This is an optimization exercise on Yosys and OpenROAD, whose aim is a short achievable clock period and few clock cycles, not a production implementation.
Where RTL was checked, it was by simulation tests only, not by an equivalence proof against the original.
Not every run is shown, and edits may drop behaviour that the tests do not exercise.
No functional check of the RTL was part of runs 2 to 4 and 6.

### flow/run.sh
#!/bin/bash
# synth_recipe.tcl (not shown) runs the flow's synth.tcl, then flattens the netlist and writes it again
# the make line also repeats each setting of config.mk as NAME=value (left out here)
make -C /OpenROAD-flow-scripts/flow DESIGN_CONFIG=/design/flow/config.mk WORK_HOME=/design/flow/orfs CLKGATE_MAP_FILE= SYNTH_SCRIPT=/design/flow/synth_recipe.tcl finish
### flow/config.mk
export PLATFORM = sky130hd
export DESIGN_NAME = cpu
export DESIGN_NICKNAME = cpu
export VERILOG_FILES = /design/flow/design.v
export SDC_FILE = /design/flow/constraint.sdc
export NUM_CORES = 4
export LEC_CHECK = 0
export CAP_MARGIN = 20
export CORE_MARGIN = 2
export CORE_UTILIZATION = 40
export PLACE_DENSITY = 0.6
export SLEW_MARGIN = 20
### flow/constraint.sdc
create_clock -name core_clock -period 9.0 [get_ports {clk}]
set_input_delay 1.8000 -clock core_clock [delete_from_list [all_inputs] [get_ports {clk}]]
set_output_delay 1.8000 -clock core_clock [all_outputs]
set_load 0.01 [all_outputs]
### flow/design.v
typedef logic [1:0] expcmux_sel_t;
localparam expcmux_sel_t expcmux_none = 2'b00;
localparam expcmux_sel_t expcmux_br = 2'b01;
localparam expcmux_sel_t expcmux_alu_out = 2'b10;
localparam expcmux_sel_t expcmux_alu_mod2 = 2'b11;
typedef logic [0:0] cmpmux2_sel_t;
localparam cmpmux2_sel_t cmpmux_rs2_out = 1'b0;
localparam cmpmux2_sel_t cmpmux_i_imm = 1'b1;
typedef logic [0:0] alumux1_sel_t;
localparam alumux1_sel_t alumux_rs1_out = 1'b0;
localparam alumux1_sel_t alumux_pc_out = 1'b1;
typedef logic [2:0] alumux2_sel_t;
localparam alumux2_sel_t alumux_i_imm = 3'b000;
localparam alumux2_sel_t alumux_u_imm = 3'b001;
localparam alumux2_sel_t alumux_b_imm = 3'b010;
localparam alumux2_sel_t alumux_s_imm = 3'b011;
localparam alumux2_sel_t alumux_j_imm = 3'b100;
localparam alumux2_sel_t alumux_rs2_out = 3'b101;
typedef logic [3:0] wbdatamux_sel_t;
localparam wbdatamux_sel_t wbdatamux_alu_out = 4'b0000;
localparam wbdatamux_sel_t wbdatamux_br_en = 4'b0001;
localparam wbdatamux_sel_t wbdatamux_u_imm = 4'b0010;
localparam wbdatamux_sel_t wbdatamux_pc_plus4 = 4'b0011;
localparam wbdatamux_sel_t wbdatamux_lb = 4'b1000;
localparam wbdatamux_sel_t wbdatamux_lh = 4'b1001;
localparam wbdatamux_sel_t wbdatamux_lw = 4'b1010;
localparam wbdatamux_sel_t wbdatamux_lbu = 4'b1100;   
localparam wbdatamux_sel_t wbdatamux_lhu = 4'b1101;   
typedef logic [2:0] rsmux_sel_t;
localparam rsmux_sel_t rsmux_regfile_out = 3'b100;   
localparam rsmux_sel_t rsmux_alu_out = 3'b000;   
localparam rsmux_sel_t rsmux_cmp_out = 3'b001;   
localparam rsmux_sel_t rsmux_u_imm_ex = 3'b010;   
localparam rsmux_sel_t rsmux_pc_ex_plus4 = 3'b011;   
localparam rsmux_sel_t rsmux_wbdatamux_out = 3'b101;   
localparam rsmux_sel_t rsmux_wbdata_out = 3'b110;   
typedef logic [31:0] rv32i_word;
typedef logic [4:0] rv32i_reg;
typedef logic [3:0] rv32i_mem_wmask;
typedef logic [6:0] rv32i_opcode;
localparam rv32i_opcode op_lui = 7'b0110111;   
localparam rv32i_opcode op_auipc = 7'b0010111;   
localparam rv32i_opcode op_jal = 7'b1101111;   
localparam rv32i_opcode op_jalr = 7'b1100111;   
localparam rv32i_opcode op_br = 7'b1100011;   
localparam rv32i_opcode op_load = 7'b0000011;   
localparam rv32i_opcode op_store = 7'b0100011;   
localparam rv32i_opcode op_imm = 7'b0010011;   
localparam rv32i_opcode op_reg = 7'b0110011;   
localparam rv32i_opcode op_csr = 7'b1110011;   
localparam rv32i_opcode op_none = 7'b0000000;
typedef logic [2:0] branch_funct3_t;
localparam branch_funct3_t beq = 3'b000;
localparam branch_funct3_t bne = 3'b001;
localparam branch_funct3_t blt = 3'b100;
localparam branch_funct3_t bge = 3'b101;
localparam branch_funct3_t bltu = 3'b110;
localparam branch_funct3_t bgeu = 3'b111;
typedef logic [2:0] load_funct3_t;
localparam load_funct3_t lb = 3'b000;
localparam load_funct3_t lh = 3'b001;
localparam load_funct3_t lw = 3'b010;
localparam load_funct3_t lbu = 3'b100;
localparam load_funct3_t lhu = 3'b101;
typedef logic [2:0] store_funct3_t;
localparam store_funct3_t sb = 3'b000;
localparam store_funct3_t sh = 3'b001;
localparam store_funct3_t sw = 3'b010;
typedef logic [2:0] arith_funct3_t;
localparam arith_funct3_t add = 3'b000;   
localparam arith_funct3_t sll = 3'b001;
localparam arith_funct3_t slt = 3'b010;
localparam arith_funct3_t sltu = 3'b011;
localparam arith_funct3_t axor = 3'b100;
localparam arith_funct3_t sr = 3'b101;   
localparam arith_funct3_t aor = 3'b110;
localparam arith_funct3_t aand = 3'b111;
typedef logic [2:0] alu_ops;
localparam alu_ops alu_add = 3'b000;
localparam alu_ops alu_sll = 3'b001;
localparam alu_ops alu_sra = 3'b010;
localparam alu_ops alu_sub = 3'b011;
localparam alu_ops alu_xor = 3'b100;
localparam alu_ops alu_srl = 3'b101;
localparam alu_ops alu_or = 3'b110;
localparam alu_ops alu_and = 3'b111;
typedef struct packed {
    rv32i_opcode opcode;
    alumux1_sel_t alumux1_sel;
    alumux2_sel_t alumux2_sel;
    cmpmux2_sel_t cmpmux2_sel;
    rv32i_reg rs1;   
    rv32i_reg rs2;   
    alu_ops aluop;
    branch_funct3_t cmpop;
    expcmux_sel_t expcmux_sel;
    logic d_read;
    logic d_write;
    logic [3:0] d_byte_enable;
    wbdatamux_sel_t wbdatamux_sel;
    rv32i_reg rd;   
} rv32i_control_word;
module alu (
    input alu_ops aluop,
    input [31:0] a, b,
    output logic [31:0] f
);
always_comb begin
    unique case (aluop)
        alu_add:  f = a + b;
        alu_sll:  f = a << b[4:0];
        alu_sra:  f = $signed(a) >>> b[4:0];
        alu_sub:  f = a - b;
        alu_xor:  f = a ^ b;
        alu_srl:  f = a >> b[4:0];
        alu_or:   f = a | b;
        alu_and:  f = a & b;
    endcase
end
endmodule
module cmp (
    input branch_funct3_t cmpop,
    input [31:0] a, b,
    output logic f
);
always_comb begin
    unique case (cmpop)
        beq:   f = (a == b);
        bne:   f = (a != b);
        blt:   f = ($signed(a) < $signed(b));
        bge:   f = ($signed(a) >= $signed(b));
        bltu:  f = (a < b);
        bgeu:  f = (a >= b);
        default: f = 1'b0;
    endcase
end
endmodule
module control_rom (   
    input rv32i_opcode opcode,
    input logic [2:0] funct3,
    input logic [6:0] funct7,
    input rv32i_reg rs1,
    input rv32i_reg rs2,
    input rv32i_reg rd,
    output rv32i_control_word ctrl
);
function void set_defaults();
    ctrl.opcode = opcode;
    ctrl.alumux1_sel = alumux_rs1_out;
    ctrl.alumux2_sel = alumux_i_imm;
    ctrl.cmpmux2_sel = cmpmux_rs2_out;
    ctrl.rs1 = (5'b00000);
    ctrl.rs2 = (5'b00000);
    ctrl.aluop = (funct3);
    ctrl.cmpop = (funct3);
    ctrl.expcmux_sel = expcmux_none;
    ctrl.d_read = 1'b0;
    ctrl.d_write = 1'b0;
    ctrl.d_byte_enable = 4'b0000;
    ctrl.wbdatamux_sel = wbdatamux_alu_out;
    ctrl.rd = (5'b00000);
endfunction
function void set_alu(alumux1_sel_t sel1,
                      alumux2_sel_t sel2,
                      alu_ops op);
    ctrl.alumux1_sel = sel1;
    ctrl.alumux2_sel = sel2;
    ctrl.aluop = op;
endfunction
function automatic void set_cmp(cmpmux2_sel_t sel, branch_funct3_t op);
    ctrl.cmpmux2_sel = sel;
    ctrl.cmpop = op;
endfunction
function void load_pc_at_ex(expcmux_sel_t sel);
    ctrl.expcmux_sel = sel;
endfunction
function void load_regfile(wbdatamux_sel_t sel);
    ctrl.rd = rd;
    ctrl.wbdatamux_sel = sel;
endfunction
always_comb begin
    set_defaults();
    unique case (opcode)
        op_auipc: begin   
            set_alu(alumux_pc_out, alumux_u_imm, alu_add);
            load_regfile(wbdatamux_alu_out);
        end
        op_lui: begin   
            load_regfile(wbdatamux_u_imm);
        end
        op_jal: begin   
            set_alu(alumux_pc_out, alumux_j_imm, alu_add); 
            load_pc_at_ex(expcmux_alu_out);
            load_regfile(wbdatamux_pc_plus4);
        end
        op_jalr: begin   
            set_alu(alumux_rs1_out, alumux_i_imm, alu_add); 
            load_pc_at_ex(expcmux_alu_mod2);
            load_regfile(wbdatamux_pc_plus4);
            ctrl.rs1 = rs1;
        end
        op_br: begin   
            set_alu(alumux_pc_out, alumux_b_imm, alu_add);
            load_pc_at_ex(expcmux_br);
            ctrl.rs1 = rs1;
            ctrl.rs2 = rs2;
        end
        op_load: begin   
            set_alu(alumux_rs1_out, alumux_i_imm, alu_add); 
            ctrl.d_read = 1'b1;
            unique case((funct3))
                lb:  load_regfile(wbdatamux_lb);
                lh:  load_regfile(wbdatamux_lh);
                lw:  load_regfile(wbdatamux_lw);
                lbu: load_regfile(wbdatamux_lbu);
                lhu: load_regfile(wbdatamux_lhu);
                default: ;   
            endcase
            unique case((funct3))
                lb, lbu:  ctrl.d_byte_enable = 4'b0001; 
                lh, lhu:  ctrl.d_byte_enable = 4'b0011;
                lw:       ctrl.d_byte_enable = 4'b1111;
                default:;   
            endcase
            ctrl.rs1 = rs1;
        end
        op_store: begin   
            set_alu(alumux_rs1_out, alumux_s_imm, alu_add);
            ctrl.d_write = 1'b1; 
            unique case((funct3))
                sb : ctrl.d_byte_enable = 4'b0001; 
                sh : ctrl.d_byte_enable = 4'b0011;
                sw : ctrl.d_byte_enable = 4'b1111;
                default:;   
            endcase
            ctrl.rs1 = rs1;
            ctrl.rs2 = rs2;
        end
        op_imm: begin   
            unique case ((funct3))
                slt: begin
                    set_cmp(cmpmux_i_imm, blt);
                    load_regfile(wbdatamux_br_en);
                end
                sltu: begin
                    set_cmp(cmpmux_i_imm, bltu);
                    load_regfile(wbdatamux_br_en);
                end
                sr: begin
                    if (funct7[5] == 1'b1) begin   
                        set_alu(alumux_rs1_out, alumux_i_imm, alu_sra);
                        load_regfile(wbdatamux_alu_out);
                    end else begin
                        set_alu(alumux_rs1_out, alumux_i_imm, alu_srl);
                        load_regfile(wbdatamux_alu_out);
                    end
                end
                default: begin
                    set_alu(alumux_rs1_out, alumux_i_imm, (funct3));
                    load_regfile(wbdatamux_alu_out);
                end
            endcase
            ctrl.rs1 = rs1;
        end
        op_reg: begin   
            unique case ((funct3))
                add: begin
                    if (funct7[5] == 1'b1) begin   
                        set_alu(alumux_rs1_out, alumux_rs2_out, alu_sub);
                        load_regfile(wbdatamux_alu_out);
                    end else begin   
                        set_alu(alumux_rs1_out, alumux_rs2_out, alu_add);
                        load_regfile(wbdatamux_alu_out);
                    end
                end
                sr: begin
                    if (funct7[5] == 1'b1) begin   
                        set_alu(alumux_rs1_out, alumux_rs2_out, alu_sra);
                        load_regfile(wbdatamux_alu_out);
                    end else begin   
                        set_alu(alumux_rs1_out, alumux_rs2_out, alu_srl);
                        load_regfile(wbdatamux_alu_out);
                    end
                end
                slt: begin
                    set_cmp(cmpmux_rs2_out, blt);
                    load_regfile(wbdatamux_br_en);
                end
                sltu: begin
                    set_cmp(cmpmux_rs2_out, bltu);
                    load_regfile(wbdatamux_br_en);
                end
                default: begin
                    set_alu(alumux_rs1_out, alumux_rs2_out, (funct3));
                    load_regfile(wbdatamux_alu_out);
                end
            endcase
            ctrl.rs1 = rs1;
            ctrl.rs2 = rs2;
        end
        default: ;   
    endcase
end
endmodule
module control
(
    input clk,
    input rst,
    input rv32i_word instruction,
    output alumux1_sel_t alumux1_sel,
    output alumux2_sel_t alumux2_sel,
    output cmpmux2_sel_t cmpmux2_sel,
    output rsmux_sel_t rs1mux_sel,
    output rsmux_sel_t rs2mux_sel,
    output rv32i_reg regfile_rs1,
    output rv32i_reg regfile_rs2,
    output alu_ops aluop,
    output branch_funct3_t cmpop,
    output expcmux_sel_t expcmux_sel,
    input  logic ex_load_pc,
    output wbdatamux_sel_t wbdatamux_sel,
    output logic d_read,
    output logic d_write,
    output logic [3:0] d_byte_enable,
    output rv32i_reg regfile_rd,
    output logic bp_update,
    input logic i_resp,
    input logic d_resp,
    output logic stall_id,
    output logic stall_ex,
    output logic stall_mem,
    output logic stall_wb
);
rv32i_control_word if_id, id_ex, ex_mem, mem_wb;   
rv32i_control_word FLUSH;                          
rv32i_control_word new_control_word;               
logic [3:0] flush_list;
logic stall_all, stall_decode;
logic d_ready, d_ready_next;
assign stall_id  = stall_all || stall_decode;
assign stall_ex  = stall_all;
assign stall_mem = stall_all;
assign stall_wb  = stall_all;
assign stall_all = (!i_resp) || (!d_ready_next);
assign bp_update = id_ex.opcode == op_br;
function void set_defaults();
    alumux1_sel = if_id.alumux1_sel;
    alumux2_sel = if_id.alumux2_sel;
    cmpmux2_sel = if_id.cmpmux2_sel;
    rs1mux_sel = rsmux_regfile_out;
    rs2mux_sel = rsmux_regfile_out;
    regfile_rs1 = if_id.rs1;
    regfile_rs2 = if_id.rs2;
    aluop = id_ex.aluop;
    cmpop = id_ex.cmpop;
    expcmux_sel = id_ex.expcmux_sel;
    d_read = ex_mem.d_read;
    d_write = ex_mem.d_write;
    d_byte_enable = ex_mem.d_byte_enable;
    wbdatamux_sel = ex_mem.wbdatamux_sel;
    regfile_rd = mem_wb.rd;
    stall_decode = 1'b0;
    flush_list = 4'b0000;
endfunction
control_rom control_rom(
    .opcode((instruction[6:0])),
    .funct3(instruction[14:12]),
    .funct7(instruction[31:25]),
    .rs1(instruction[19:15]),
    .rs2(instruction[24:20]),
    .rd(instruction[11:7]),
    .ctrl(new_control_word)
);
always_comb begin : FLUSH_ASSIGN
    FLUSH.opcode = op_none;
    FLUSH.alumux1_sel = (1'b0);
    FLUSH.alumux2_sel = (3'b000);
    FLUSH.cmpmux2_sel = (1'b0);
    FLUSH.wbdatamux_sel = (4'b0000);
    FLUSH.aluop = (3'b000);
    FLUSH.cmpop = (3'b000);
    FLUSH.expcmux_sel = expcmux_none;
    FLUSH.d_read = 1'b0;
    FLUSH.d_write = 1'b0;
    FLUSH.d_byte_enable = 4'b0000;
    FLUSH.rs1 = (5'b00000);
    FLUSH.rs2 = (5'b00000);
    FLUSH.rd = (5'b00000);
end
always_comb begin : MAIN_COMB
    set_defaults();
    if (ex_load_pc) begin
        flush_list[1:0] = 2'b11;   
    end
    if (if_id.rs1) begin
        if (id_ex.rd == if_id.rs1) begin
            if (id_ex.wbdatamux_sel[3] == 1'b1) begin
                stall_decode = 1'b1;    
                flush_list[1] = 1'b1;   
            end else begin
                rs1mux_sel = (id_ex.wbdatamux_sel[2:0]);
            end
        end else if (ex_mem.rd == if_id.rs1) begin
            rs1mux_sel = rsmux_wbdatamux_out;   
        end else if (mem_wb.rd == if_id.rs1) begin
            rs1mux_sel = rsmux_wbdata_out;   
        end
    end
    if (if_id.rs2) begin
        if (id_ex.rd == if_id.rs2) begin
            if (id_ex.wbdatamux_sel[3] == 1'b1) begin
                stall_decode = 1'b1;    
                flush_list[1] = 1'b1;   
            end else begin
                rs2mux_sel = (id_ex.wbdatamux_sel[2:0]);
            end
        end else if (ex_mem.rd == if_id.rs2) begin
            rs2mux_sel = rsmux_wbdatamux_out;   
        end else if (mem_wb.rd == if_id.rs2) begin
            rs2mux_sel = rsmux_wbdata_out;   
        end
    end
end
always_comb begin : DATA_READY_CHECK
    d_ready_next = d_ready;
    if (!ex_mem.d_read && !ex_mem.d_write) begin
        d_ready_next = 1'b1;
    end else if (d_resp) begin
        d_ready_next = 1'b1;
    end
end
always_ff @(posedge clk) begin : FF
    if (rst) begin
        if_id <= FLUSH;
        id_ex <= FLUSH;
        ex_mem <= FLUSH;
        mem_wb <= FLUSH;
        d_ready <= 1'b0;
    end else if (stall_all) begin
        if_id <= if_id;
        id_ex <= id_ex;
        ex_mem <= ex_mem;
        mem_wb <= mem_wb;
        d_ready <= d_ready_next;
    end else begin
        if_id <= (stall_decode) ? if_id : ((flush_list[0]) ? FLUSH : new_control_word);
        id_ex <= (flush_list[1]) ? FLUSH : if_id;
        ex_mem <= (flush_list[2]) ? FLUSH : id_ex;
        mem_wb <= (flush_list[3]) ? FLUSH : ex_mem;
        d_ready <= 1'b0;
    end
end
endmodule
module regfile (
    input clk,
    input rst,
    input load,
    input [31:0] in,
    input [4:0] src_a, src_b, dest,
    output logic [31:0] reg_a, reg_b
);
logic [31:0] data [32];
always_ff @(posedge clk) begin
    if (rst) begin
        for (int i=0; i<32; i=i+1) begin
            data[i] <= '0;
        end
    end else if (load && dest) begin
        data[dest] <= in;
    end
end
always_comb begin
    reg_a = src_a ? data[src_a] : 0;
    reg_b = src_b ? data[src_b] : 0;
end
endmodule
module pc_register #(parameter width = 32) (
    input clk,
    input rst,
    input load,
    input [width-1:0] in,
    output logic [width-1:0] out
);
logic [width-1:0] data;
always_ff @(posedge clk) begin
    if (rst) begin
        data <= 32'h00000060;
    end else if (load) begin
        data <= in;
    end else begin
        data <= data;
    end
end
always_comb begin
    out = data;
end
endmodule
module register #(parameter width = 32) (
    input clk,
    input rst,
    input load,
    input [width-1:0] in,
    output logic [width-1:0] out
);
logic [width-1:0] data;
always_ff @(posedge clk) begin
    if (rst) begin
        data <= '0;
    end else if (load) begin
        data <= in;
    end else begin
        data <= data;
    end
end
always_comb begin
    out = data;
end
endmodule
module ir (
    input clk,
    input rst,
    input load,
    input [31:0] in,
    output [2:0] funct3,
    output [6:0] funct7,
    output rv32i_opcode opcode,
    output [31:0] i_imm,
    output [31:0] s_imm,
    output [31:0] b_imm,
    output [31:0] u_imm,
    output [31:0] j_imm,
    output [4:0] rs1,
    output [4:0] rs2,
    output [4:0] rd
);
logic [31:0] data;
assign funct3 = data[14:12];
assign funct7 = data[31:25];
assign opcode = (data[6:0]);
assign i_imm = {{21{data[31]}}, data[30:20]};
assign s_imm = {{21{data[31]}}, data[30:25], data[11:7]};
assign b_imm = {{20{data[31]}}, data[7], data[30:25], data[11:8], 1'b0};
assign u_imm = {data[31:12], 12'h000};
assign j_imm = {{12{data[31]}}, data[19:12], data[20], data[30:21], 1'b0};
assign rs1 = data[19:15];
assign rs2 = data[24:20];
assign rd = data[11:7];
always_ff @(posedge clk) begin
    if (rst) begin
        data <= '0;
    end else if (load == 1) begin
        data <= in;
    end else begin
        data <= data;
    end
end
endmodule
module mem_align (
    input  rv32i_word  raw_addr,
    output rv32i_word  raw_rdata,
    input  rv32i_word  raw_wdata,
    input  logic [3:0] raw_byte_enable,
    output rv32i_word  mem_addr,
    input  rv32i_word  mem_rdata,
    output rv32i_word  mem_wdata,
    output logic [3:0] mem_byte_enable
);
assign mem_addr = {raw_addr[31:2], 2'b00};   
always_comb begin
    unique case (raw_addr[1:0])  
    2'b00: begin
        mem_wdata = raw_wdata;
        mem_byte_enable = raw_byte_enable;
        raw_rdata = mem_rdata;
    end
    2'b01: begin
        mem_wdata = {raw_wdata[23:0], 8'b0};
        mem_byte_enable = {raw_byte_enable[2:0], 1'b0};
        raw_rdata = {8'b0, mem_rdata[31:8]};
    end
    2'b10: begin
        mem_wdata = {raw_wdata[15:0], 16'b0};
        mem_byte_enable = {raw_byte_enable[1:0], 2'b0};
        raw_rdata = {16'b0, mem_rdata[31:16]};
    end
    2'b11: begin
        mem_wdata = {raw_wdata[7:0], 24'b0};
        mem_byte_enable = {raw_byte_enable[0], 3'b0};
        raw_rdata = {24'b0, mem_rdata[31:24]};
    end
    default: begin
        mem_wdata = raw_wdata;
        mem_byte_enable = raw_byte_enable;
        raw_rdata = mem_rdata;
    end
endcase
end
endmodule
module datapath #(
    parameter bp_type = 3
)
(
    input clk,
    input rst,
    output rv32i_word i_addr,
    input  rv32i_word i_rdata,
    input alumux1_sel_t alumux1_sel,
    input alumux2_sel_t alumux2_sel,
    input cmpmux2_sel_t cmpmux2_sel,
    input rsmux_sel_t rs1mux_sel,
    input rsmux_sel_t rs2mux_sel,
    input rv32i_reg regfile_rs1,
    input rv32i_reg regfile_rs2,
    input alu_ops aluop,
    input branch_funct3_t cmpop,
    input expcmux_sel_t expcmux_sel,
    output logic ex_load_pc,
    input wbdatamux_sel_t wbdatamux_sel,
    output rv32i_word d_addr,
    input  rv32i_word d_rdata,
    output rv32i_word d_wdata,
    input rv32i_reg regfile_rd,
    input logic bp_update,
    input logic stall_id,
    input logic stall_ex,
    input logic stall_mem,
    input logic stall_wb
);
rv32i_reg rs1, rs2;
rv32i_word i_imm, u_imm, b_imm, s_imm, j_imm;
rv32i_opcode opcode;
logic [2:0] funct3;
logic [6:0] funct7;
rv32i_reg rd_out;
rv32i_word regfile_rs1_out, regfile_rs2_out;
rv32i_word alu_out;
logic br_en;
rv32i_word cmp_out;   
rv32i_word pc_out, pc_id_out, pc_ex_out, pc_mem_out;
rv32i_word bp_pc_in;
logic br_take, mispred, bp_enable;
rv32i_word regfile_in, alu_in1, alu_in2, cmp_in1, cmp_in2, alu_wb_imm_out, mwdr_ex_out;
rv32i_word u_imm_ex_out, u_imm_mem_out, cmp_wb_imm_out, cmpmux2_out;
rv32i_word alumux1_out, alumux2_out, wbdatamux_out, pc_in;
rv32i_word rs1_actual, rs2_actual;
assign i_addr = pc_out;
assign cmp_out = {31'b0, br_en};
assign bp_pc_in = pc_out + {{20{i_rdata[31]}}, i_rdata[7], i_rdata[30:25], i_rdata[11:8], 1'b0};
assign bp_enable = i_rdata[6:0] == op_br;
logic ld_pc;
ir ir(
    .clk(clk),
    .rst(rst),
    .load(~stall_id),
    .in(i_rdata),
    .funct3(funct3),
    .funct7(funct7),
    .opcode(opcode),
    .i_imm(i_imm),
    .u_imm(u_imm),
    .b_imm(b_imm),
    .s_imm(s_imm),
    .j_imm(j_imm),
    .rs1(rs1),
    .rs2(rs2),
    .rd(rd_out)
);
register u_imm_ex(
    .clk(clk),
    .rst(rst),
    .load(~stall_ex),
    .in(u_imm),
    .out(u_imm_ex_out)
);
register u_imm_mem(
    .clk(clk),
    .rst(rst),
    .load(~stall_mem),
    .in(u_imm_ex_out),
    .out(u_imm_mem_out)
);
pc_register pc(
    .clk(clk),
    .rst(rst),
    .load(ld_pc),
    .in(pc_in),
    .out(pc_out)
);
register pc_id(
    .clk(clk),
    .rst(rst),
    .load(~stall_id),
    .in(pc_out),
    .out(pc_id_out)
);
register pc_ex(
    .clk(clk),
    .rst(rst),
    .load(~stall_ex),
    .in(pc_id_out),
    .out(pc_ex_out)
);
register pc_mem(
    .clk(clk),
    .rst(rst),
    .load(~stall_mem),
    .in(pc_ex_out),
    .out(pc_mem_out)
);
register mdar(
    .clk(clk),
    .rst(rst),
    .load(~stall_mem),
    .in(alu_out),
    .out(d_addr)
);
register mwdr(
    .clk(clk),
    .rst(rst),
    .load(~stall_mem),
    .in(mwdr_ex_out),
    .out(d_wdata)
);
register mwdr_ex(
    .clk(clk),
    .rst(rst),
    .load(~stall_ex),
    .in(rs2_actual),
    .out(mwdr_ex_out)
);
register wbdata(
    .clk(clk),
    .rst(rst),
    .load(~stall_mem),
    .in(wbdatamux_out),
    .out(regfile_in)
);
register alu_imm1(
    .clk(clk),
    .rst(rst),
    .load(~stall_ex),
    .in(alumux1_out),
    .out(alu_in1)
);
register alu_imm2(
    .clk(clk),
    .rst(rst),
    .load(~stall_ex),
    .in(alumux2_out),
    .out(alu_in2)
);
register alu_wb_imm(
    .clk(clk),
    .rst(rst),
    .load(~stall_mem),
    .in(alu_out),
    .out(alu_wb_imm_out)
);
register cmp_imm1(
    .clk(clk),
    .rst(rst),
    .load(~stall_ex),
    .in(rs1_actual),
    .out(cmp_in1)
);
register cmp_imm2(
    .clk(clk),
    .rst(rst),
    .load(~stall_ex),
    .in(cmpmux2_out),
    .out(cmp_in2)
);
register cmp_wb_imm(
    .clk(clk),
    .rst(rst),
    .load(~stall_mem),
    .in(cmp_out),
    .out(cmp_wb_imm_out)
);
regfile regfile(
    .clk(clk),
    .rst(rst),
    .load(~stall_wb),   
    .in(regfile_in),
    .src_a(regfile_rs1),   
    .src_b(regfile_rs2),   
    .dest(regfile_rd),     
    .reg_a(regfile_rs1_out),
    .reg_b(regfile_rs2_out)
);
alu alu(
    .aluop(aluop),
    .a(alu_in1),
    .b(alu_in2),
    .f(alu_out)
);
cmp cmp(
    .cmpop(cmpop),
    .a(cmp_in1),
    .b(cmp_in2),
    .f(br_en)
);
assign br_take = 1'b0;
assign mispred = br_en;
always_comb begin
    unique case ({expcmux_sel, mispred})
        3'b100, 3'b101: begin   
            pc_in = alu_out; 
            ld_pc = ~stall_ex;
            ex_load_pc = 1'b1;
        end
        3'b110, 3'b111: begin   
            pc_in = {alu_out[31:1], 1'b0};
            ld_pc = ~stall_ex;
            ex_load_pc = 1'b1;
        end
        3'b011: begin   
            pc_in = (br_en) ? alu_out : (pc_ex_out + 4);
            ld_pc = ~stall_ex;
            ex_load_pc = 1'b1;
        end
        default: begin
            pc_in = (bp_enable & br_take) ? bp_pc_in : (pc_out + 4);   
            ld_pc = ~stall_id;
            ex_load_pc = 1'b0;
        end
    endcase
end
always_comb begin
    unique case (rs1mux_sel)
        rsmux_regfile_out:    rs1_actual = regfile_rs1_out;
        rsmux_alu_out:        rs1_actual = alu_out;
        rsmux_cmp_out:        rs1_actual = cmp_out;
        rsmux_u_imm_ex:       rs1_actual = u_imm_ex_out;
        rsmux_pc_ex_plus4:    rs1_actual = pc_ex_out + 4;
        rsmux_wbdatamux_out:  rs1_actual = wbdatamux_out;
        rsmux_wbdata_out:     rs1_actual = regfile_in;
        default:              rs1_actual = '0;
    endcase
end
always_comb begin
    unique case (rs2mux_sel)
        rsmux_regfile_out:    rs2_actual = regfile_rs2_out;
        rsmux_alu_out:        rs2_actual = alu_out;
        rsmux_cmp_out:        rs2_actual = cmp_out;
        rsmux_u_imm_ex:       rs2_actual = u_imm_ex_out;
        rsmux_pc_ex_plus4:    rs2_actual = pc_ex_out + 4;
        rsmux_wbdatamux_out:  rs2_actual = wbdatamux_out;
        rsmux_wbdata_out:     rs2_actual = regfile_in;
        default:              rs2_actual = '0;
    endcase
end
always_comb begin
    unique case (wbdatamux_sel)
        wbdatamux_alu_out:   wbdatamux_out = alu_wb_imm_out;
        wbdatamux_br_en:     wbdatamux_out = cmp_wb_imm_out;
        wbdatamux_u_imm:     wbdatamux_out = u_imm_mem_out;
        wbdatamux_pc_plus4:  wbdatamux_out = pc_mem_out + 4;
        wbdatamux_lw:        wbdatamux_out = d_rdata;
        wbdatamux_lb:        wbdatamux_out = {{24{d_rdata[7]}}, d_rdata[7:0]};
        wbdatamux_lbu:       wbdatamux_out = {24'b0, d_rdata[7:0]};
        wbdatamux_lh:        wbdatamux_out = {{16{d_rdata[15]}}, d_rdata[15:0]};
        wbdatamux_lhu:       wbdatamux_out = {16'b0, d_rdata[15:0]};
        default: wbdatamux_out = '0;
    endcase
end
always_comb begin
    unique case (alumux1_sel)
        alumux_rs1_out:  alumux1_out = rs1_actual;
        alumux_pc_out:   alumux1_out = pc_id_out;
        default: alumux1_out = '0;
    endcase
end
always_comb begin
    unique case (alumux2_sel)
        alumux_i_imm:    alumux2_out = i_imm;
        alumux_u_imm:    alumux2_out = u_imm;
        alumux_b_imm:    alumux2_out = b_imm;
        alumux_s_imm:    alumux2_out = s_imm;
        alumux_j_imm:    alumux2_out = j_imm;
        alumux_rs2_out:  alumux2_out = rs2_actual;
        default: alumux2_out = '0;
    endcase
end
always_comb begin
    unique case (cmpmux2_sel)
        cmpmux_rs2_out:  cmpmux2_out = rs2_actual;
        cmpmux_i_imm:    cmpmux2_out = i_imm;
        default: cmpmux2_out = '0;
    endcase
end
endmodule
module cpu #(
    parameter bp_type = 3
)
(
    input clk,
    input rst,
    output rv32i_word i_addr,
    input  rv32i_word i_rdata,
    output logic      i_read,
    input  logic      i_resp,
    output rv32i_word  d_addr,
    input  rv32i_word  d_rdata,
    output rv32i_word  d_wdata,
    output logic [3:0] d_byte_enable,
    output logic       d_read,
    output logic       d_write,
    input  logic       d_resp
);
rv32i_word  raw_d_addr;
rv32i_word  raw_d_rdata;
rv32i_word  raw_d_wdata;
logic [3:0] raw_d_byte_enable;
alumux1_sel_t alumux1_sel;
alumux2_sel_t alumux2_sel;
cmpmux2_sel_t cmpmux2_sel;
rsmux_sel_t rs1mux_sel;
rsmux_sel_t rs2mux_sel;
rv32i_reg regfile_rs1;
rv32i_reg regfile_rs2;
alu_ops aluop;
branch_funct3_t cmpop;
expcmux_sel_t expcmux_sel;
logic ex_load_pc;
wbdatamux_sel_t wbdatamux_sel;
rv32i_reg regfile_rd;
logic bp_update;
logic stall_id;
logic stall_ex;
logic stall_mem;
logic stall_wb;
control control(
    .instruction(i_rdata),
    .d_byte_enable(raw_d_byte_enable),
    .*
);
datapath #(.bp_type(bp_type)) datapath(
    .d_addr(raw_d_addr),
    .d_rdata(raw_d_rdata),
    .d_wdata(raw_d_wdata),
    .*
);
mem_align d_align(
    .raw_addr(raw_d_addr),
    .raw_rdata(raw_d_rdata),
    .raw_wdata(raw_d_wdata),
    .raw_byte_enable(raw_d_byte_enable),
    .mem_addr(d_addr),
    .mem_rdata(d_rdata),
    .mem_wdata(d_wdata),
    .mem_byte_enable(d_byte_enable)
);
assign i_read = 1'b1;
endmodule
Figure 1. Worst path highlighted (run 1).
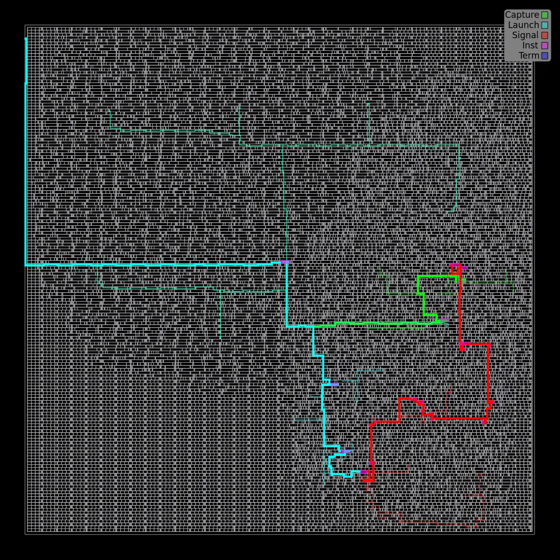
setup_tns: 0 ns
Finished Layout Cells: 10,833
Final Critical Period: 6.733 ns

Figure 2. Drive-strength map (run 1).
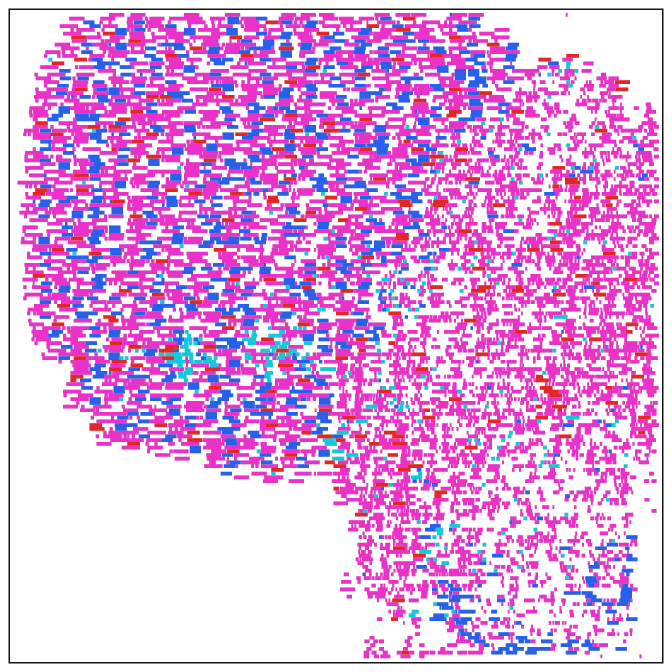
drive 6 and up -> red  # cells 239, share 3.0%, most used clkbuf_16
drive 2 -> blue  # cells 886, share 11%, most used mux4_2
drive 1 or less -> magenta  # cells 6,426, share 82%, most used edfxtp_1
drive 3 to 4 -> cyan  # cells 299, share 3.8%, most used buf_4

==> impl_metrics.csv, run 1 <==
group,metric,value,unit
layout,regArea,41600,um2
layout,multi_input_area,44470,um2
synth,synth_simple_gate_area_share,15.72,%
setup_path,crit_chain,"inv_2, ha_1, nor3b_1, nor2b_1, a31oi_1, xnor2_1, ha_1, a21oi_1, nor2_1, a211oi_1, o21bai_1, a2111oi_1, o21ai_0, a2111oi_4, nor3_2, a2111oi_4, a21oi_1",
timing,finalMaxSlewViolations,0,
setup_path,cp_max_fo,30,
setup_path,worstPathRequired,9.67,ns
synth,netlist_instances,7861,
layout,area_growth_syn_to_layout,12.39,%
global_route,gr-total-overflow,0,
die,die_h,475.5,um
setup_path,rrSetupSlack,2.27,ns
layout,nFillCells,20367,
layout,final_cell_mix,"edfxtp_1 (1,024), and2_1 (1,017), nand2_1 (820), mux4_2 (687), a21oi_1 (520)",
setup_path,crit_start,"datapath.alu_imm2.data[0]",
cts,clock_path_buffers,3,
cts,post_cts_buffers,0,
worst_hold_path,min_path_type,"reg -> reg",
route,wl_per_cell,33.00,um
worst_hold_path,holdPathStages,2,
layout,fin_util,45.09,%
synth,async_flop_share,0,%
layout,fin_nets,7906,
place,dp_cells,10506,
flow_run,cap_violations,0,
route,num_vias,69122,
layout,seq_cell_count,1563,
global_route,busiest_layer,"met2",
cts,cts_tree,"done",
setup_path,cp_num_cells,17,
layout,n_clock_buffer,215,
synth,yosysMostFrequentCell,"edfxtp_1",
setup_path,path_delay_family,"compound AO/OA/AOI/OAI gates",
timing,rsz0062_at_grt,"no",
synth,yosysWarnings,10,
worst_hold_path,min-delay-start,"datapath.pc_id.data[25]",
setup_path,path_buf_inv,1,
die,start_util,40.12,%
cts,numCtsBuffers,172,
layout,fin_area,99930,um2
timing,skew,0.08070,ns
die,die_area,226100,um2
timing,max-slew-margin-rel,13.22,%
synth,yosysSeqAreaShare,46.72,%
synth,synth_top_area_cell,"edfxtp_1",
run_status,status,"timing/DRC/antenna clean",
timing,setup_slack,2.267,ns
timing,finalHoldViolCount,0,
Testbench counts for the RTL of run 1, summed over its fixed seeds: cycles 118,644.
Figure 3. Zoomed window (run 1).
Region (225, 130) to (250, 155) um. Cells in gray, sequential cells in the stronger gray; small squares are vias.
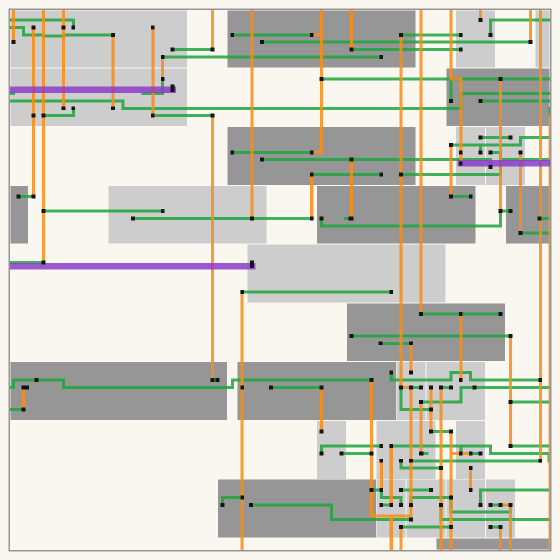
met1 -> green
met2 -> orange
met3 -> purple
sequential cells in the window = 8
netlist names of flops here include = control.id_ex (2), control.if_id (2)
cells with their middle in the window = 24
most frequent = a21oi_1 (4), dfxtp_1 (4)

Figure 4. Sequential cells colored by netlist name (run 1).
Scale bar: 100 um. Other sequential cells in the stronger gray, the rest of the logic in the fainter gray.
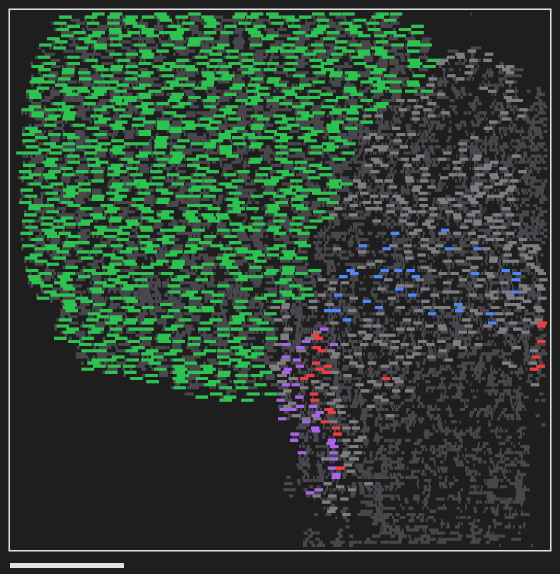
datapath.regfile.data -> green  # flops 1,024
control.if_id -> purple  # flops 37, where south
datapath.cmp_imm1.data -> blue  # flops 32
datapath.ir.data -> red  # flops 25

## Run 2: files that changed since run 1, shown whole
==> flow/design.v <==
module cpu (
    input clk,
    input rst,
    output logic [31:0] i_addr,
    input  logic [31:0] i_rdata,
    output logic        i_read,
    input  logic        i_resp,
    output logic [31:0] d_addr,
    input  logic [31:0] d_rdata,
    output logic [31:0] d_wdata,
    output logic [3:0]  d_byte_enable,
    output logic        d_read,
    output logic        d_write,
    input  logic        d_resp
);
logic [31:0] pc;
logic        ifid_v;
logic [31:0] ifid_ir;
logic [31:0] ifid_pc;
logic        idex_v;
logic [31:0] idex_a, idex_b, idex_sd, idex_alt;
logic        idex_fa1, idex_fa2, idex_fb1, idex_fb2, idex_fs1, idex_fs2;
logic [4:0]  idex_rd;
logic        idex_ld, idex_st, idex_br, idex_jalr, idex_pred;
logic [2:0]  idex_f3;
logic        idex_sub, idex_s_sum, idex_s_sh, idex_s_xor, idex_s_or, idex_s_and,
             idex_s_slt, idex_s_sltu, idex_s_link, idex_sh_r, idex_sh_a;
logic [31:0] exmem_res;
logic [31:0] exmem_wdata;
logic [3:0]  exmem_be;
logic [4:0]  exmem_rd;
logic        exmem_ld, exmem_st;
logic [2:0]  exmem_f3;
logic [31:0] memwb_res;
logic [4:0]  memwb_rd;
logic [31:0] rf [1:31];
logic freeze;      
logic stall_lu;    
logic ex_redir, id_redir;
logic [31:0] ex_target, id_target;
assign freeze = (exmem_ld | exmem_st) & ~d_resp;
assign i_addr = pc;
assign i_read = 1'b1;
always_ff @(posedge clk) begin
    if (rst) begin
        pc <= 32'h00000060;
    end else if (!freeze) begin
        if (ex_redir)
            pc <= ex_target;
        else if (id_redir)
            pc <= id_target;
        else if (!stall_lu && i_resp)
            pc <= pc + 32'd4;
    end
end
always_ff @(posedge clk) begin
    if (rst) begin
        ifid_v <= 1'b0;
    end else if (!freeze) begin
        if (ex_redir || id_redir) begin
            ifid_v <= 1'b0;
        end else if (!stall_lu) begin
            ifid_v  <= i_resp;
            ifid_ir <= i_rdata;
            ifid_pc <= pc;
        end
    end
end
wire [4:0] op  = ifid_ir[6:2];
wire [4:0] rd  = ifid_ir[11:7];
wire [2:0] f3  = ifid_ir[14:12];
wire [4:0] rs1 = ifid_ir[19:15];
wire [4:0] rs2 = ifid_ir[24:20];
wire       f7b5 = ifid_ir[30];
wire is_lui   = (op == 5'b01101);
wire is_auipc = (op == 5'b00101);
wire is_jal   = (op == 5'b11011);
wire is_jalr  = (op == 5'b11001);
wire is_br    = (op == 5'b11000);
wire is_load  = (op == 5'b00000);
wire is_store = (op == 5'b01000);
wire is_opimm = (op == 5'b00100);
wire is_opreg = (op == 5'b01100);
wire is_alu   = is_opimm | is_opreg;
wire use_rs1 = is_jalr | is_br | is_load | is_store | is_alu;
wire use_rs2 = is_br | is_store | is_opreg;
wire writes  = is_lui | is_auipc | is_jal | is_jalr | is_load | is_alu;
wire [31:0] imm_i = {{20{ifid_ir[31]}}, ifid_ir[31:20]};
wire [31:0] imm_s = {{20{ifid_ir[31]}}, ifid_ir[31:25], ifid_ir[11:7]};
wire [31:0] imm_b = {{19{ifid_ir[31]}}, ifid_ir[31], ifid_ir[7], ifid_ir[30:25], ifid_ir[11:8], 1'b0};
wire [31:0] imm_u = {ifid_ir[31:12], 12'b0};
wire [31:0] imm_j = {{11{ifid_ir[31]}}, ifid_ir[31], ifid_ir[19:12], ifid_ir[20], ifid_ir[30:21], 1'b0};
wire rs1_nz = (rs1 != 5'd0);
wire rs2_nz = (rs2 != 5'd0);
wire m1_ex  = rs1_nz && (idex_rd == rs1);
wire m2_ex  = rs2_nz && (idex_rd == rs2);
wire m1_mem = rs1_nz && (exmem_rd == rs1);
wire m2_mem = rs2_nz && (exmem_rd == rs2);
wire m1_wb  = rs1_nz && (memwb_rd == rs1);
wire m2_wb  = rs2_nz && (memwb_rd == rs2);
logic [31:0] rv1, rv2;
always_comb begin
    if (!rs1_nz)                 rv1 = 32'd0;
    else if (m1_mem && !exmem_ld) rv1 = exmem_res;
    else if (m1_wb)              rv1 = memwb_res;
    else                         rv1 = rf[rs1];
    if (!rs2_nz)                 rv2 = 32'd0;
    else if (m2_mem && !exmem_ld) rv2 = exmem_res;
    else if (m2_wb)              rv2 = memwb_res;
    else                         rv2 = rf[rs2];
end
wire fwd1_ex  = m1_ex;
wire fwd1_mem = !m1_ex && m1_mem && exmem_ld;
wire fwd2_ex  = m2_ex;
wire fwd2_mem = !m2_ex && m2_mem && exmem_ld;
assign stall_lu = ifid_v && idex_ld && ((use_rs1 && m1_ex) || (use_rs2 && m2_ex));
wire [31:0] pc_plus4 = ifid_pc + 32'd4;
wire [31:0] pc_imm   = ifid_pc + (is_jal ? imm_j : imm_b);
wire        pred_tk  = is_br && ifid_ir[31];
assign id_redir  = ifid_v && !stall_lu && (is_jal || pred_tk);
assign id_target = pc_imm;
logic sub, s_sum, s_sh, s_xor, s_or, s_and, s_slt, s_sltu, s_link, sh_r, sh_a;
always_comb begin
    sub = 1'b0; s_sum = 1'b0; s_sh = 1'b0; s_xor = 1'b0; s_or = 1'b0; s_and = 1'b0;
    s_slt = 1'b0; s_sltu = 1'b0; s_link = 1'b0; sh_r = 1'b0; sh_a = 1'b0;
    if (is_alu) begin
        case (f3)
            3'b000: begin s_sum = 1'b1; sub = is_opreg & f7b5; end
            3'b001: begin s_sh = 1'b1; end
            3'b010: begin s_slt = 1'b1; end
            3'b011: begin s_sltu = 1'b1; end
            3'b100: begin s_xor = 1'b1; end
            3'b101: begin s_sh = 1'b1; sh_r = 1'b1; sh_a = f7b5; end
            3'b110: begin s_or = 1'b1; end
            default: begin s_and = 1'b1; end
        endcase
    end else if (is_jal || is_jalr) begin
        s_link = 1'b1;
    end else begin
        s_sum = 1'b1;
    end
end
logic [31:0] a_val, b_val;
always_comb begin
    if (is_lui)                 a_val = 32'd0;
    else if (is_auipc)          a_val = ifid_pc;
    else                        a_val = rv1;
    if (is_opreg || is_br)      b_val = rv2;
    else if (is_lui || is_auipc) b_val = imm_u;
    else if (is_store)          b_val = imm_s;
    else                        b_val = imm_i;
end
wire a_reg = use_rs1;
wire b_reg = is_opreg | is_br;
always_ff @(posedge clk) begin
    if (rst) begin
        idex_v <= 1'b0;
        idex_rd <= 5'd0;
        idex_ld <= 1'b0;
        idex_st <= 1'b0;
        idex_br <= 1'b0;
        idex_jalr <= 1'b0;
    end else if (!freeze) begin
        if (ex_redir || stall_lu || !ifid_v) begin
            idex_v <= 1'b0;
            idex_rd <= 5'd0;
            idex_ld <= 1'b0;
            idex_st <= 1'b0;
            idex_br <= 1'b0;
            idex_jalr <= 1'b0;
        end else begin
            idex_v <= 1'b1;
            idex_rd <= writes ? rd : 5'd0;
            idex_ld <= is_load;
            idex_st <= is_store;
            idex_br <= is_br;
            idex_jalr <= is_jalr;
        end
    end
end
always_ff @(posedge clk) begin
    if (!freeze) begin
        idex_a   <= a_val;
        idex_b   <= b_val;
        idex_sd  <= (is_jal || is_jalr) ? pc_plus4 : rv2;
        idex_alt <= pred_tk ? pc_plus4 : pc_imm;
        idex_fa1 <= a_reg & fwd1_ex;
        idex_fa2 <= a_reg & fwd1_mem;
        idex_fb1 <= b_reg & fwd2_ex;
        idex_fb2 <= b_reg & fwd2_mem;
        idex_fs1 <= is_store & fwd2_ex;
        idex_fs2 <= is_store & fwd2_mem;
        idex_pred <= pred_tk;
        idex_f3  <= f3;
        idex_sub <= sub | is_br;
        idex_s_sum <= s_sum;
        idex_s_sh <= s_sh;
        idex_s_xor <= s_xor;
        idex_s_or <= s_or;
        idex_s_and <= s_and;
        idex_s_slt <= s_slt;
        idex_s_sltu <= s_sltu;
        idex_s_link <= s_link;
        idex_sh_r <= sh_r;
        idex_sh_a <= sh_a;
    end
end
logic [31:0] opa, opb, sdv;
always_comb begin
    opa = idex_fa1 ? exmem_res : (idex_fa2 ? memwb_res : idex_a);
    opb = idex_fb1 ? exmem_res : (idex_fb2 ? memwb_res : idex_b);
    sdv = idex_fs1 ? exmem_res : (idex_fs2 ? memwb_res : idex_sd);
end
wire [31:0] sum = idex_sub ? (opa - opb) : (opa + opb);
wire        eq  = (opa == opb);
wire        ltu = (opa < opb);
wire        lt  = ($signed(opa) < $signed(opb));
wire [4:0]  shamt = opb[4:0];
logic [31:0] sh_in, sh_out, sh_rev;
always_comb begin
    for (int i = 0; i < 32; i++) sh_in[i] = idex_sh_r ? opa[i] : opa[31 - i];
    sh_rev = $unsigned($signed({idex_sh_a & sh_in[31], sh_in}) >>> shamt);
    for (int i = 0; i < 32; i++) sh_out[i] = idex_sh_r ? sh_rev[i] : sh_rev[31 - i];
end
logic [31:0] res;
always_comb begin
    res = ({32{idex_s_sum}} & sum)
        | ({32{idex_s_sh}}  & sh_out)
        | ({32{idex_s_xor}} & (opa ^ opb))
        | ({32{idex_s_or}}  & (opa | opb))
        | ({32{idex_s_and}} & (opa & opb))
        | ({32{idex_s_link}} & idex_sd);
    res[0] = res[0] | (idex_s_slt & lt) | (idex_s_sltu & ltu);
end
logic taken;
always_comb begin
    case (idex_f3)
        3'b000: taken = eq;
        3'b001: taken = ~eq;
        3'b100: taken = lt;
        3'b101: taken = ~lt;
        3'b110: taken = ltu;
        default: taken = ~ltu;
    endcase
end
assign ex_redir  = idex_br ? (taken != idex_pred) : idex_jalr;
assign ex_target = idex_jalr ? {sum[31:1], 1'b0} : idex_alt;
logic [31:0] st_data;
logic [3:0]  st_be;
always_comb begin
    case (idex_f3[1:0])
        2'b00: begin
            st_data = {4{sdv[7:0]}};
            st_be = 4'b0001 << sum[1:0];
        end
        2'b01: begin
            st_data = {2{sdv[15:0]}};
            st_be = sum[1] ? 4'b1100 : 4'b0011;
        end
        default: begin
            st_data = sdv;
            st_be = 4'b1111;
        end
    endcase
end
always_ff @(posedge clk) begin
    if (rst) begin
        exmem_rd <= 5'd0;
        exmem_ld <= 1'b0;
        exmem_st <= 1'b0;
    end else if (!freeze) begin
        exmem_rd <= idex_rd;
        exmem_ld <= idex_ld;
        exmem_st <= idex_st;
    end
end
always_ff @(posedge clk) begin
    if (!freeze) begin
        exmem_res   <= res;
        exmem_wdata <= st_data;
        exmem_be    <= st_be;
        exmem_f3    <= idex_f3;
    end
end
assign d_addr        = {exmem_res[31:2], 2'b00};
assign d_wdata       = exmem_wdata;
assign d_byte_enable = exmem_be;
assign d_read        = exmem_ld;
assign d_write       = exmem_st;
logic [31:0] ld_data;
logic [15:0] ld_half;
logic [7:0]  ld_byte;
always_comb begin
    ld_half = exmem_res[1] ? d_rdata[31:16] : d_rdata[15:0];
    ld_byte = exmem_res[0] ? ld_half[15:8] : ld_half[7:0];
    case (exmem_f3)
        3'b000:  ld_data = {{24{ld_byte[7]}}, ld_byte};
        3'b001:  ld_data = {{16{ld_half[15]}}, ld_half};
        3'b100:  ld_data = {24'd0, ld_byte};
        3'b101:  ld_data = {16'd0, ld_half};
        default: ld_data = d_rdata;
    endcase
end
always_ff @(posedge clk) begin
    if (rst) begin
        memwb_rd <= 5'd0;
    end else if (!freeze) begin
        memwb_rd <= exmem_rd;
    end
end
always_ff @(posedge clk) begin
    if (!freeze) begin
        memwb_res <= exmem_ld ? ld_data : exmem_res;
    end
end
always_ff @(posedge clk) begin
    if (rst) begin
        for (int i = 1; i < 32; i++) rf[i] <= 32'd0;
    end else if (memwb_rd != 5'd0) begin
        rf[memwb_rd] <= memwb_res;
    end
end
endmodule
==> flow/config.mk <==
export PLATFORM = sky130hd
export DESIGN_NAME = cpu
export DESIGN_NICKNAME = cpu
export VERILOG_FILES = /design/flow/design.v
export SDC_FILE = /design/flow/constraint.sdc
export NUM_CORES = 4
export LEC_CHECK = 0
export ABC_CLOCK_PERIOD_IN_PS = 2500
export CAP_MARGIN = 20
export CORE_MARGIN = 2
export CORE_UTILIZATION = 40
export GPL_TIMING_DRIVEN = 1
export PLACE_DENSITY = 0.6
export SETUP_SLACK_MARGIN = 5
export SLEW_MARGIN = 20
export TNS_END_PERCENT = 100
Figure 5. Sequential cells colored by netlist name (run 2).
Scale bar: 100 um. Other sequential cells in the stronger gray, the rest of the logic in the fainter gray.
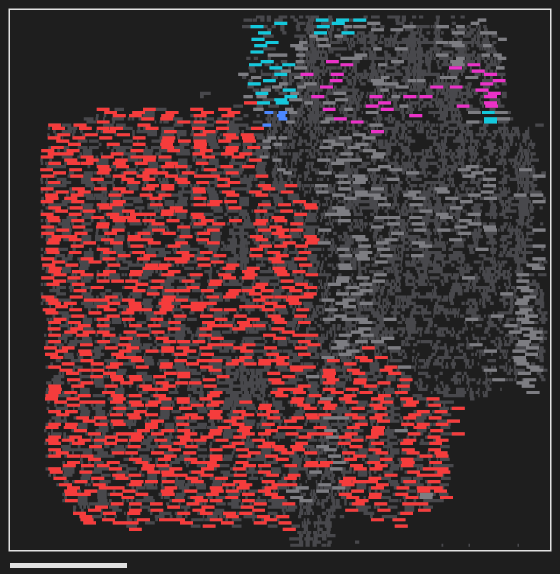
fraction of area in registers: 41.77%
Layout Utilization: 47.83%
register area: 41,490 um2

Figure 6. Port wiring (run 2).
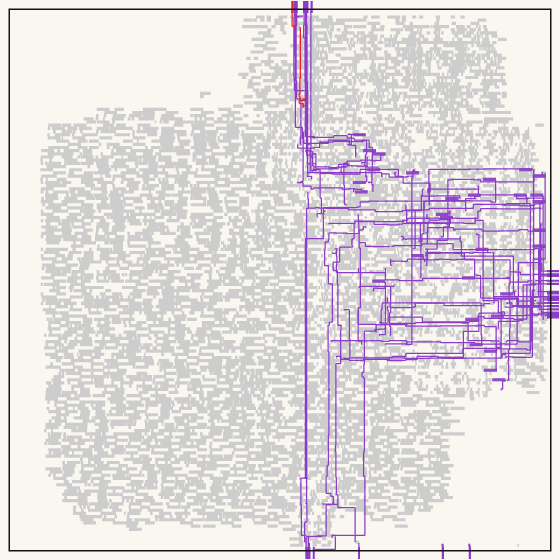
i_resp -> red  # direction input, edge north, end cells 2, wire 96.1 um
d_addr -> purple  # direction output, edge 17 east, 8 north, 7 south, end cells 32, wire 9,820 um

Figure 7. Zoomed window (run 2).
Region (218, 126) to (243, 151) um. Cells in gray, sequential cells in the stronger gray; small squares are vias.
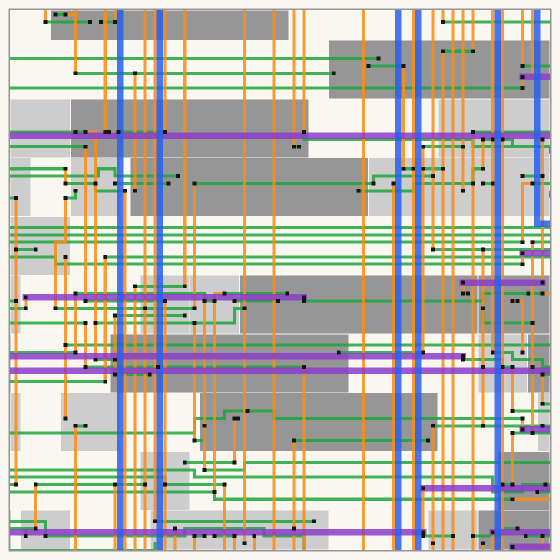

==> impl_metrics.csv, run 2 <==
group,metric,value,unit
layout,nFillCells,18157,
synth,netlist_instances,6681,
synth,yosysWarnings,1,
synth,async_flop_share,0,%
synth,synth_adder_area_share,1.984,%
place,pre_cts_slack,1.969,ns
layout,area_growth_syn_to_layout,18.60,%
worst_hold_path,holdPathStages,2,
setup_path,crit_chain,"buf_12, buf_12, buf_8, mux2_2, mux2i_4, ha_2, nor2_4, nand4_1, buf_4, nor4_4, mux2i_2, o21ai_1, mux2i_1, o22a_2, and2_4, nand2_4, nor3_4, buf_6, buf_12, buf_12",
die,die_area,213100,um2
layout,seq_cell_count,1402,
setup_path,crit_arrival,5.37,ns
timing,setup_tns,0,ns
setup_path,slowest_delay,0.43,ns
cts,post_cts_buffers,185,
synth,synth_top_area_cell,"edfxtp_1",
cts,cts_tree,"done",
timing,finalMaxSlewViolations,0,
timing,setup_slack,4.181,ns
synth,yosysMostFrequentCell,"edfxtp_1",
layout,n_clock_buffer,197,
global_route,gr-total-overflow,0,
worst_hold_path,min-delay-start,"idex_st",
setup_path,worstPathRequired,9.55,ns
cts,numCtsBuffers,161,
setup_path,path_buf_inv,7,
timing,rsz0062_at_grt,"yes",
setup_path,rrSetupSlack,4.18,ns
die,die_h,461.6,um
setup_path,cp_max_fo,9,
timing,max-slew-margin-rel,19.03,%
setup_path,crit_start,"idex_fa2",
setup_path,cp_num_cells,20,
place,dp_cells,9205,
timing,finalHoldViolCount,0,
setup_path,path_delay_family,"simple AND/OR/NAND/NOR gates",
layout,fin_area,99340,um2
layout,fin_nets,7077,
flow_run,cap_violations,0,
timing,skew,0.07447,ns
worst_hold_path,min_path_type,"reg -> reg",
die,start_util,40.33,%
layout,multi_input_area,41750,um2
timing,tightest_slew,1.215,ns
timing,final.min_clock_period,4.819,ns
run_status,status,"timing/DRC/antenna clean",
synth,yosysSeqAreaShare,49.50,%
--- run 3 (diff from run 2) ---
==> flow/config.mk (replaced) <==
export PLATFORM = sky130hd
export DESIGN_NAME = cpu
export DESIGN_NICKNAME = cpu
export VERILOG_FILES = /design/flow/design.v
export SDC_FILE = /design/flow/constraint.sdc
export NUM_CORES = 4
export LEC_CHECK = 0
export CAP_MARGIN = 20
export CORE_MARGIN = 2
export CORE_UTILIZATION = 40
export PLACE_DENSITY = 0.6
export SLEW_MARGIN = 20
Figure 8. Drive-strength map (run 3).
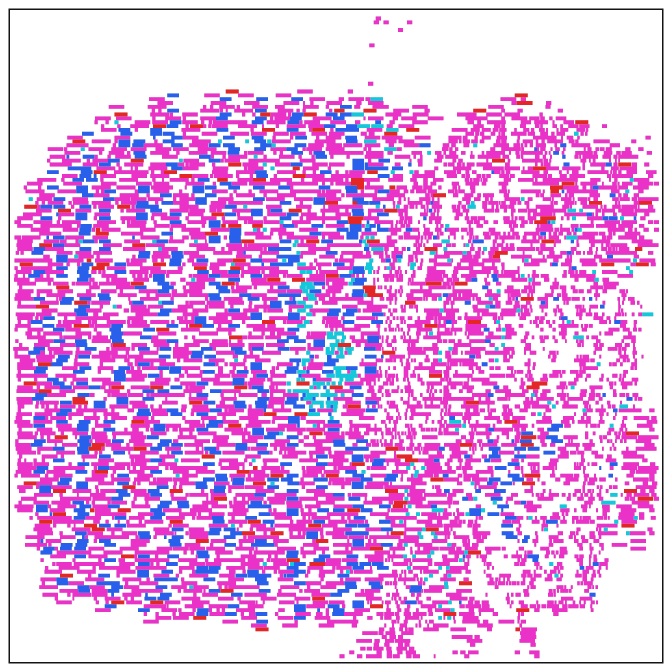
drive 2 -> blue  # cells 810, share 12%, most used mux4_2
drive 6 and up -> red  # cells 191, share 2.9%, most used clkbuf_16
drive 1 or less -> magenta  # cells 5,426, share 81%, most used edfxtp_1
drive 3 to 4 -> cyan  # cells 267, share 4.0%, most used buf_4
cell area after layout: 93,470 um2
Non-Clock Buffer Count: 368
synthesis-to-finish area growth: 11.59%
final worst slack: 1.917 ns

Figure 9. Sequential cells colored by netlist name (run 3).
Scale bar: 100 um. Other sequential cells in the stronger gray, the rest of the logic in the fainter gray.
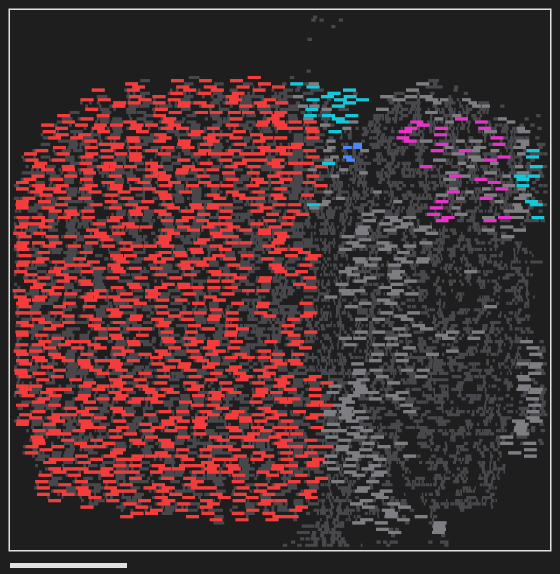
Layout Utilization: 45.00%
fraction of area in registers: 44.39%

Figure 10. Port wiring (run 3).
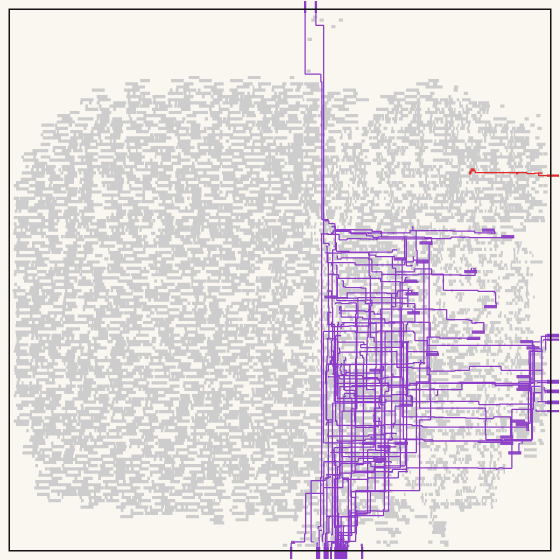
d_addr -> purple  # direction output, edge 20 south, 10 east, 2 north, end cells 32, wire 12,000 um
i_resp -> red  # direction input, edge east, end cells 2, wire 82.7 um
PortBufs: 165
I/O Pins: 171

==> impl_metrics.csv, run 3 <==
group,metric,value,unit
run_status,status,"timing/DRC/antenna clean",
cts,cts_tree,"done",
synth,yosysMostFrequentCell,"edfxtp_1",
synth,synth_adder_area_share,1.984,%
timing,skew,0.04021,ns
setup_path,path_delay_family,"simple AND/OR/NAND/NOR gates",
synth,yosysWarnings,1,
timing,tightest_slew,1.193,ns
timing,setup_tns,0,ns
die,start_util,40.33,%
layout,seq_cell_count,1402,
timing,rsz0062_at_grt,"no",
layout,regArea,41490,um2
layout,final_cell_mix,"edfxtp_1 (1,338), and2_1 (1,008), mux4_2 (673), nand2_1 (500), a21oi_1 (355)",
place,pre_cts_slack,2.095,ns
synth,netlist_instances,6681,
layout,final_common_cell,"edfxtp_1",
layout,multi_input_area,39800,um2
layout,stdcell_count,9492,
setup_path,worstPathRequired,9.76,ns
synth,synth_top_area_cell,"edfxtp_1",
flow_run,cap_violations,0,
layout,nFillCells,18780,
synth,async_flop_share,0,%
die,die_area,213100,um2
cts,numCtsBuffers,155,
route,num_vias,59329,
timing,setup_viol_count_final,0,
route,wl_per_cell,34.38,um
global_route,gr-total-overflow,0,
timing,final.min_clock_period,7.083,ns
worst_hold_path,min-delay-start,"pc[11]",
setup_path,crit_arrival,7.84,ns
setup_path,cp_num_cells,15,
synth,synth_simple_gate_area_share,13.26,%
global_route,busiest_layer,"met2",
setup_path,crit_chain,"buf_4, mux2_2, mux2i_1, ha_1, nor4_2, nand4_1, nor4_1, mux2i_1, o21ai_0, mux2i_1, o22a_2, nand2_2, nor3_1, and3_1, a22o_1",
place,dp_cells,9199,
synth,yosysSeqAreaShare,49.50,%
timing,finalMaxSlewViolations,0,
setup_path,slowest_delay,0.85,ns
cts,clock_path_buffers,3,
global_route,use_met2,47.21,%
global_route,antenna_found_initial,20,
worst_hold_path,holdPathStages,2,
timing,finalHoldViolCount,0,
layout,fin_nets,6768,
setup_path,path_buf_inv,1,
setup_path,cp_max_fo,34,
## Run 4: files that changed since run 3, shown whole
==> flow/design.v <==
module cpu (
    input clk,
    input rst,
    output logic [31:0] i_addr,
    input  logic [31:0] i_rdata,
    output logic        i_read,
    input  logic        i_resp,
    output logic [31:0] d_addr,
    input  logic [31:0] d_rdata,
    output logic [31:0] d_wdata,
    output logic [3:0]  d_byte_enable,
    output logic        d_read,
    output logic        d_write,
    input  logic        d_resp
);
localparam int BI = 4;             
localparam int BN = 1 << BI;       
localparam int BT = 30 - BI;       
logic [31:0] pc;
logic          btb_v   [BN];
logic [BT-1:0] btb_tag [BN];
logic [29:0]   btb_tgt [BN];
logic        ifid_v;
logic [31:0] ifid_ir;
logic [31:0] ifid_pc;
logic        ifid_pt;              
logic [29:0] ifid_ptgt;            
logic        idex_v;
logic [31:0] idex_a, idex_b, idex_sd, idex_alt, idex_tgt, idex_jd0, idex_jd1;
logic [29:0] idex_pc;
logic [4:0]  idex_rd;
logic        idex_ld, idex_st, idex_br, idex_jal, idex_jalr, idex_pred, idex_pt;
logic [2:0]  idex_f3;
logic        idex_t_eq, idex_t_ne, idex_t_lt, idex_t_ge, idex_t_ltu, idex_t_geu;
logic        idex_sub, idex_s_sum, idex_s_sh, idex_s_xor, idex_s_or, idex_s_and,
             idex_s_slt, idex_s_sltu, idex_s_link, idex_sh_r, idex_sh_a;
logic [31:0] exmem_res;
logic [31:0] exmem_wdata;
logic [3:0]  exmem_be;
logic [4:0]  exmem_rd;
logic        exmem_ld, exmem_st;
logic [2:0]  exmem_f3;
logic          bw_en, bw_set;
logic [BI-1:0] bw_idx;
logic [BT-1:0] bw_tag;
logic [29:0]   bw_tgt;
logic [31:0] memwb_res;
logic [4:0]  memwb_rd;
logic [31:0] res, ld_data;
logic [31:0] rf [1:31];
logic freeze;      
logic stall_lu;    
logic ex_redir, id_redir;
logic [31:0] ex_target, id_target;
assign freeze = (exmem_ld | exmem_st) & ~d_resp;
assign i_addr = pc;
assign i_read = 1'b1;
wire [BI-1:0] f_idx = pc[BI+1:2];
wire          f_hit = btb_v[f_idx] && (btb_tag[f_idx] == pc[31:BI+2]);
wire [29:0]   f_tgt = btb_tgt[f_idx];
logic [31:0] pc_next;
always_comb begin
    if (rst)
        pc_next = 32'h00000060;
    else if (id_redir)
        pc_next = id_target;
    else if (stall_lu || !i_resp)
        pc_next = pc;
    else if (f_hit)
        pc_next = {f_tgt, 2'b00};
    else
        pc_next = pc + 32'd4;
end
always_ff @(posedge clk) begin
    if (!freeze || rst)
        pc <= ex_redir ? ex_target : pc_next;
end
always_ff @(posedge clk) begin
    if (rst) begin
        ifid_v <= 1'b0;
    end else if (!freeze) begin
        if (ex_redir || id_redir)
            ifid_v <= 1'b0;
        else if (!stall_lu)
            ifid_v <= i_resp;
    end
end
always_ff @(posedge clk) begin
    if (!freeze && !stall_lu) begin
        ifid_ir   <= i_rdata;
        ifid_pc   <= pc;
        ifid_pt   <= f_hit;
        ifid_ptgt <= f_tgt;
    end
end
wire [4:0] op  = ifid_ir[6:2];
wire [4:0] rd  = ifid_ir[11:7];
wire [2:0] f3  = ifid_ir[14:12];
wire [4:0] rs1 = ifid_ir[19:15];
wire [4:0] rs2 = ifid_ir[24:20];
wire       f7b5 = ifid_ir[30];
wire is_lui   = (op == 5'b01101);
wire is_auipc = (op == 5'b00101);
wire is_jal   = (op == 5'b11011);
wire is_jalr  = (op == 5'b11001);
wire is_br    = (op == 5'b11000);
wire is_load  = (op == 5'b00000);
wire is_store = (op == 5'b01000);
wire is_opimm = (op == 5'b00100);
wire is_opreg = (op == 5'b01100);
wire is_alu   = is_opimm | is_opreg;
wire use_rs1 = is_jalr | is_br | is_load | is_store | is_alu;
wire use_rs2 = is_br | is_store | is_opreg;
wire writes  = is_lui | is_auipc | is_jal | is_jalr | is_load | is_alu;
wire [31:0] imm_i = {{20{ifid_ir[31]}}, ifid_ir[31:20]};
wire [31:0] imm_s = {{20{ifid_ir[31]}}, ifid_ir[31:25], ifid_ir[11:7]};
wire [31:0] imm_b = {{19{ifid_ir[31]}}, ifid_ir[31], ifid_ir[7], ifid_ir[30:25], ifid_ir[11:8], 1'b0};
wire [31:0] imm_u = {ifid_ir[31:12], 12'b0};
wire [31:0] imm_j = {{11{ifid_ir[31]}}, ifid_ir[31], ifid_ir[19:12], ifid_ir[20], ifid_ir[30:21], 1'b0};
wire rs1_nz = (rs1 != 5'd0);
wire rs2_nz = (rs2 != 5'd0);
wire m1_ex  = rs1_nz && (idex_rd == rs1);
wire m2_ex  = rs2_nz && (idex_rd == rs2);
wire m1_mem = rs1_nz && (exmem_rd == rs1);
wire m2_mem = rs2_nz && (exmem_rd == rs2);
wire m1_wb  = rs1_nz && (memwb_rd == rs1);
wire m2_wb  = rs2_nz && (memwb_rd == rs2);
logic [31:0] rv1, rv2;
always_comb begin
    if (!rs1_nz)      rv1 = 32'd0;
    else if (m1_mem)  rv1 = exmem_res;
    else if (m1_wb)   rv1 = memwb_res;
    else              rv1 = rf[rs1];
    if (!rs2_nz)      rv2 = 32'd0;
    else if (m2_mem)  rv2 = exmem_res;
    else if (m2_wb)   rv2 = memwb_res;
    else              rv2 = rf[rs2];
end
wire f1_ex  = m1_ex;
wire f1_ld  = !m1_ex && m1_mem && exmem_ld;
wire f2_ex  = m2_ex;
wire f2_ld  = !m2_ex && m2_mem && exmem_ld;
assign stall_lu = ifid_v && idex_ld && ((use_rs1 && m1_ex) || (use_rs2 && m2_ex));
wire [31:0] pc_plus4 = ifid_pc + 32'd4;
wire [31:0] pc_imm   = ifid_pc + (ifid_ir[3] ? imm_j : imm_b);   
wire        pred_tk  = is_br && (ifid_pt || ifid_ir[31]);
assign id_redir  = ifid_v && !stall_lu && !ifid_pt && (is_jal || (is_br && ifid_ir[31]));
assign id_target = pc_imm;
wire [31:0] jd0 = {ifid_ptgt, 2'b00} - imm_i;
logic sub, s_sum, s_sh, s_xor, s_or, s_and, s_slt, s_sltu, s_link, sh_r, sh_a;
always_comb begin
    sub = 1'b0; s_sum = 1'b0; s_sh = 1'b0; s_xor = 1'b0; s_or = 1'b0; s_and = 1'b0;
    s_slt = 1'b0; s_sltu = 1'b0; s_link = 1'b0; sh_r = 1'b0; sh_a = 1'b0;
    if (is_alu) begin
        case (f3)
            3'b000: begin s_sum = 1'b1; sub = is_opreg & f7b5; end
            3'b001: begin s_sh = 1'b1; end
            3'b010: begin s_slt = 1'b1; end
            3'b011: begin s_sltu = 1'b1; end
            3'b100: begin s_xor = 1'b1; end
            3'b101: begin s_sh = 1'b1; sh_r = 1'b1; sh_a = f7b5; end
            3'b110: begin s_or = 1'b1; end
            default: begin s_and = 1'b1; end
        endcase
    end else if (is_jal || is_jalr) begin
        s_link = 1'b1;
    end else begin
        s_sum = 1'b1;
    end
end
logic [31:0] a_val, b_val, sd_val;
always_comb begin
    if (is_lui)                  a_val = 32'd0;
    else if (is_auipc)           a_val = ifid_pc;
    else                         a_val = rv1;
    if (is_opreg || is_br)       b_val = rv2;
    else if (is_lui || is_auipc) b_val = imm_u;
    else if (is_store)           b_val = imm_s;
    else                         b_val = imm_i;
    sd_val = (is_jal || is_jalr) ? pc_plus4 : rv2;
end
wire a_reg  = use_rs1;
wire b_reg  = is_opreg | is_br;
wire sa_ex  = a_reg & f1_ex;
wire sa_ld  = a_reg & f1_ld;
wire sb_ex  = b_reg & f2_ex;
wire sb_ld  = b_reg & f2_ld;
wire ss_ex  = is_store & f2_ex;
wire ss_ld  = is_store & f2_ld;
always_ff @(posedge clk) begin
    if (rst) begin
        idex_v <= 1'b0;
        idex_rd <= 5'd0;
        idex_ld <= 1'b0;
        idex_st <= 1'b0;
        idex_br <= 1'b0;
        idex_jal <= 1'b0;
        idex_jalr <= 1'b0;
    end else if (!freeze) begin
        if (ex_redir || stall_lu || !ifid_v) begin
            idex_v <= 1'b0;
            idex_rd <= 5'd0;
            idex_ld <= 1'b0;
            idex_st <= 1'b0;
            idex_br <= 1'b0;
            idex_jal <= 1'b0;
            idex_jalr <= 1'b0;
        end else begin
            idex_v <= 1'b1;
            idex_rd <= writes ? rd : 5'd0;
            idex_ld <= is_load;
            idex_st <= is_store;
            idex_br <= is_br;
            idex_jal <= is_jal;
            idex_jalr <= is_jalr;
        end
    end
end
always_ff @(posedge clk) begin
    if (!freeze) begin
        idex_a   <= sa_ex ? res : (sa_ld ? ld_data : a_val);
        idex_b   <= sb_ex ? res : (sb_ld ? ld_data : b_val);
        idex_sd  <= ss_ex ? res : (ss_ld ? ld_data : sd_val);
        idex_alt <= pred_tk ? pc_plus4 : pc_imm;   
        idex_tgt <= pc_imm;
        idex_jd0 <= jd0;
        idex_jd1 <= jd0 + 32'd1;
        idex_pc  <= ifid_pc[31:2];
        idex_pred <= pred_tk;
        idex_pt  <= ifid_pt;
        idex_f3  <= f3;
        idex_t_eq  <= (f3 == 3'b000);
        idex_t_ne  <= (f3 == 3'b001);
        idex_t_lt  <= (f3 == 3'b100);
        idex_t_ge  <= (f3 == 3'b101);
        idex_t_ltu <= (f3 == 3'b110);
        idex_t_geu <= (f3 == 3'b111);
        idex_sub <= sub;
        idex_s_sum <= s_sum;
        idex_s_sh <= s_sh;
        idex_s_xor <= s_xor;
        idex_s_or <= s_or;
        idex_s_and <= s_and;
        idex_s_slt <= s_slt;
        idex_s_sltu <= s_sltu;
        idex_s_link <= s_link;
        idex_sh_r <= sh_r;
        idex_sh_a <= sh_a;
    end
end
wire [31:0] opa = idex_a;
wire [31:0] opb = idex_b;
wire [31:0] sdv = idex_sd;
wire [31:0] sum = idex_sub ? (opa - opb) : (opa + opb);
wire        eq  = (opa == opb);
wire        ltu = (opa < opb);
wire        lt  = ($signed(opa) < $signed(opb));
wire [4:0]  shamt = opb[4:0];
logic [31:0] sh_in, sh_out, sh_rev;
always_comb begin
    for (int i = 0; i < 32; i++) sh_in[i] = idex_sh_r ? opa[i] : opa[31 - i];
    sh_rev = $unsigned($signed({idex_sh_a & sh_in[31], sh_in}) >>> shamt);
    for (int i = 0; i < 32; i++) sh_out[i] = idex_sh_r ? sh_rev[i] : sh_rev[31 - i];
end
always_comb begin
    res = ({32{idex_s_sum}} & sum)
        | ({32{idex_s_sh}}  & sh_out)
        | ({32{idex_s_xor}} & (opa ^ opb))
        | ({32{idex_s_or}}  & (opa | opb))
        | ({32{idex_s_and}} & (opa & opb))
        | ({32{idex_s_link}} & idex_sd);
    res[0] = res[0] | (idex_s_slt & lt) | (idex_s_sltu & ltu);
end
wire taken = (idex_t_eq & eq) | (idex_t_ne & ~eq) | (idex_t_lt & lt) | (idex_t_ge & ~lt)
           | (idex_t_ltu & ltu) | (idex_t_geu & ~ltu);
wire jalr_ok = idex_pt && ((opa == idex_jd0) || (opa == idex_jd1));
assign ex_redir  = idex_br ? (taken != idex_pred) : (idex_jalr && !jalr_ok);
assign ex_target = idex_jalr ? {sum[31:1], 1'b0} : idex_alt;
always_ff @(posedge clk) begin
    if (rst) begin
        bw_en <= 1'b0;
    end else begin
        bw_en  <= !freeze && (idex_jal || idex_jalr || idex_br);
        bw_set <= !idex_br || taken;
        bw_idx <= idex_pc[BI-1:0];
        bw_tag <= idex_pc[29:BI];
        bw_tgt <= idex_jalr ? sum[31:2] : idex_tgt[31:2];
    end
end
always_ff @(posedge clk) begin
    if (rst) begin
        for (int i = 0; i < BN; i++) btb_v[i] <= 1'b0;
    end else if (bw_en) begin
        btb_v[bw_idx]   <= bw_set;
        btb_tag[bw_idx] <= bw_tag;
        btb_tgt[bw_idx] <= bw_tgt;
    end
end
logic [31:0] st_data;
logic [3:0]  st_be;
always_comb begin
    case (idex_f3[1:0])
        2'b00: begin
            st_data = {4{sdv[7:0]}};
            st_be = 4'b0001 << sum[1:0];
        end
        2'b01: begin
            st_data = {2{sdv[15:0]}};
            st_be = sum[1] ? 4'b1100 : 4'b0011;
        end
        default: begin
            st_data = sdv;
            st_be = 4'b1111;
        end
    endcase
end
always_ff @(posedge clk) begin
    if (rst) begin
        exmem_rd <= 5'd0;
        exmem_ld <= 1'b0;
        exmem_st <= 1'b0;
    end else if (!freeze) begin
        exmem_rd <= idex_rd;
        exmem_ld <= idex_ld;
        exmem_st <= idex_st;
    end
end
always_ff @(posedge clk) begin
    if (!freeze) begin
        exmem_res   <= res;
        exmem_wdata <= st_data;
        exmem_be    <= st_be;
        exmem_f3    <= idex_f3;
    end
end
assign d_addr        = {exmem_res[31:2], 2'b00};
assign d_wdata       = exmem_wdata;
assign d_byte_enable = exmem_be;
assign d_read        = exmem_ld;
assign d_write       = exmem_st;
logic [15:0] ld_half;
logic [7:0]  ld_byte;
always_comb begin
    ld_half = exmem_res[1] ? d_rdata[31:16] : d_rdata[15:0];
    ld_byte = exmem_res[0] ? ld_half[15:8] : ld_half[7:0];
    case (exmem_f3)
        3'b000:  ld_data = {{24{ld_byte[7]}}, ld_byte};
        3'b001:  ld_data = {{16{ld_half[15]}}, ld_half};
        3'b100:  ld_data = {24'd0, ld_byte};
        3'b101:  ld_data = {16'd0, ld_half};
        default: ld_data = d_rdata;
    endcase
end
always_ff @(posedge clk) begin
    if (rst) begin
        memwb_rd <= 5'd0;
    end else if (!freeze) begin
        memwb_rd <= exmem_rd;
    end
end
always_ff @(posedge clk) begin
    if (!freeze) begin
        memwb_res <= exmem_ld ? ld_data : exmem_res;
    end
end
always_ff @(posedge clk) begin
    if (rst) begin
        for (int i = 1; i < 32; i++) rf[i] <= 32'd0;
    end else if (memwb_rd != 5'd0) begin
        rf[memwb_rd] <= memwb_res;
    end
end
endmodule
==> flow/config.mk <==
export PLATFORM = sky130hd
export DESIGN_NAME = cpu
export DESIGN_NICKNAME = cpu
export VERILOG_FILES = /design/flow/design.v
export SDC_FILE = /design/flow/constraint.sdc
export NUM_CORES = 4
export LEC_CHECK = 0
export ABC_CLOCK_PERIOD_IN_PS = 2500
export CAP_MARGIN = 20
export CORE_MARGIN = 2
export CORE_UTILIZATION = 40
export GPL_TIMING_DRIVEN = 1
export PLACE_DENSITY = 0.6
export SETUP_SLACK_MARGIN = 5
export SLEW_MARGIN = 20
export TNS_END_PERCENT = 100
Figure 11. Sequential cells colored by netlist name (run 4).
Scale bar: 200 um. Other sequential cells in the stronger gray, the rest of the logic in the fainter gray.
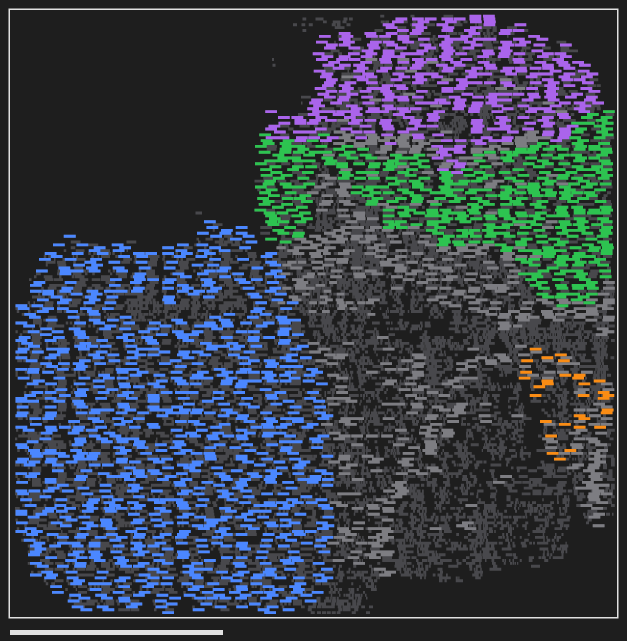
idex_jd0 -> orange  # flops 32
btb_tgt -> green  # flops 480
btb_tag -> purple  # flops 416
rf -> blue  # flops 1,024
not colored = 585

Figure 12. Worst path highlighted (run 4).
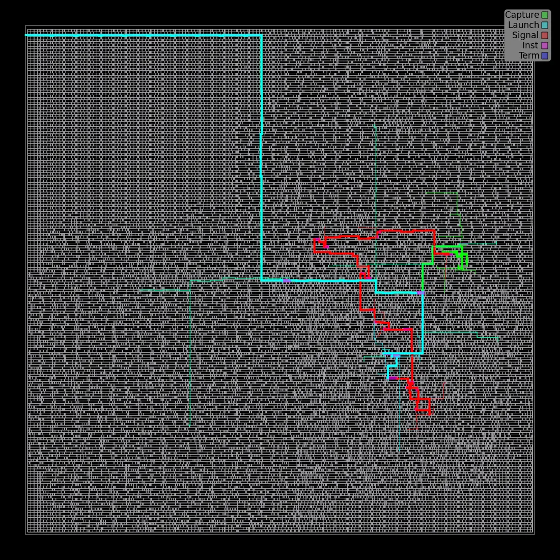
Finished Layout Cells: 13,548
Layout Utilization: 47.81%
Final Critical Period: 4.247 ns
final worst slack: 4.753 ns

Figure 13. Port wiring (run 4).
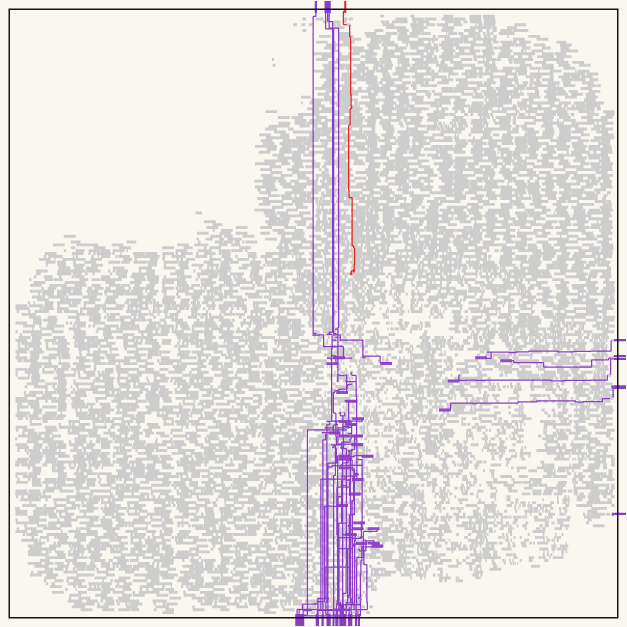
i_resp -> red  # direction input, edge north, end cells 2, wire 265 um
d_addr -> purple  # direction output, edge 22 south, 6 east, 4 north, end cells 32, wire 6,350 um

==> impl_metrics.csv, run 4 <==
group,metric,value,unit
synth,yosysMostFrequentCell,"edfxtp_1",
setup_path,cp_num_cells,16,
setup_path,path_delay_family,"compound AO/OA/AOI/OAI gates",
flow_run,cap_violations,0,
die,io_pins,171,
layout,buffers,774,
layout,n_clock_buffer,346,
synth,synth_simple_gate_area_share,9.336,%
synth,synth_adder_area_share,1.599,%
run_status,status,"timing/DRC/antenna clean",
timing,tightest_slew,1.341,ns
worst_hold_path,holdPathStages,0,
cts,numCtsBuffers,291,
die,die_h,570.1,um
global_route,use_met2,44.67,%
layout,seq_cell_count,2537,
setup_path,crit_start,"idex_b[21]",
synth,netlist_instances,8728,
layout,area_growth_syn_to_layout,18.80,%
timing,max-slew-margin-rel,10.58,%
cts,clock_path_buffers,4,
place,placement.io_buffers,165,
timing,rsz0062_at_grt,"yes",
setup_path,rrSetupSlack,4.75,ns
setup_path,worstPathRequired,9.62,ns
global_route,gr-total-overflow,0,
cts,post_cts_buffers,207,
layout,seq_share,49.81,%
global_route,antenna_found_initial,38,
synth,async_flop_share,0,%
setup_path,path_buf_inv,6,
place,pre_cts_slack,2.400,ns
route,wl_per_cell,34.57,um
timing,setup_viol_count_final,0,
synth,synth_top_area_cell,"edfxtp_1",
timing,skew,0.07726,ns
timing,setup_tns,0,ns
worst_hold_path,min_path_type,"reg -> reg",
worst_hold_path,min-delay-start,"idex_pc[25]",
layout,fin_area,152300,um2
place,dp_cells,12641,
cts,cts_tree,"done",
die,die_area,325000,um2
layout,regArea,75860,um2
setup_path,crit_arrival,4.87,ns
--- run 5 (diff from run 4) ---
--- a/flow/design.v
+++ b/flow/design.v
@@ -260,5 +260,5 @@
 always_comb begin
     for (int i = 0; i < 32; i++) sh_in[i] = idex_sh_r ? opa[i] : opa[31 - i];
-    sh_rev = $unsigned($signed({idex_sh_a & sh_in[31], sh_in}) >>> shamt);
+    sh_rev = $signed({idex_sh_a & sh_in[31], sh_in}) >>> shamt;
     for (int i = 0; i < 32; i++) sh_out[i] = idex_sh_r ? sh_rev[i] : sh_rev[31 - i];
 end
Figure 14. Zoomed window (run 5).
Region (273, 159) to (298, 184) um. Cells in gray, sequential cells in the stronger gray; small squares are vias.
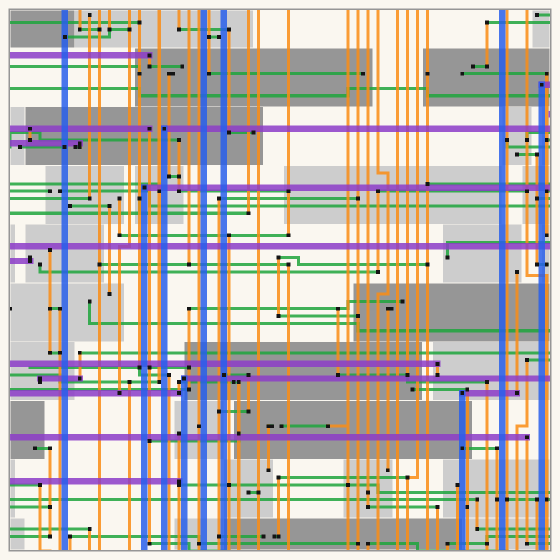
met2 -> orange
met1 -> green
met3 -> purple
met4 -> blue
cells with their middle in the window = 23
sequential cells in the window = 7
most frequent = edfxtp_1 (7), and2_1 (5), mux4_2 (3)
netlist names of flops here include = rf (6), memwb_res (1)

==> impl_metrics.csv, run 5 <==
group,metric,value,unit
run_status,status,"timing/DRC/antenna clean",
synth,synth_adder_area_share,1.599,%
global_route,use_met2,44.67,%
timing,setup_viol_count_final,0,
place,dp_cells,12641,
cts,cts_tree,"done",
layout,final_common_cell,"edfxtp_1",
synth,synth_simple_gate_area_share,9.336,%
synth,netlist_instances,8728,
cts,clock_path_buffers,4,
layout,nFillCells,27076,
worst_hold_path,min-delay-start,"idex_pc[25]",
layout,seq_cell_count,2537,
die,start_util,40.24,%
layout,fin_area,152300,um2
worst_hold_path,min_path_type,"reg -> reg",
worst_hold_path,holdPathStages,0,
timing,finalMaxSlewViolations,0,
synth,async_flop_share,0,%
route,wl_per_cell,34.57,um
synth,yosysWarnings,1,
Testbench counts for the RTL of run 5, summed over its fixed seeds: cycles 101,834.
--- run 6 (diff from run 5) ---
--- a/flow/design.v
+++ b/flow/design.v
@@ -26,6 +26,12 @@
 logic        ifid_pt;              
 logic [29:0] ifid_ptgt;            
+logic [31:0] ifid_pc4;             
+logic [18:0] ifid_hb_inc, ifid_hb_dec;    
+logic [10:0] ifid_hj_inc, ifid_hj_dec;    
 logic        idex_v;
 logic [31:0] idex_a, idex_b, idex_sd, idex_alt, idex_tgt, idex_jd0, idex_jd1;
+logic [31:0] idex_an;              
+logic [31:0] idex_bx;              
+logic [4:0]  idex_shn;             
 logic [29:0] idex_pc;
 logic [4:0]  idex_rd;
@@ -33,6 +39,6 @@
 logic [2:0]  idex_f3;
 logic        idex_t_eq, idex_t_ne, idex_t_lt, idex_t_ge, idex_t_ltu, idex_t_geu;
-logic        idex_sub, idex_s_sum, idex_s_sh, idex_s_xor, idex_s_or, idex_s_and,
-             idex_s_slt, idex_s_sltu, idex_s_link, idex_sh_r, idex_sh_a;
+logic        idex_sub, idex_s_sum, idex_s_sll, idex_s_srx, idex_s_xor, idex_s_or, idex_s_and,
+             idex_s_slt, idex_s_sltu, idex_s_link, idex_sh_a;
 logic [31:0] exmem_res;
 logic [31:0] exmem_wdata;
@@ -60,4 +66,5 @@
 wire [29:0]   f_tgt = btb_tgt[f_idx];
 logic [31:0] pc_next;
+wire  [31:0] pc_seq = pc + 32'd4;
 always_comb begin
     if (rst)
@@ -70,5 +77,5 @@
         pc_next = {f_tgt, 2'b00};
     else
-        pc_next = pc + 32'd4;
+        pc_next = pc_seq;
 end
 always_ff @(posedge clk) begin
@@ -92,4 +99,9 @@
         ifid_pt   <= f_hit;
         ifid_ptgt <= f_tgt;
+        ifid_pc4  <= pc_seq;
+        ifid_hb_inc <= pc[31:13] + 19'd1;
+        ifid_hb_dec <= pc[31:13] - 19'd1;
+        ifid_hj_inc <= pc[31:21] + 11'd1;
+        ifid_hj_dec <= pc[31:21] - 11'd1;
     end
 end
@@ -142,22 +154,42 @@
 wire f2_ld  = !m2_ex && m2_mem && exmem_ld;
 assign stall_lu = ifid_v && idex_ld && ((use_rs1 && m1_ex) || (use_rs2 && m2_ex));
-wire [31:0] pc_plus4 = ifid_pc + 32'd4;
-wire [31:0] pc_imm   = ifid_pc + (ifid_ir[3] ? imm_j : imm_b);   
+wire [31:0] pc_plus4 = ifid_pc4;
+wire [13:0] br_lo = {1'b0, ifid_pc[12:0]} + {1'b0, imm_b[12:0]};
+wire [21:0] jl_lo = {1'b0, ifid_pc[20:0]} + {1'b0, imm_j[20:0]};
+logic [18:0] br_hi;
+logic [10:0] jl_hi;
+always_comb begin
+    case ({imm_b[31], br_lo[13]})
+        2'b01:   br_hi = ifid_hb_inc;
+        2'b10:   br_hi = ifid_hb_dec;
+        default: br_hi = ifid_pc[31:13];
+    endcase
+    case ({imm_j[31], jl_lo[21]})
+        2'b01:   jl_hi = ifid_hj_inc;
+        2'b10:   jl_hi = ifid_hj_dec;
+        default: jl_hi = ifid_pc[31:21];
+    endcase
+end
+wire [31:0] pc_br  = {br_hi, br_lo[12:0]};
+wire [31:0] pc_jal = {jl_hi, jl_lo[20:0]};
+wire [31:0] pc_imm = ifid_ir[3] ? pc_jal : pc_br;   
 wire        pred_tk  = is_br && (ifid_pt || ifid_ir[31]);
 assign id_redir  = ifid_v && !stall_lu && !ifid_pt && (is_jal || (is_br && ifid_ir[31]));
 assign id_target = pc_imm;
+wire [12:0] imm_i_m1 = {imm_i[11], imm_i[11:0]} - 13'd1;
 wire [31:0] jd0 = {ifid_ptgt, 2'b00} - imm_i;
-logic sub, s_sum, s_sh, s_xor, s_or, s_and, s_slt, s_sltu, s_link, sh_r, sh_a;
+wire [31:0] jd1 = {ifid_ptgt, 2'b00} - {{19{imm_i_m1[12]}}, imm_i_m1};
+logic sub, s_sum, s_sll, s_srx, s_xor, s_or, s_and, s_slt, s_sltu, s_link, sh_a;
 always_comb begin
-    sub = 1'b0; s_sum = 1'b0; s_sh = 1'b0; s_xor = 1'b0; s_or = 1'b0; s_and = 1'b0;
-    s_slt = 1'b0; s_sltu = 1'b0; s_link = 1'b0; sh_r = 1'b0; sh_a = 1'b0;
+    sub = 1'b0; s_sum = 1'b0; s_sll = 1'b0; s_srx = 1'b0; s_xor = 1'b0; s_or = 1'b0; s_and = 1'b0;
+    s_slt = 1'b0; s_sltu = 1'b0; s_link = 1'b0; sh_a = 1'b0;
     if (is_alu) begin
         case (f3)
             3'b000: begin s_sum = 1'b1; sub = is_opreg & f7b5; end
-            3'b001: begin s_sh = 1'b1; end
+            3'b001: begin s_sll = 1'b1; end
             3'b010: begin s_slt = 1'b1; end
             3'b011: begin s_sltu = 1'b1; end
             3'b100: begin s_xor = 1'b1; end
-            3'b101: begin s_sh = 1'b1; sh_r = 1'b1; sh_a = f7b5; end
+            3'b101: begin s_srx = 1'b1; sh_a = f7b5; end
             3'b110: begin s_or = 1'b1; end
             default: begin s_and = 1'b1; end
@@ -217,13 +249,18 @@
     end
 end
+wire [31:0] a_fwd = sa_ex ? res : (sa_ld ? ld_data : a_val);
+wire [31:0] b_fwd = sb_ex ? res : (sb_ld ? ld_data : b_val);
 always_ff @(posedge clk) begin
     if (!freeze) begin
-        idex_a   <= sa_ex ? res : (sa_ld ? ld_data : a_val);
-        idex_b   <= sb_ex ? res : (sb_ld ? ld_data : b_val);
+        idex_a   <= a_fwd;
+        idex_an  <= ~a_fwd;
+        idex_b   <= b_fwd;
+        idex_bx  <= b_fwd ^ {32{sub}};
+        idex_shn <= ~b_fwd[4:0];
         idex_sd  <= ss_ex ? res : (ss_ld ? ld_data : sd_val);
         idex_alt <= pred_tk ? pc_plus4 : pc_imm;   
         idex_tgt <= pc_imm;
         idex_jd0 <= jd0;
-        idex_jd1 <= jd0 + 32'd1;
+        idex_jd1 <= jd1;
         idex_pc  <= ifid_pc[31:2];
         idex_pred <= pred_tk;
@@ -238,5 +275,6 @@
         idex_sub <= sub;
         idex_s_sum <= s_sum;
-        idex_s_sh <= s_sh;
+        idex_s_sll <= s_sll;
+        idex_s_srx <= s_srx;
         idex_s_xor <= s_xor;
         idex_s_or <= s_or;
@@ -245,5 +283,4 @@
         idex_s_sltu <= s_sltu;
         idex_s_link <= s_link;
-        idex_sh_r <= sh_r;
         idex_sh_a <= sh_a;
     end
@@ -252,18 +289,32 @@
 wire [31:0] opb = idex_b;
 wire [31:0] sdv = idex_sd;
-wire [31:0] sum = idex_sub ? (opa - opb) : (opa + opb);
-wire        eq  = (opa == opb);
-wire        ltu = (opa < opb);
-wire        lt  = ($signed(opa) < $signed(opb));
-wire [4:0]  shamt = opb[4:0];
-logic [31:0] sh_in, sh_out, sh_rev;
-always_comb begin
-    for (int i = 0; i < 32; i++) sh_in[i] = idex_sh_r ? opa[i] : opa[31 - i];
-    sh_rev = $signed({idex_sh_a & sh_in[31], sh_in}) >>> shamt;
-    for (int i = 0; i < 32; i++) sh_out[i] = idex_sh_r ? sh_rev[i] : sh_rev[31 - i];
-end
+wire [32:0] sum33 = {opa, 1'b1} + {idex_bx, idex_sub};
+wire [31:0] sum   = sum33[32:1];
+logic eq, ltu, lt;
+always_comb begin
+    logic [31:0] l, e, ln, en;
+    for (int i = 0; i < 32; i++) begin
+        l[i] = idex_an[i] & opb[i];
+        e[i] = idex_an[i] ^ opb[i];
+    end
+    for (int d = 1; d < 32; d = d * 2) begin
+        ln = l; en = e;
+        for (int i = 0; i + d < 32; i += 2 * d) begin
+            ln[i] = l[i + d] | (e[i + d] & l[i]);
+            en[i] = e[i + d] & e[i];
+        end
+        l = ln; e = en;
+    end
+    eq  = e[0];
+    ltu = l[0];
+    lt  = (idex_an[31] ^ opb[31]) ? l[0] : ~idex_an[31];
+end
+wire [4:0]  shamt = ~idex_shn;
+wire [31:0] sh_l  = opa << shamt;
+wire [31:0] sh_r  = $unsigned($signed({idex_sh_a & opa[31], opa}) >>> shamt);
 always_comb begin
     res = ({32{idex_s_sum}} & sum)
-        | ({32{idex_s_sh}}  & sh_out)
+        | ({32{idex_s_sll}} & sh_l)
+        | ({32{idex_s_srx}} & sh_r)
         | ({32{idex_s_xor}} & (opa ^ opb))
         | ({32{idex_s_or}}  & (opa | opb))
@@ -274,5 +325,5 @@
 wire taken = (idex_t_eq & eq) | (idex_t_ne & ~eq) | (idex_t_lt & lt) | (idex_t_ge & ~lt)
            | (idex_t_ltu & ltu) | (idex_t_geu & ~ltu);
-wire jalr_ok = idex_pt && ((opa == idex_jd0) || (opa == idex_jd1));
+wire jalr_ok = idex_pt && ((~idex_an == idex_jd0) || (~idex_an == idex_jd1));
 assign ex_redir  = idex_br ? (taken != idex_pred) : (idex_jalr && !jalr_ok);
 assign ex_target = idex_jalr ? {sum[31:1], 1'b0} : idex_alt;
Figure 15. Sequential cells colored by netlist name (run 6).
Scale bar: 200 um. Other sequential cells in the stronger gray, the rest of the logic in the fainter gray.
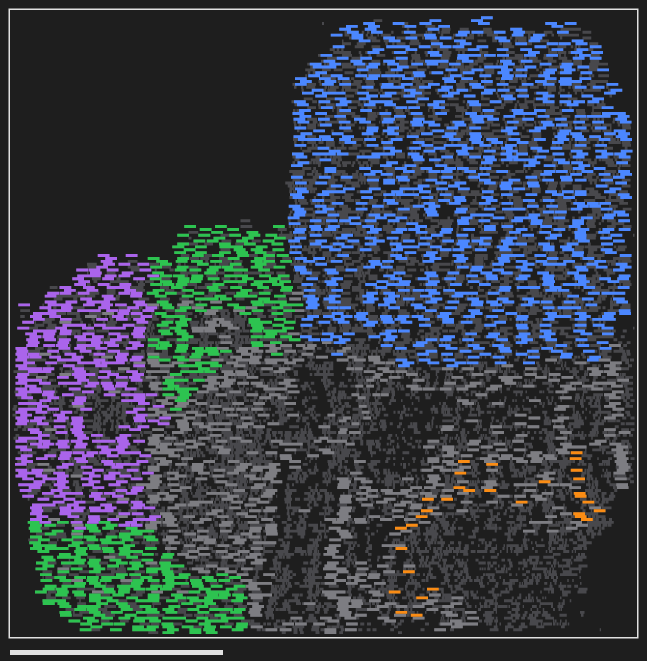
btb_tgt -> green  # flops 480
idex_bx -> orange  # flops 32
rf -> blue  # flops 1,024
btb_tag -> purple  # flops 416
not colored = 742

Figure 16. Zoomed window (run 6).
Region (281, 164) to (306, 189) um. Cells in gray, sequential cells in the stronger gray; small squares are vias.
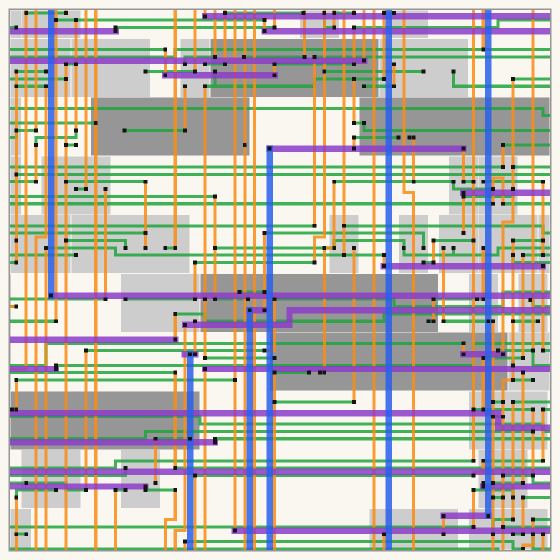
met2 -> orange
met1 -> green
met4 -> blue
met3 -> purple
cells with their middle in the window = 30
most frequent = edfxtp_1 (4), nand2_1 (3)
sequential cells in the window = 6
netlist names of flops here include = ifid_ir (3)

Figure 17. Port wiring (run 6).
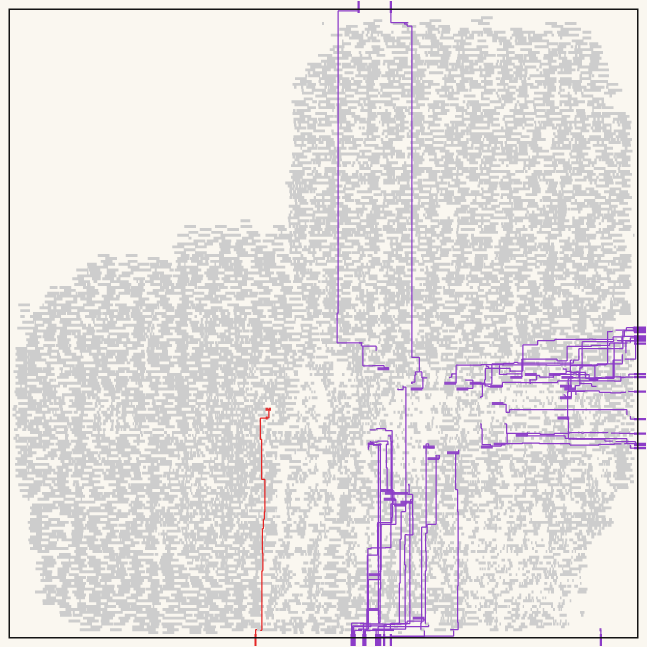

==> impl_metrics.csv, run 6 <==
group,metric,value,unit
synth,yosysWarnings,1,
layout,multi_input_area,54290,um2
layout,fin_util,46.87,%
cts,clock_path_buffers,4,
setup_path,slowest_delay,0.83,ns
layout,area_growth_syn_to_layout,16.67,%
layout,stdcell_count,14384,
layout,buffers,769,
layout,n_clock_buffer,372,
die,io_pins,171,
run_status,status,"timing/DRC/antenna clean",
cts,post_cts_buffers,208,
synth,yosysSeqAreaShare,59.03,%
timing,finalMaxSlewViolations,0,
setup_path,crit_chain,"ha_1, and2_1, a22o_1, a311o_1, nor3b_4, o31ai_2, nand2b_1, a21o_1, ha_4, buf_8, mux2i_2, nor2_1, a211oi_2, buf_4, o211ai_1, o22ai_1",
timing,rsz0062_at_grt,"yes",
timing,finalHoldViolCount,0,
place,placement.io_buffers,165,
synth,synth_top_area_cell,"edfxtp_1",
worst_hold_path,min-delay-start,"idex_pc[15]",
worst_hold_path,holdPathStages,0,
timing,skew,0.08712,ns
layout,nFillCells,29327,
die,start_util,40.17,%
timing,setup_viol_count_final,0,
worst_hold_path,min_path_type,"reg -> reg",
synth,async_flop_share,0,%
setup_path,rrSetupSlack,4.66,ns
layout,final_common_cell,"edfxtp_1",
route,wl_per_cell,35.02,um
global_route,use_met2,42.93,%
setup_path,crit_start,"ifid_pc[12]",
synth,synth_simple_gate_area_share,8.946,%
die,die_area,345700,um2
route,num_vias,90122,
die,die_h,587.9,um
setup_path,crit_arrival,5.00,ns
layout,regArea,80570,um2
layout,fin_area,159100,um2
timing,setup_slack,4.657,ns
setup_path,worstPathRequired,9.66,ns
global_route,busiest_layer,"met2",
timing,max-slew-margin-rel,14.61,%
setup_path,cp_max_fo,6,

==> screenshots <==
Worst path highlighted.
(a)
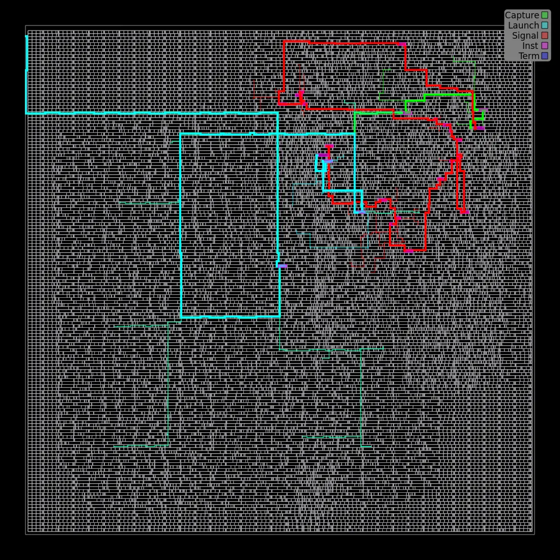
(b)
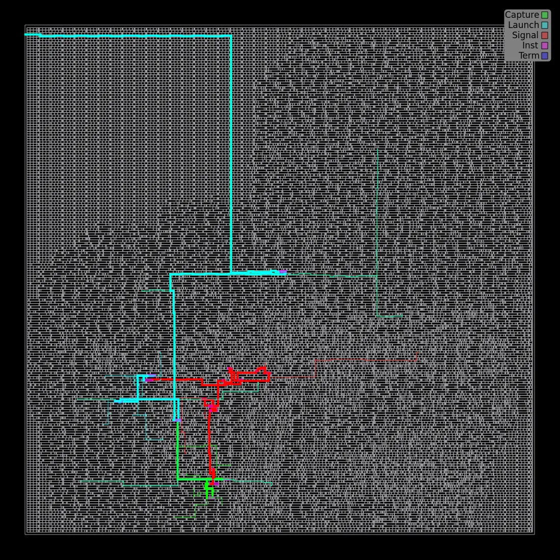
run 6: (b)
run 2: (a)

==> port drivers added, routing unchanged <==
No port has a modelled driver above. Below, the same layouts with a new extraction and two added sets of constraints. Step 1 (the two cells are an assumption about what drives the block):
set clk [get_ports {clk}]
set_driving_cell -lib_cell sky130_fd_sc_hd__clkbuf_16 $clk
set_driving_cell -lib_cell sky130_fd_sc_hd__buf_2 [delete_from_list [all_inputs] $clk]
Step 2 also shifts input and output timing later by t, the mid clock arrival at the registers, as if the neighbouring blocks saw the same clock. Slacks: no drivers / after step 1 / after step 2; pairs: no drivers / after step 1.
| run | t (ns) | setup WS [ns] | worst setup path after step 2 |
|---|---|---|---|
| run 1 | 0.914 | 2.267 / 2.267 / 2.267 | register to register |
| run 2 | 0.931 | 4.181 / 4.181 / 3.427 | input to register |
| run 3 | 0.903 | 1.917 / 1.917 / 1.917 | register to register |
| run 4 | 0.995 | 4.753 / 4.753 / 3.982 | input to register |
| run 5 | 0.995 | 4.753 / 4.753 / 3.982 | input to register |
| run 6 | 1.000 | 4.657 / 4.657 / 4.074 | input to register |
After both steps setup and hold are still met in every run listed.
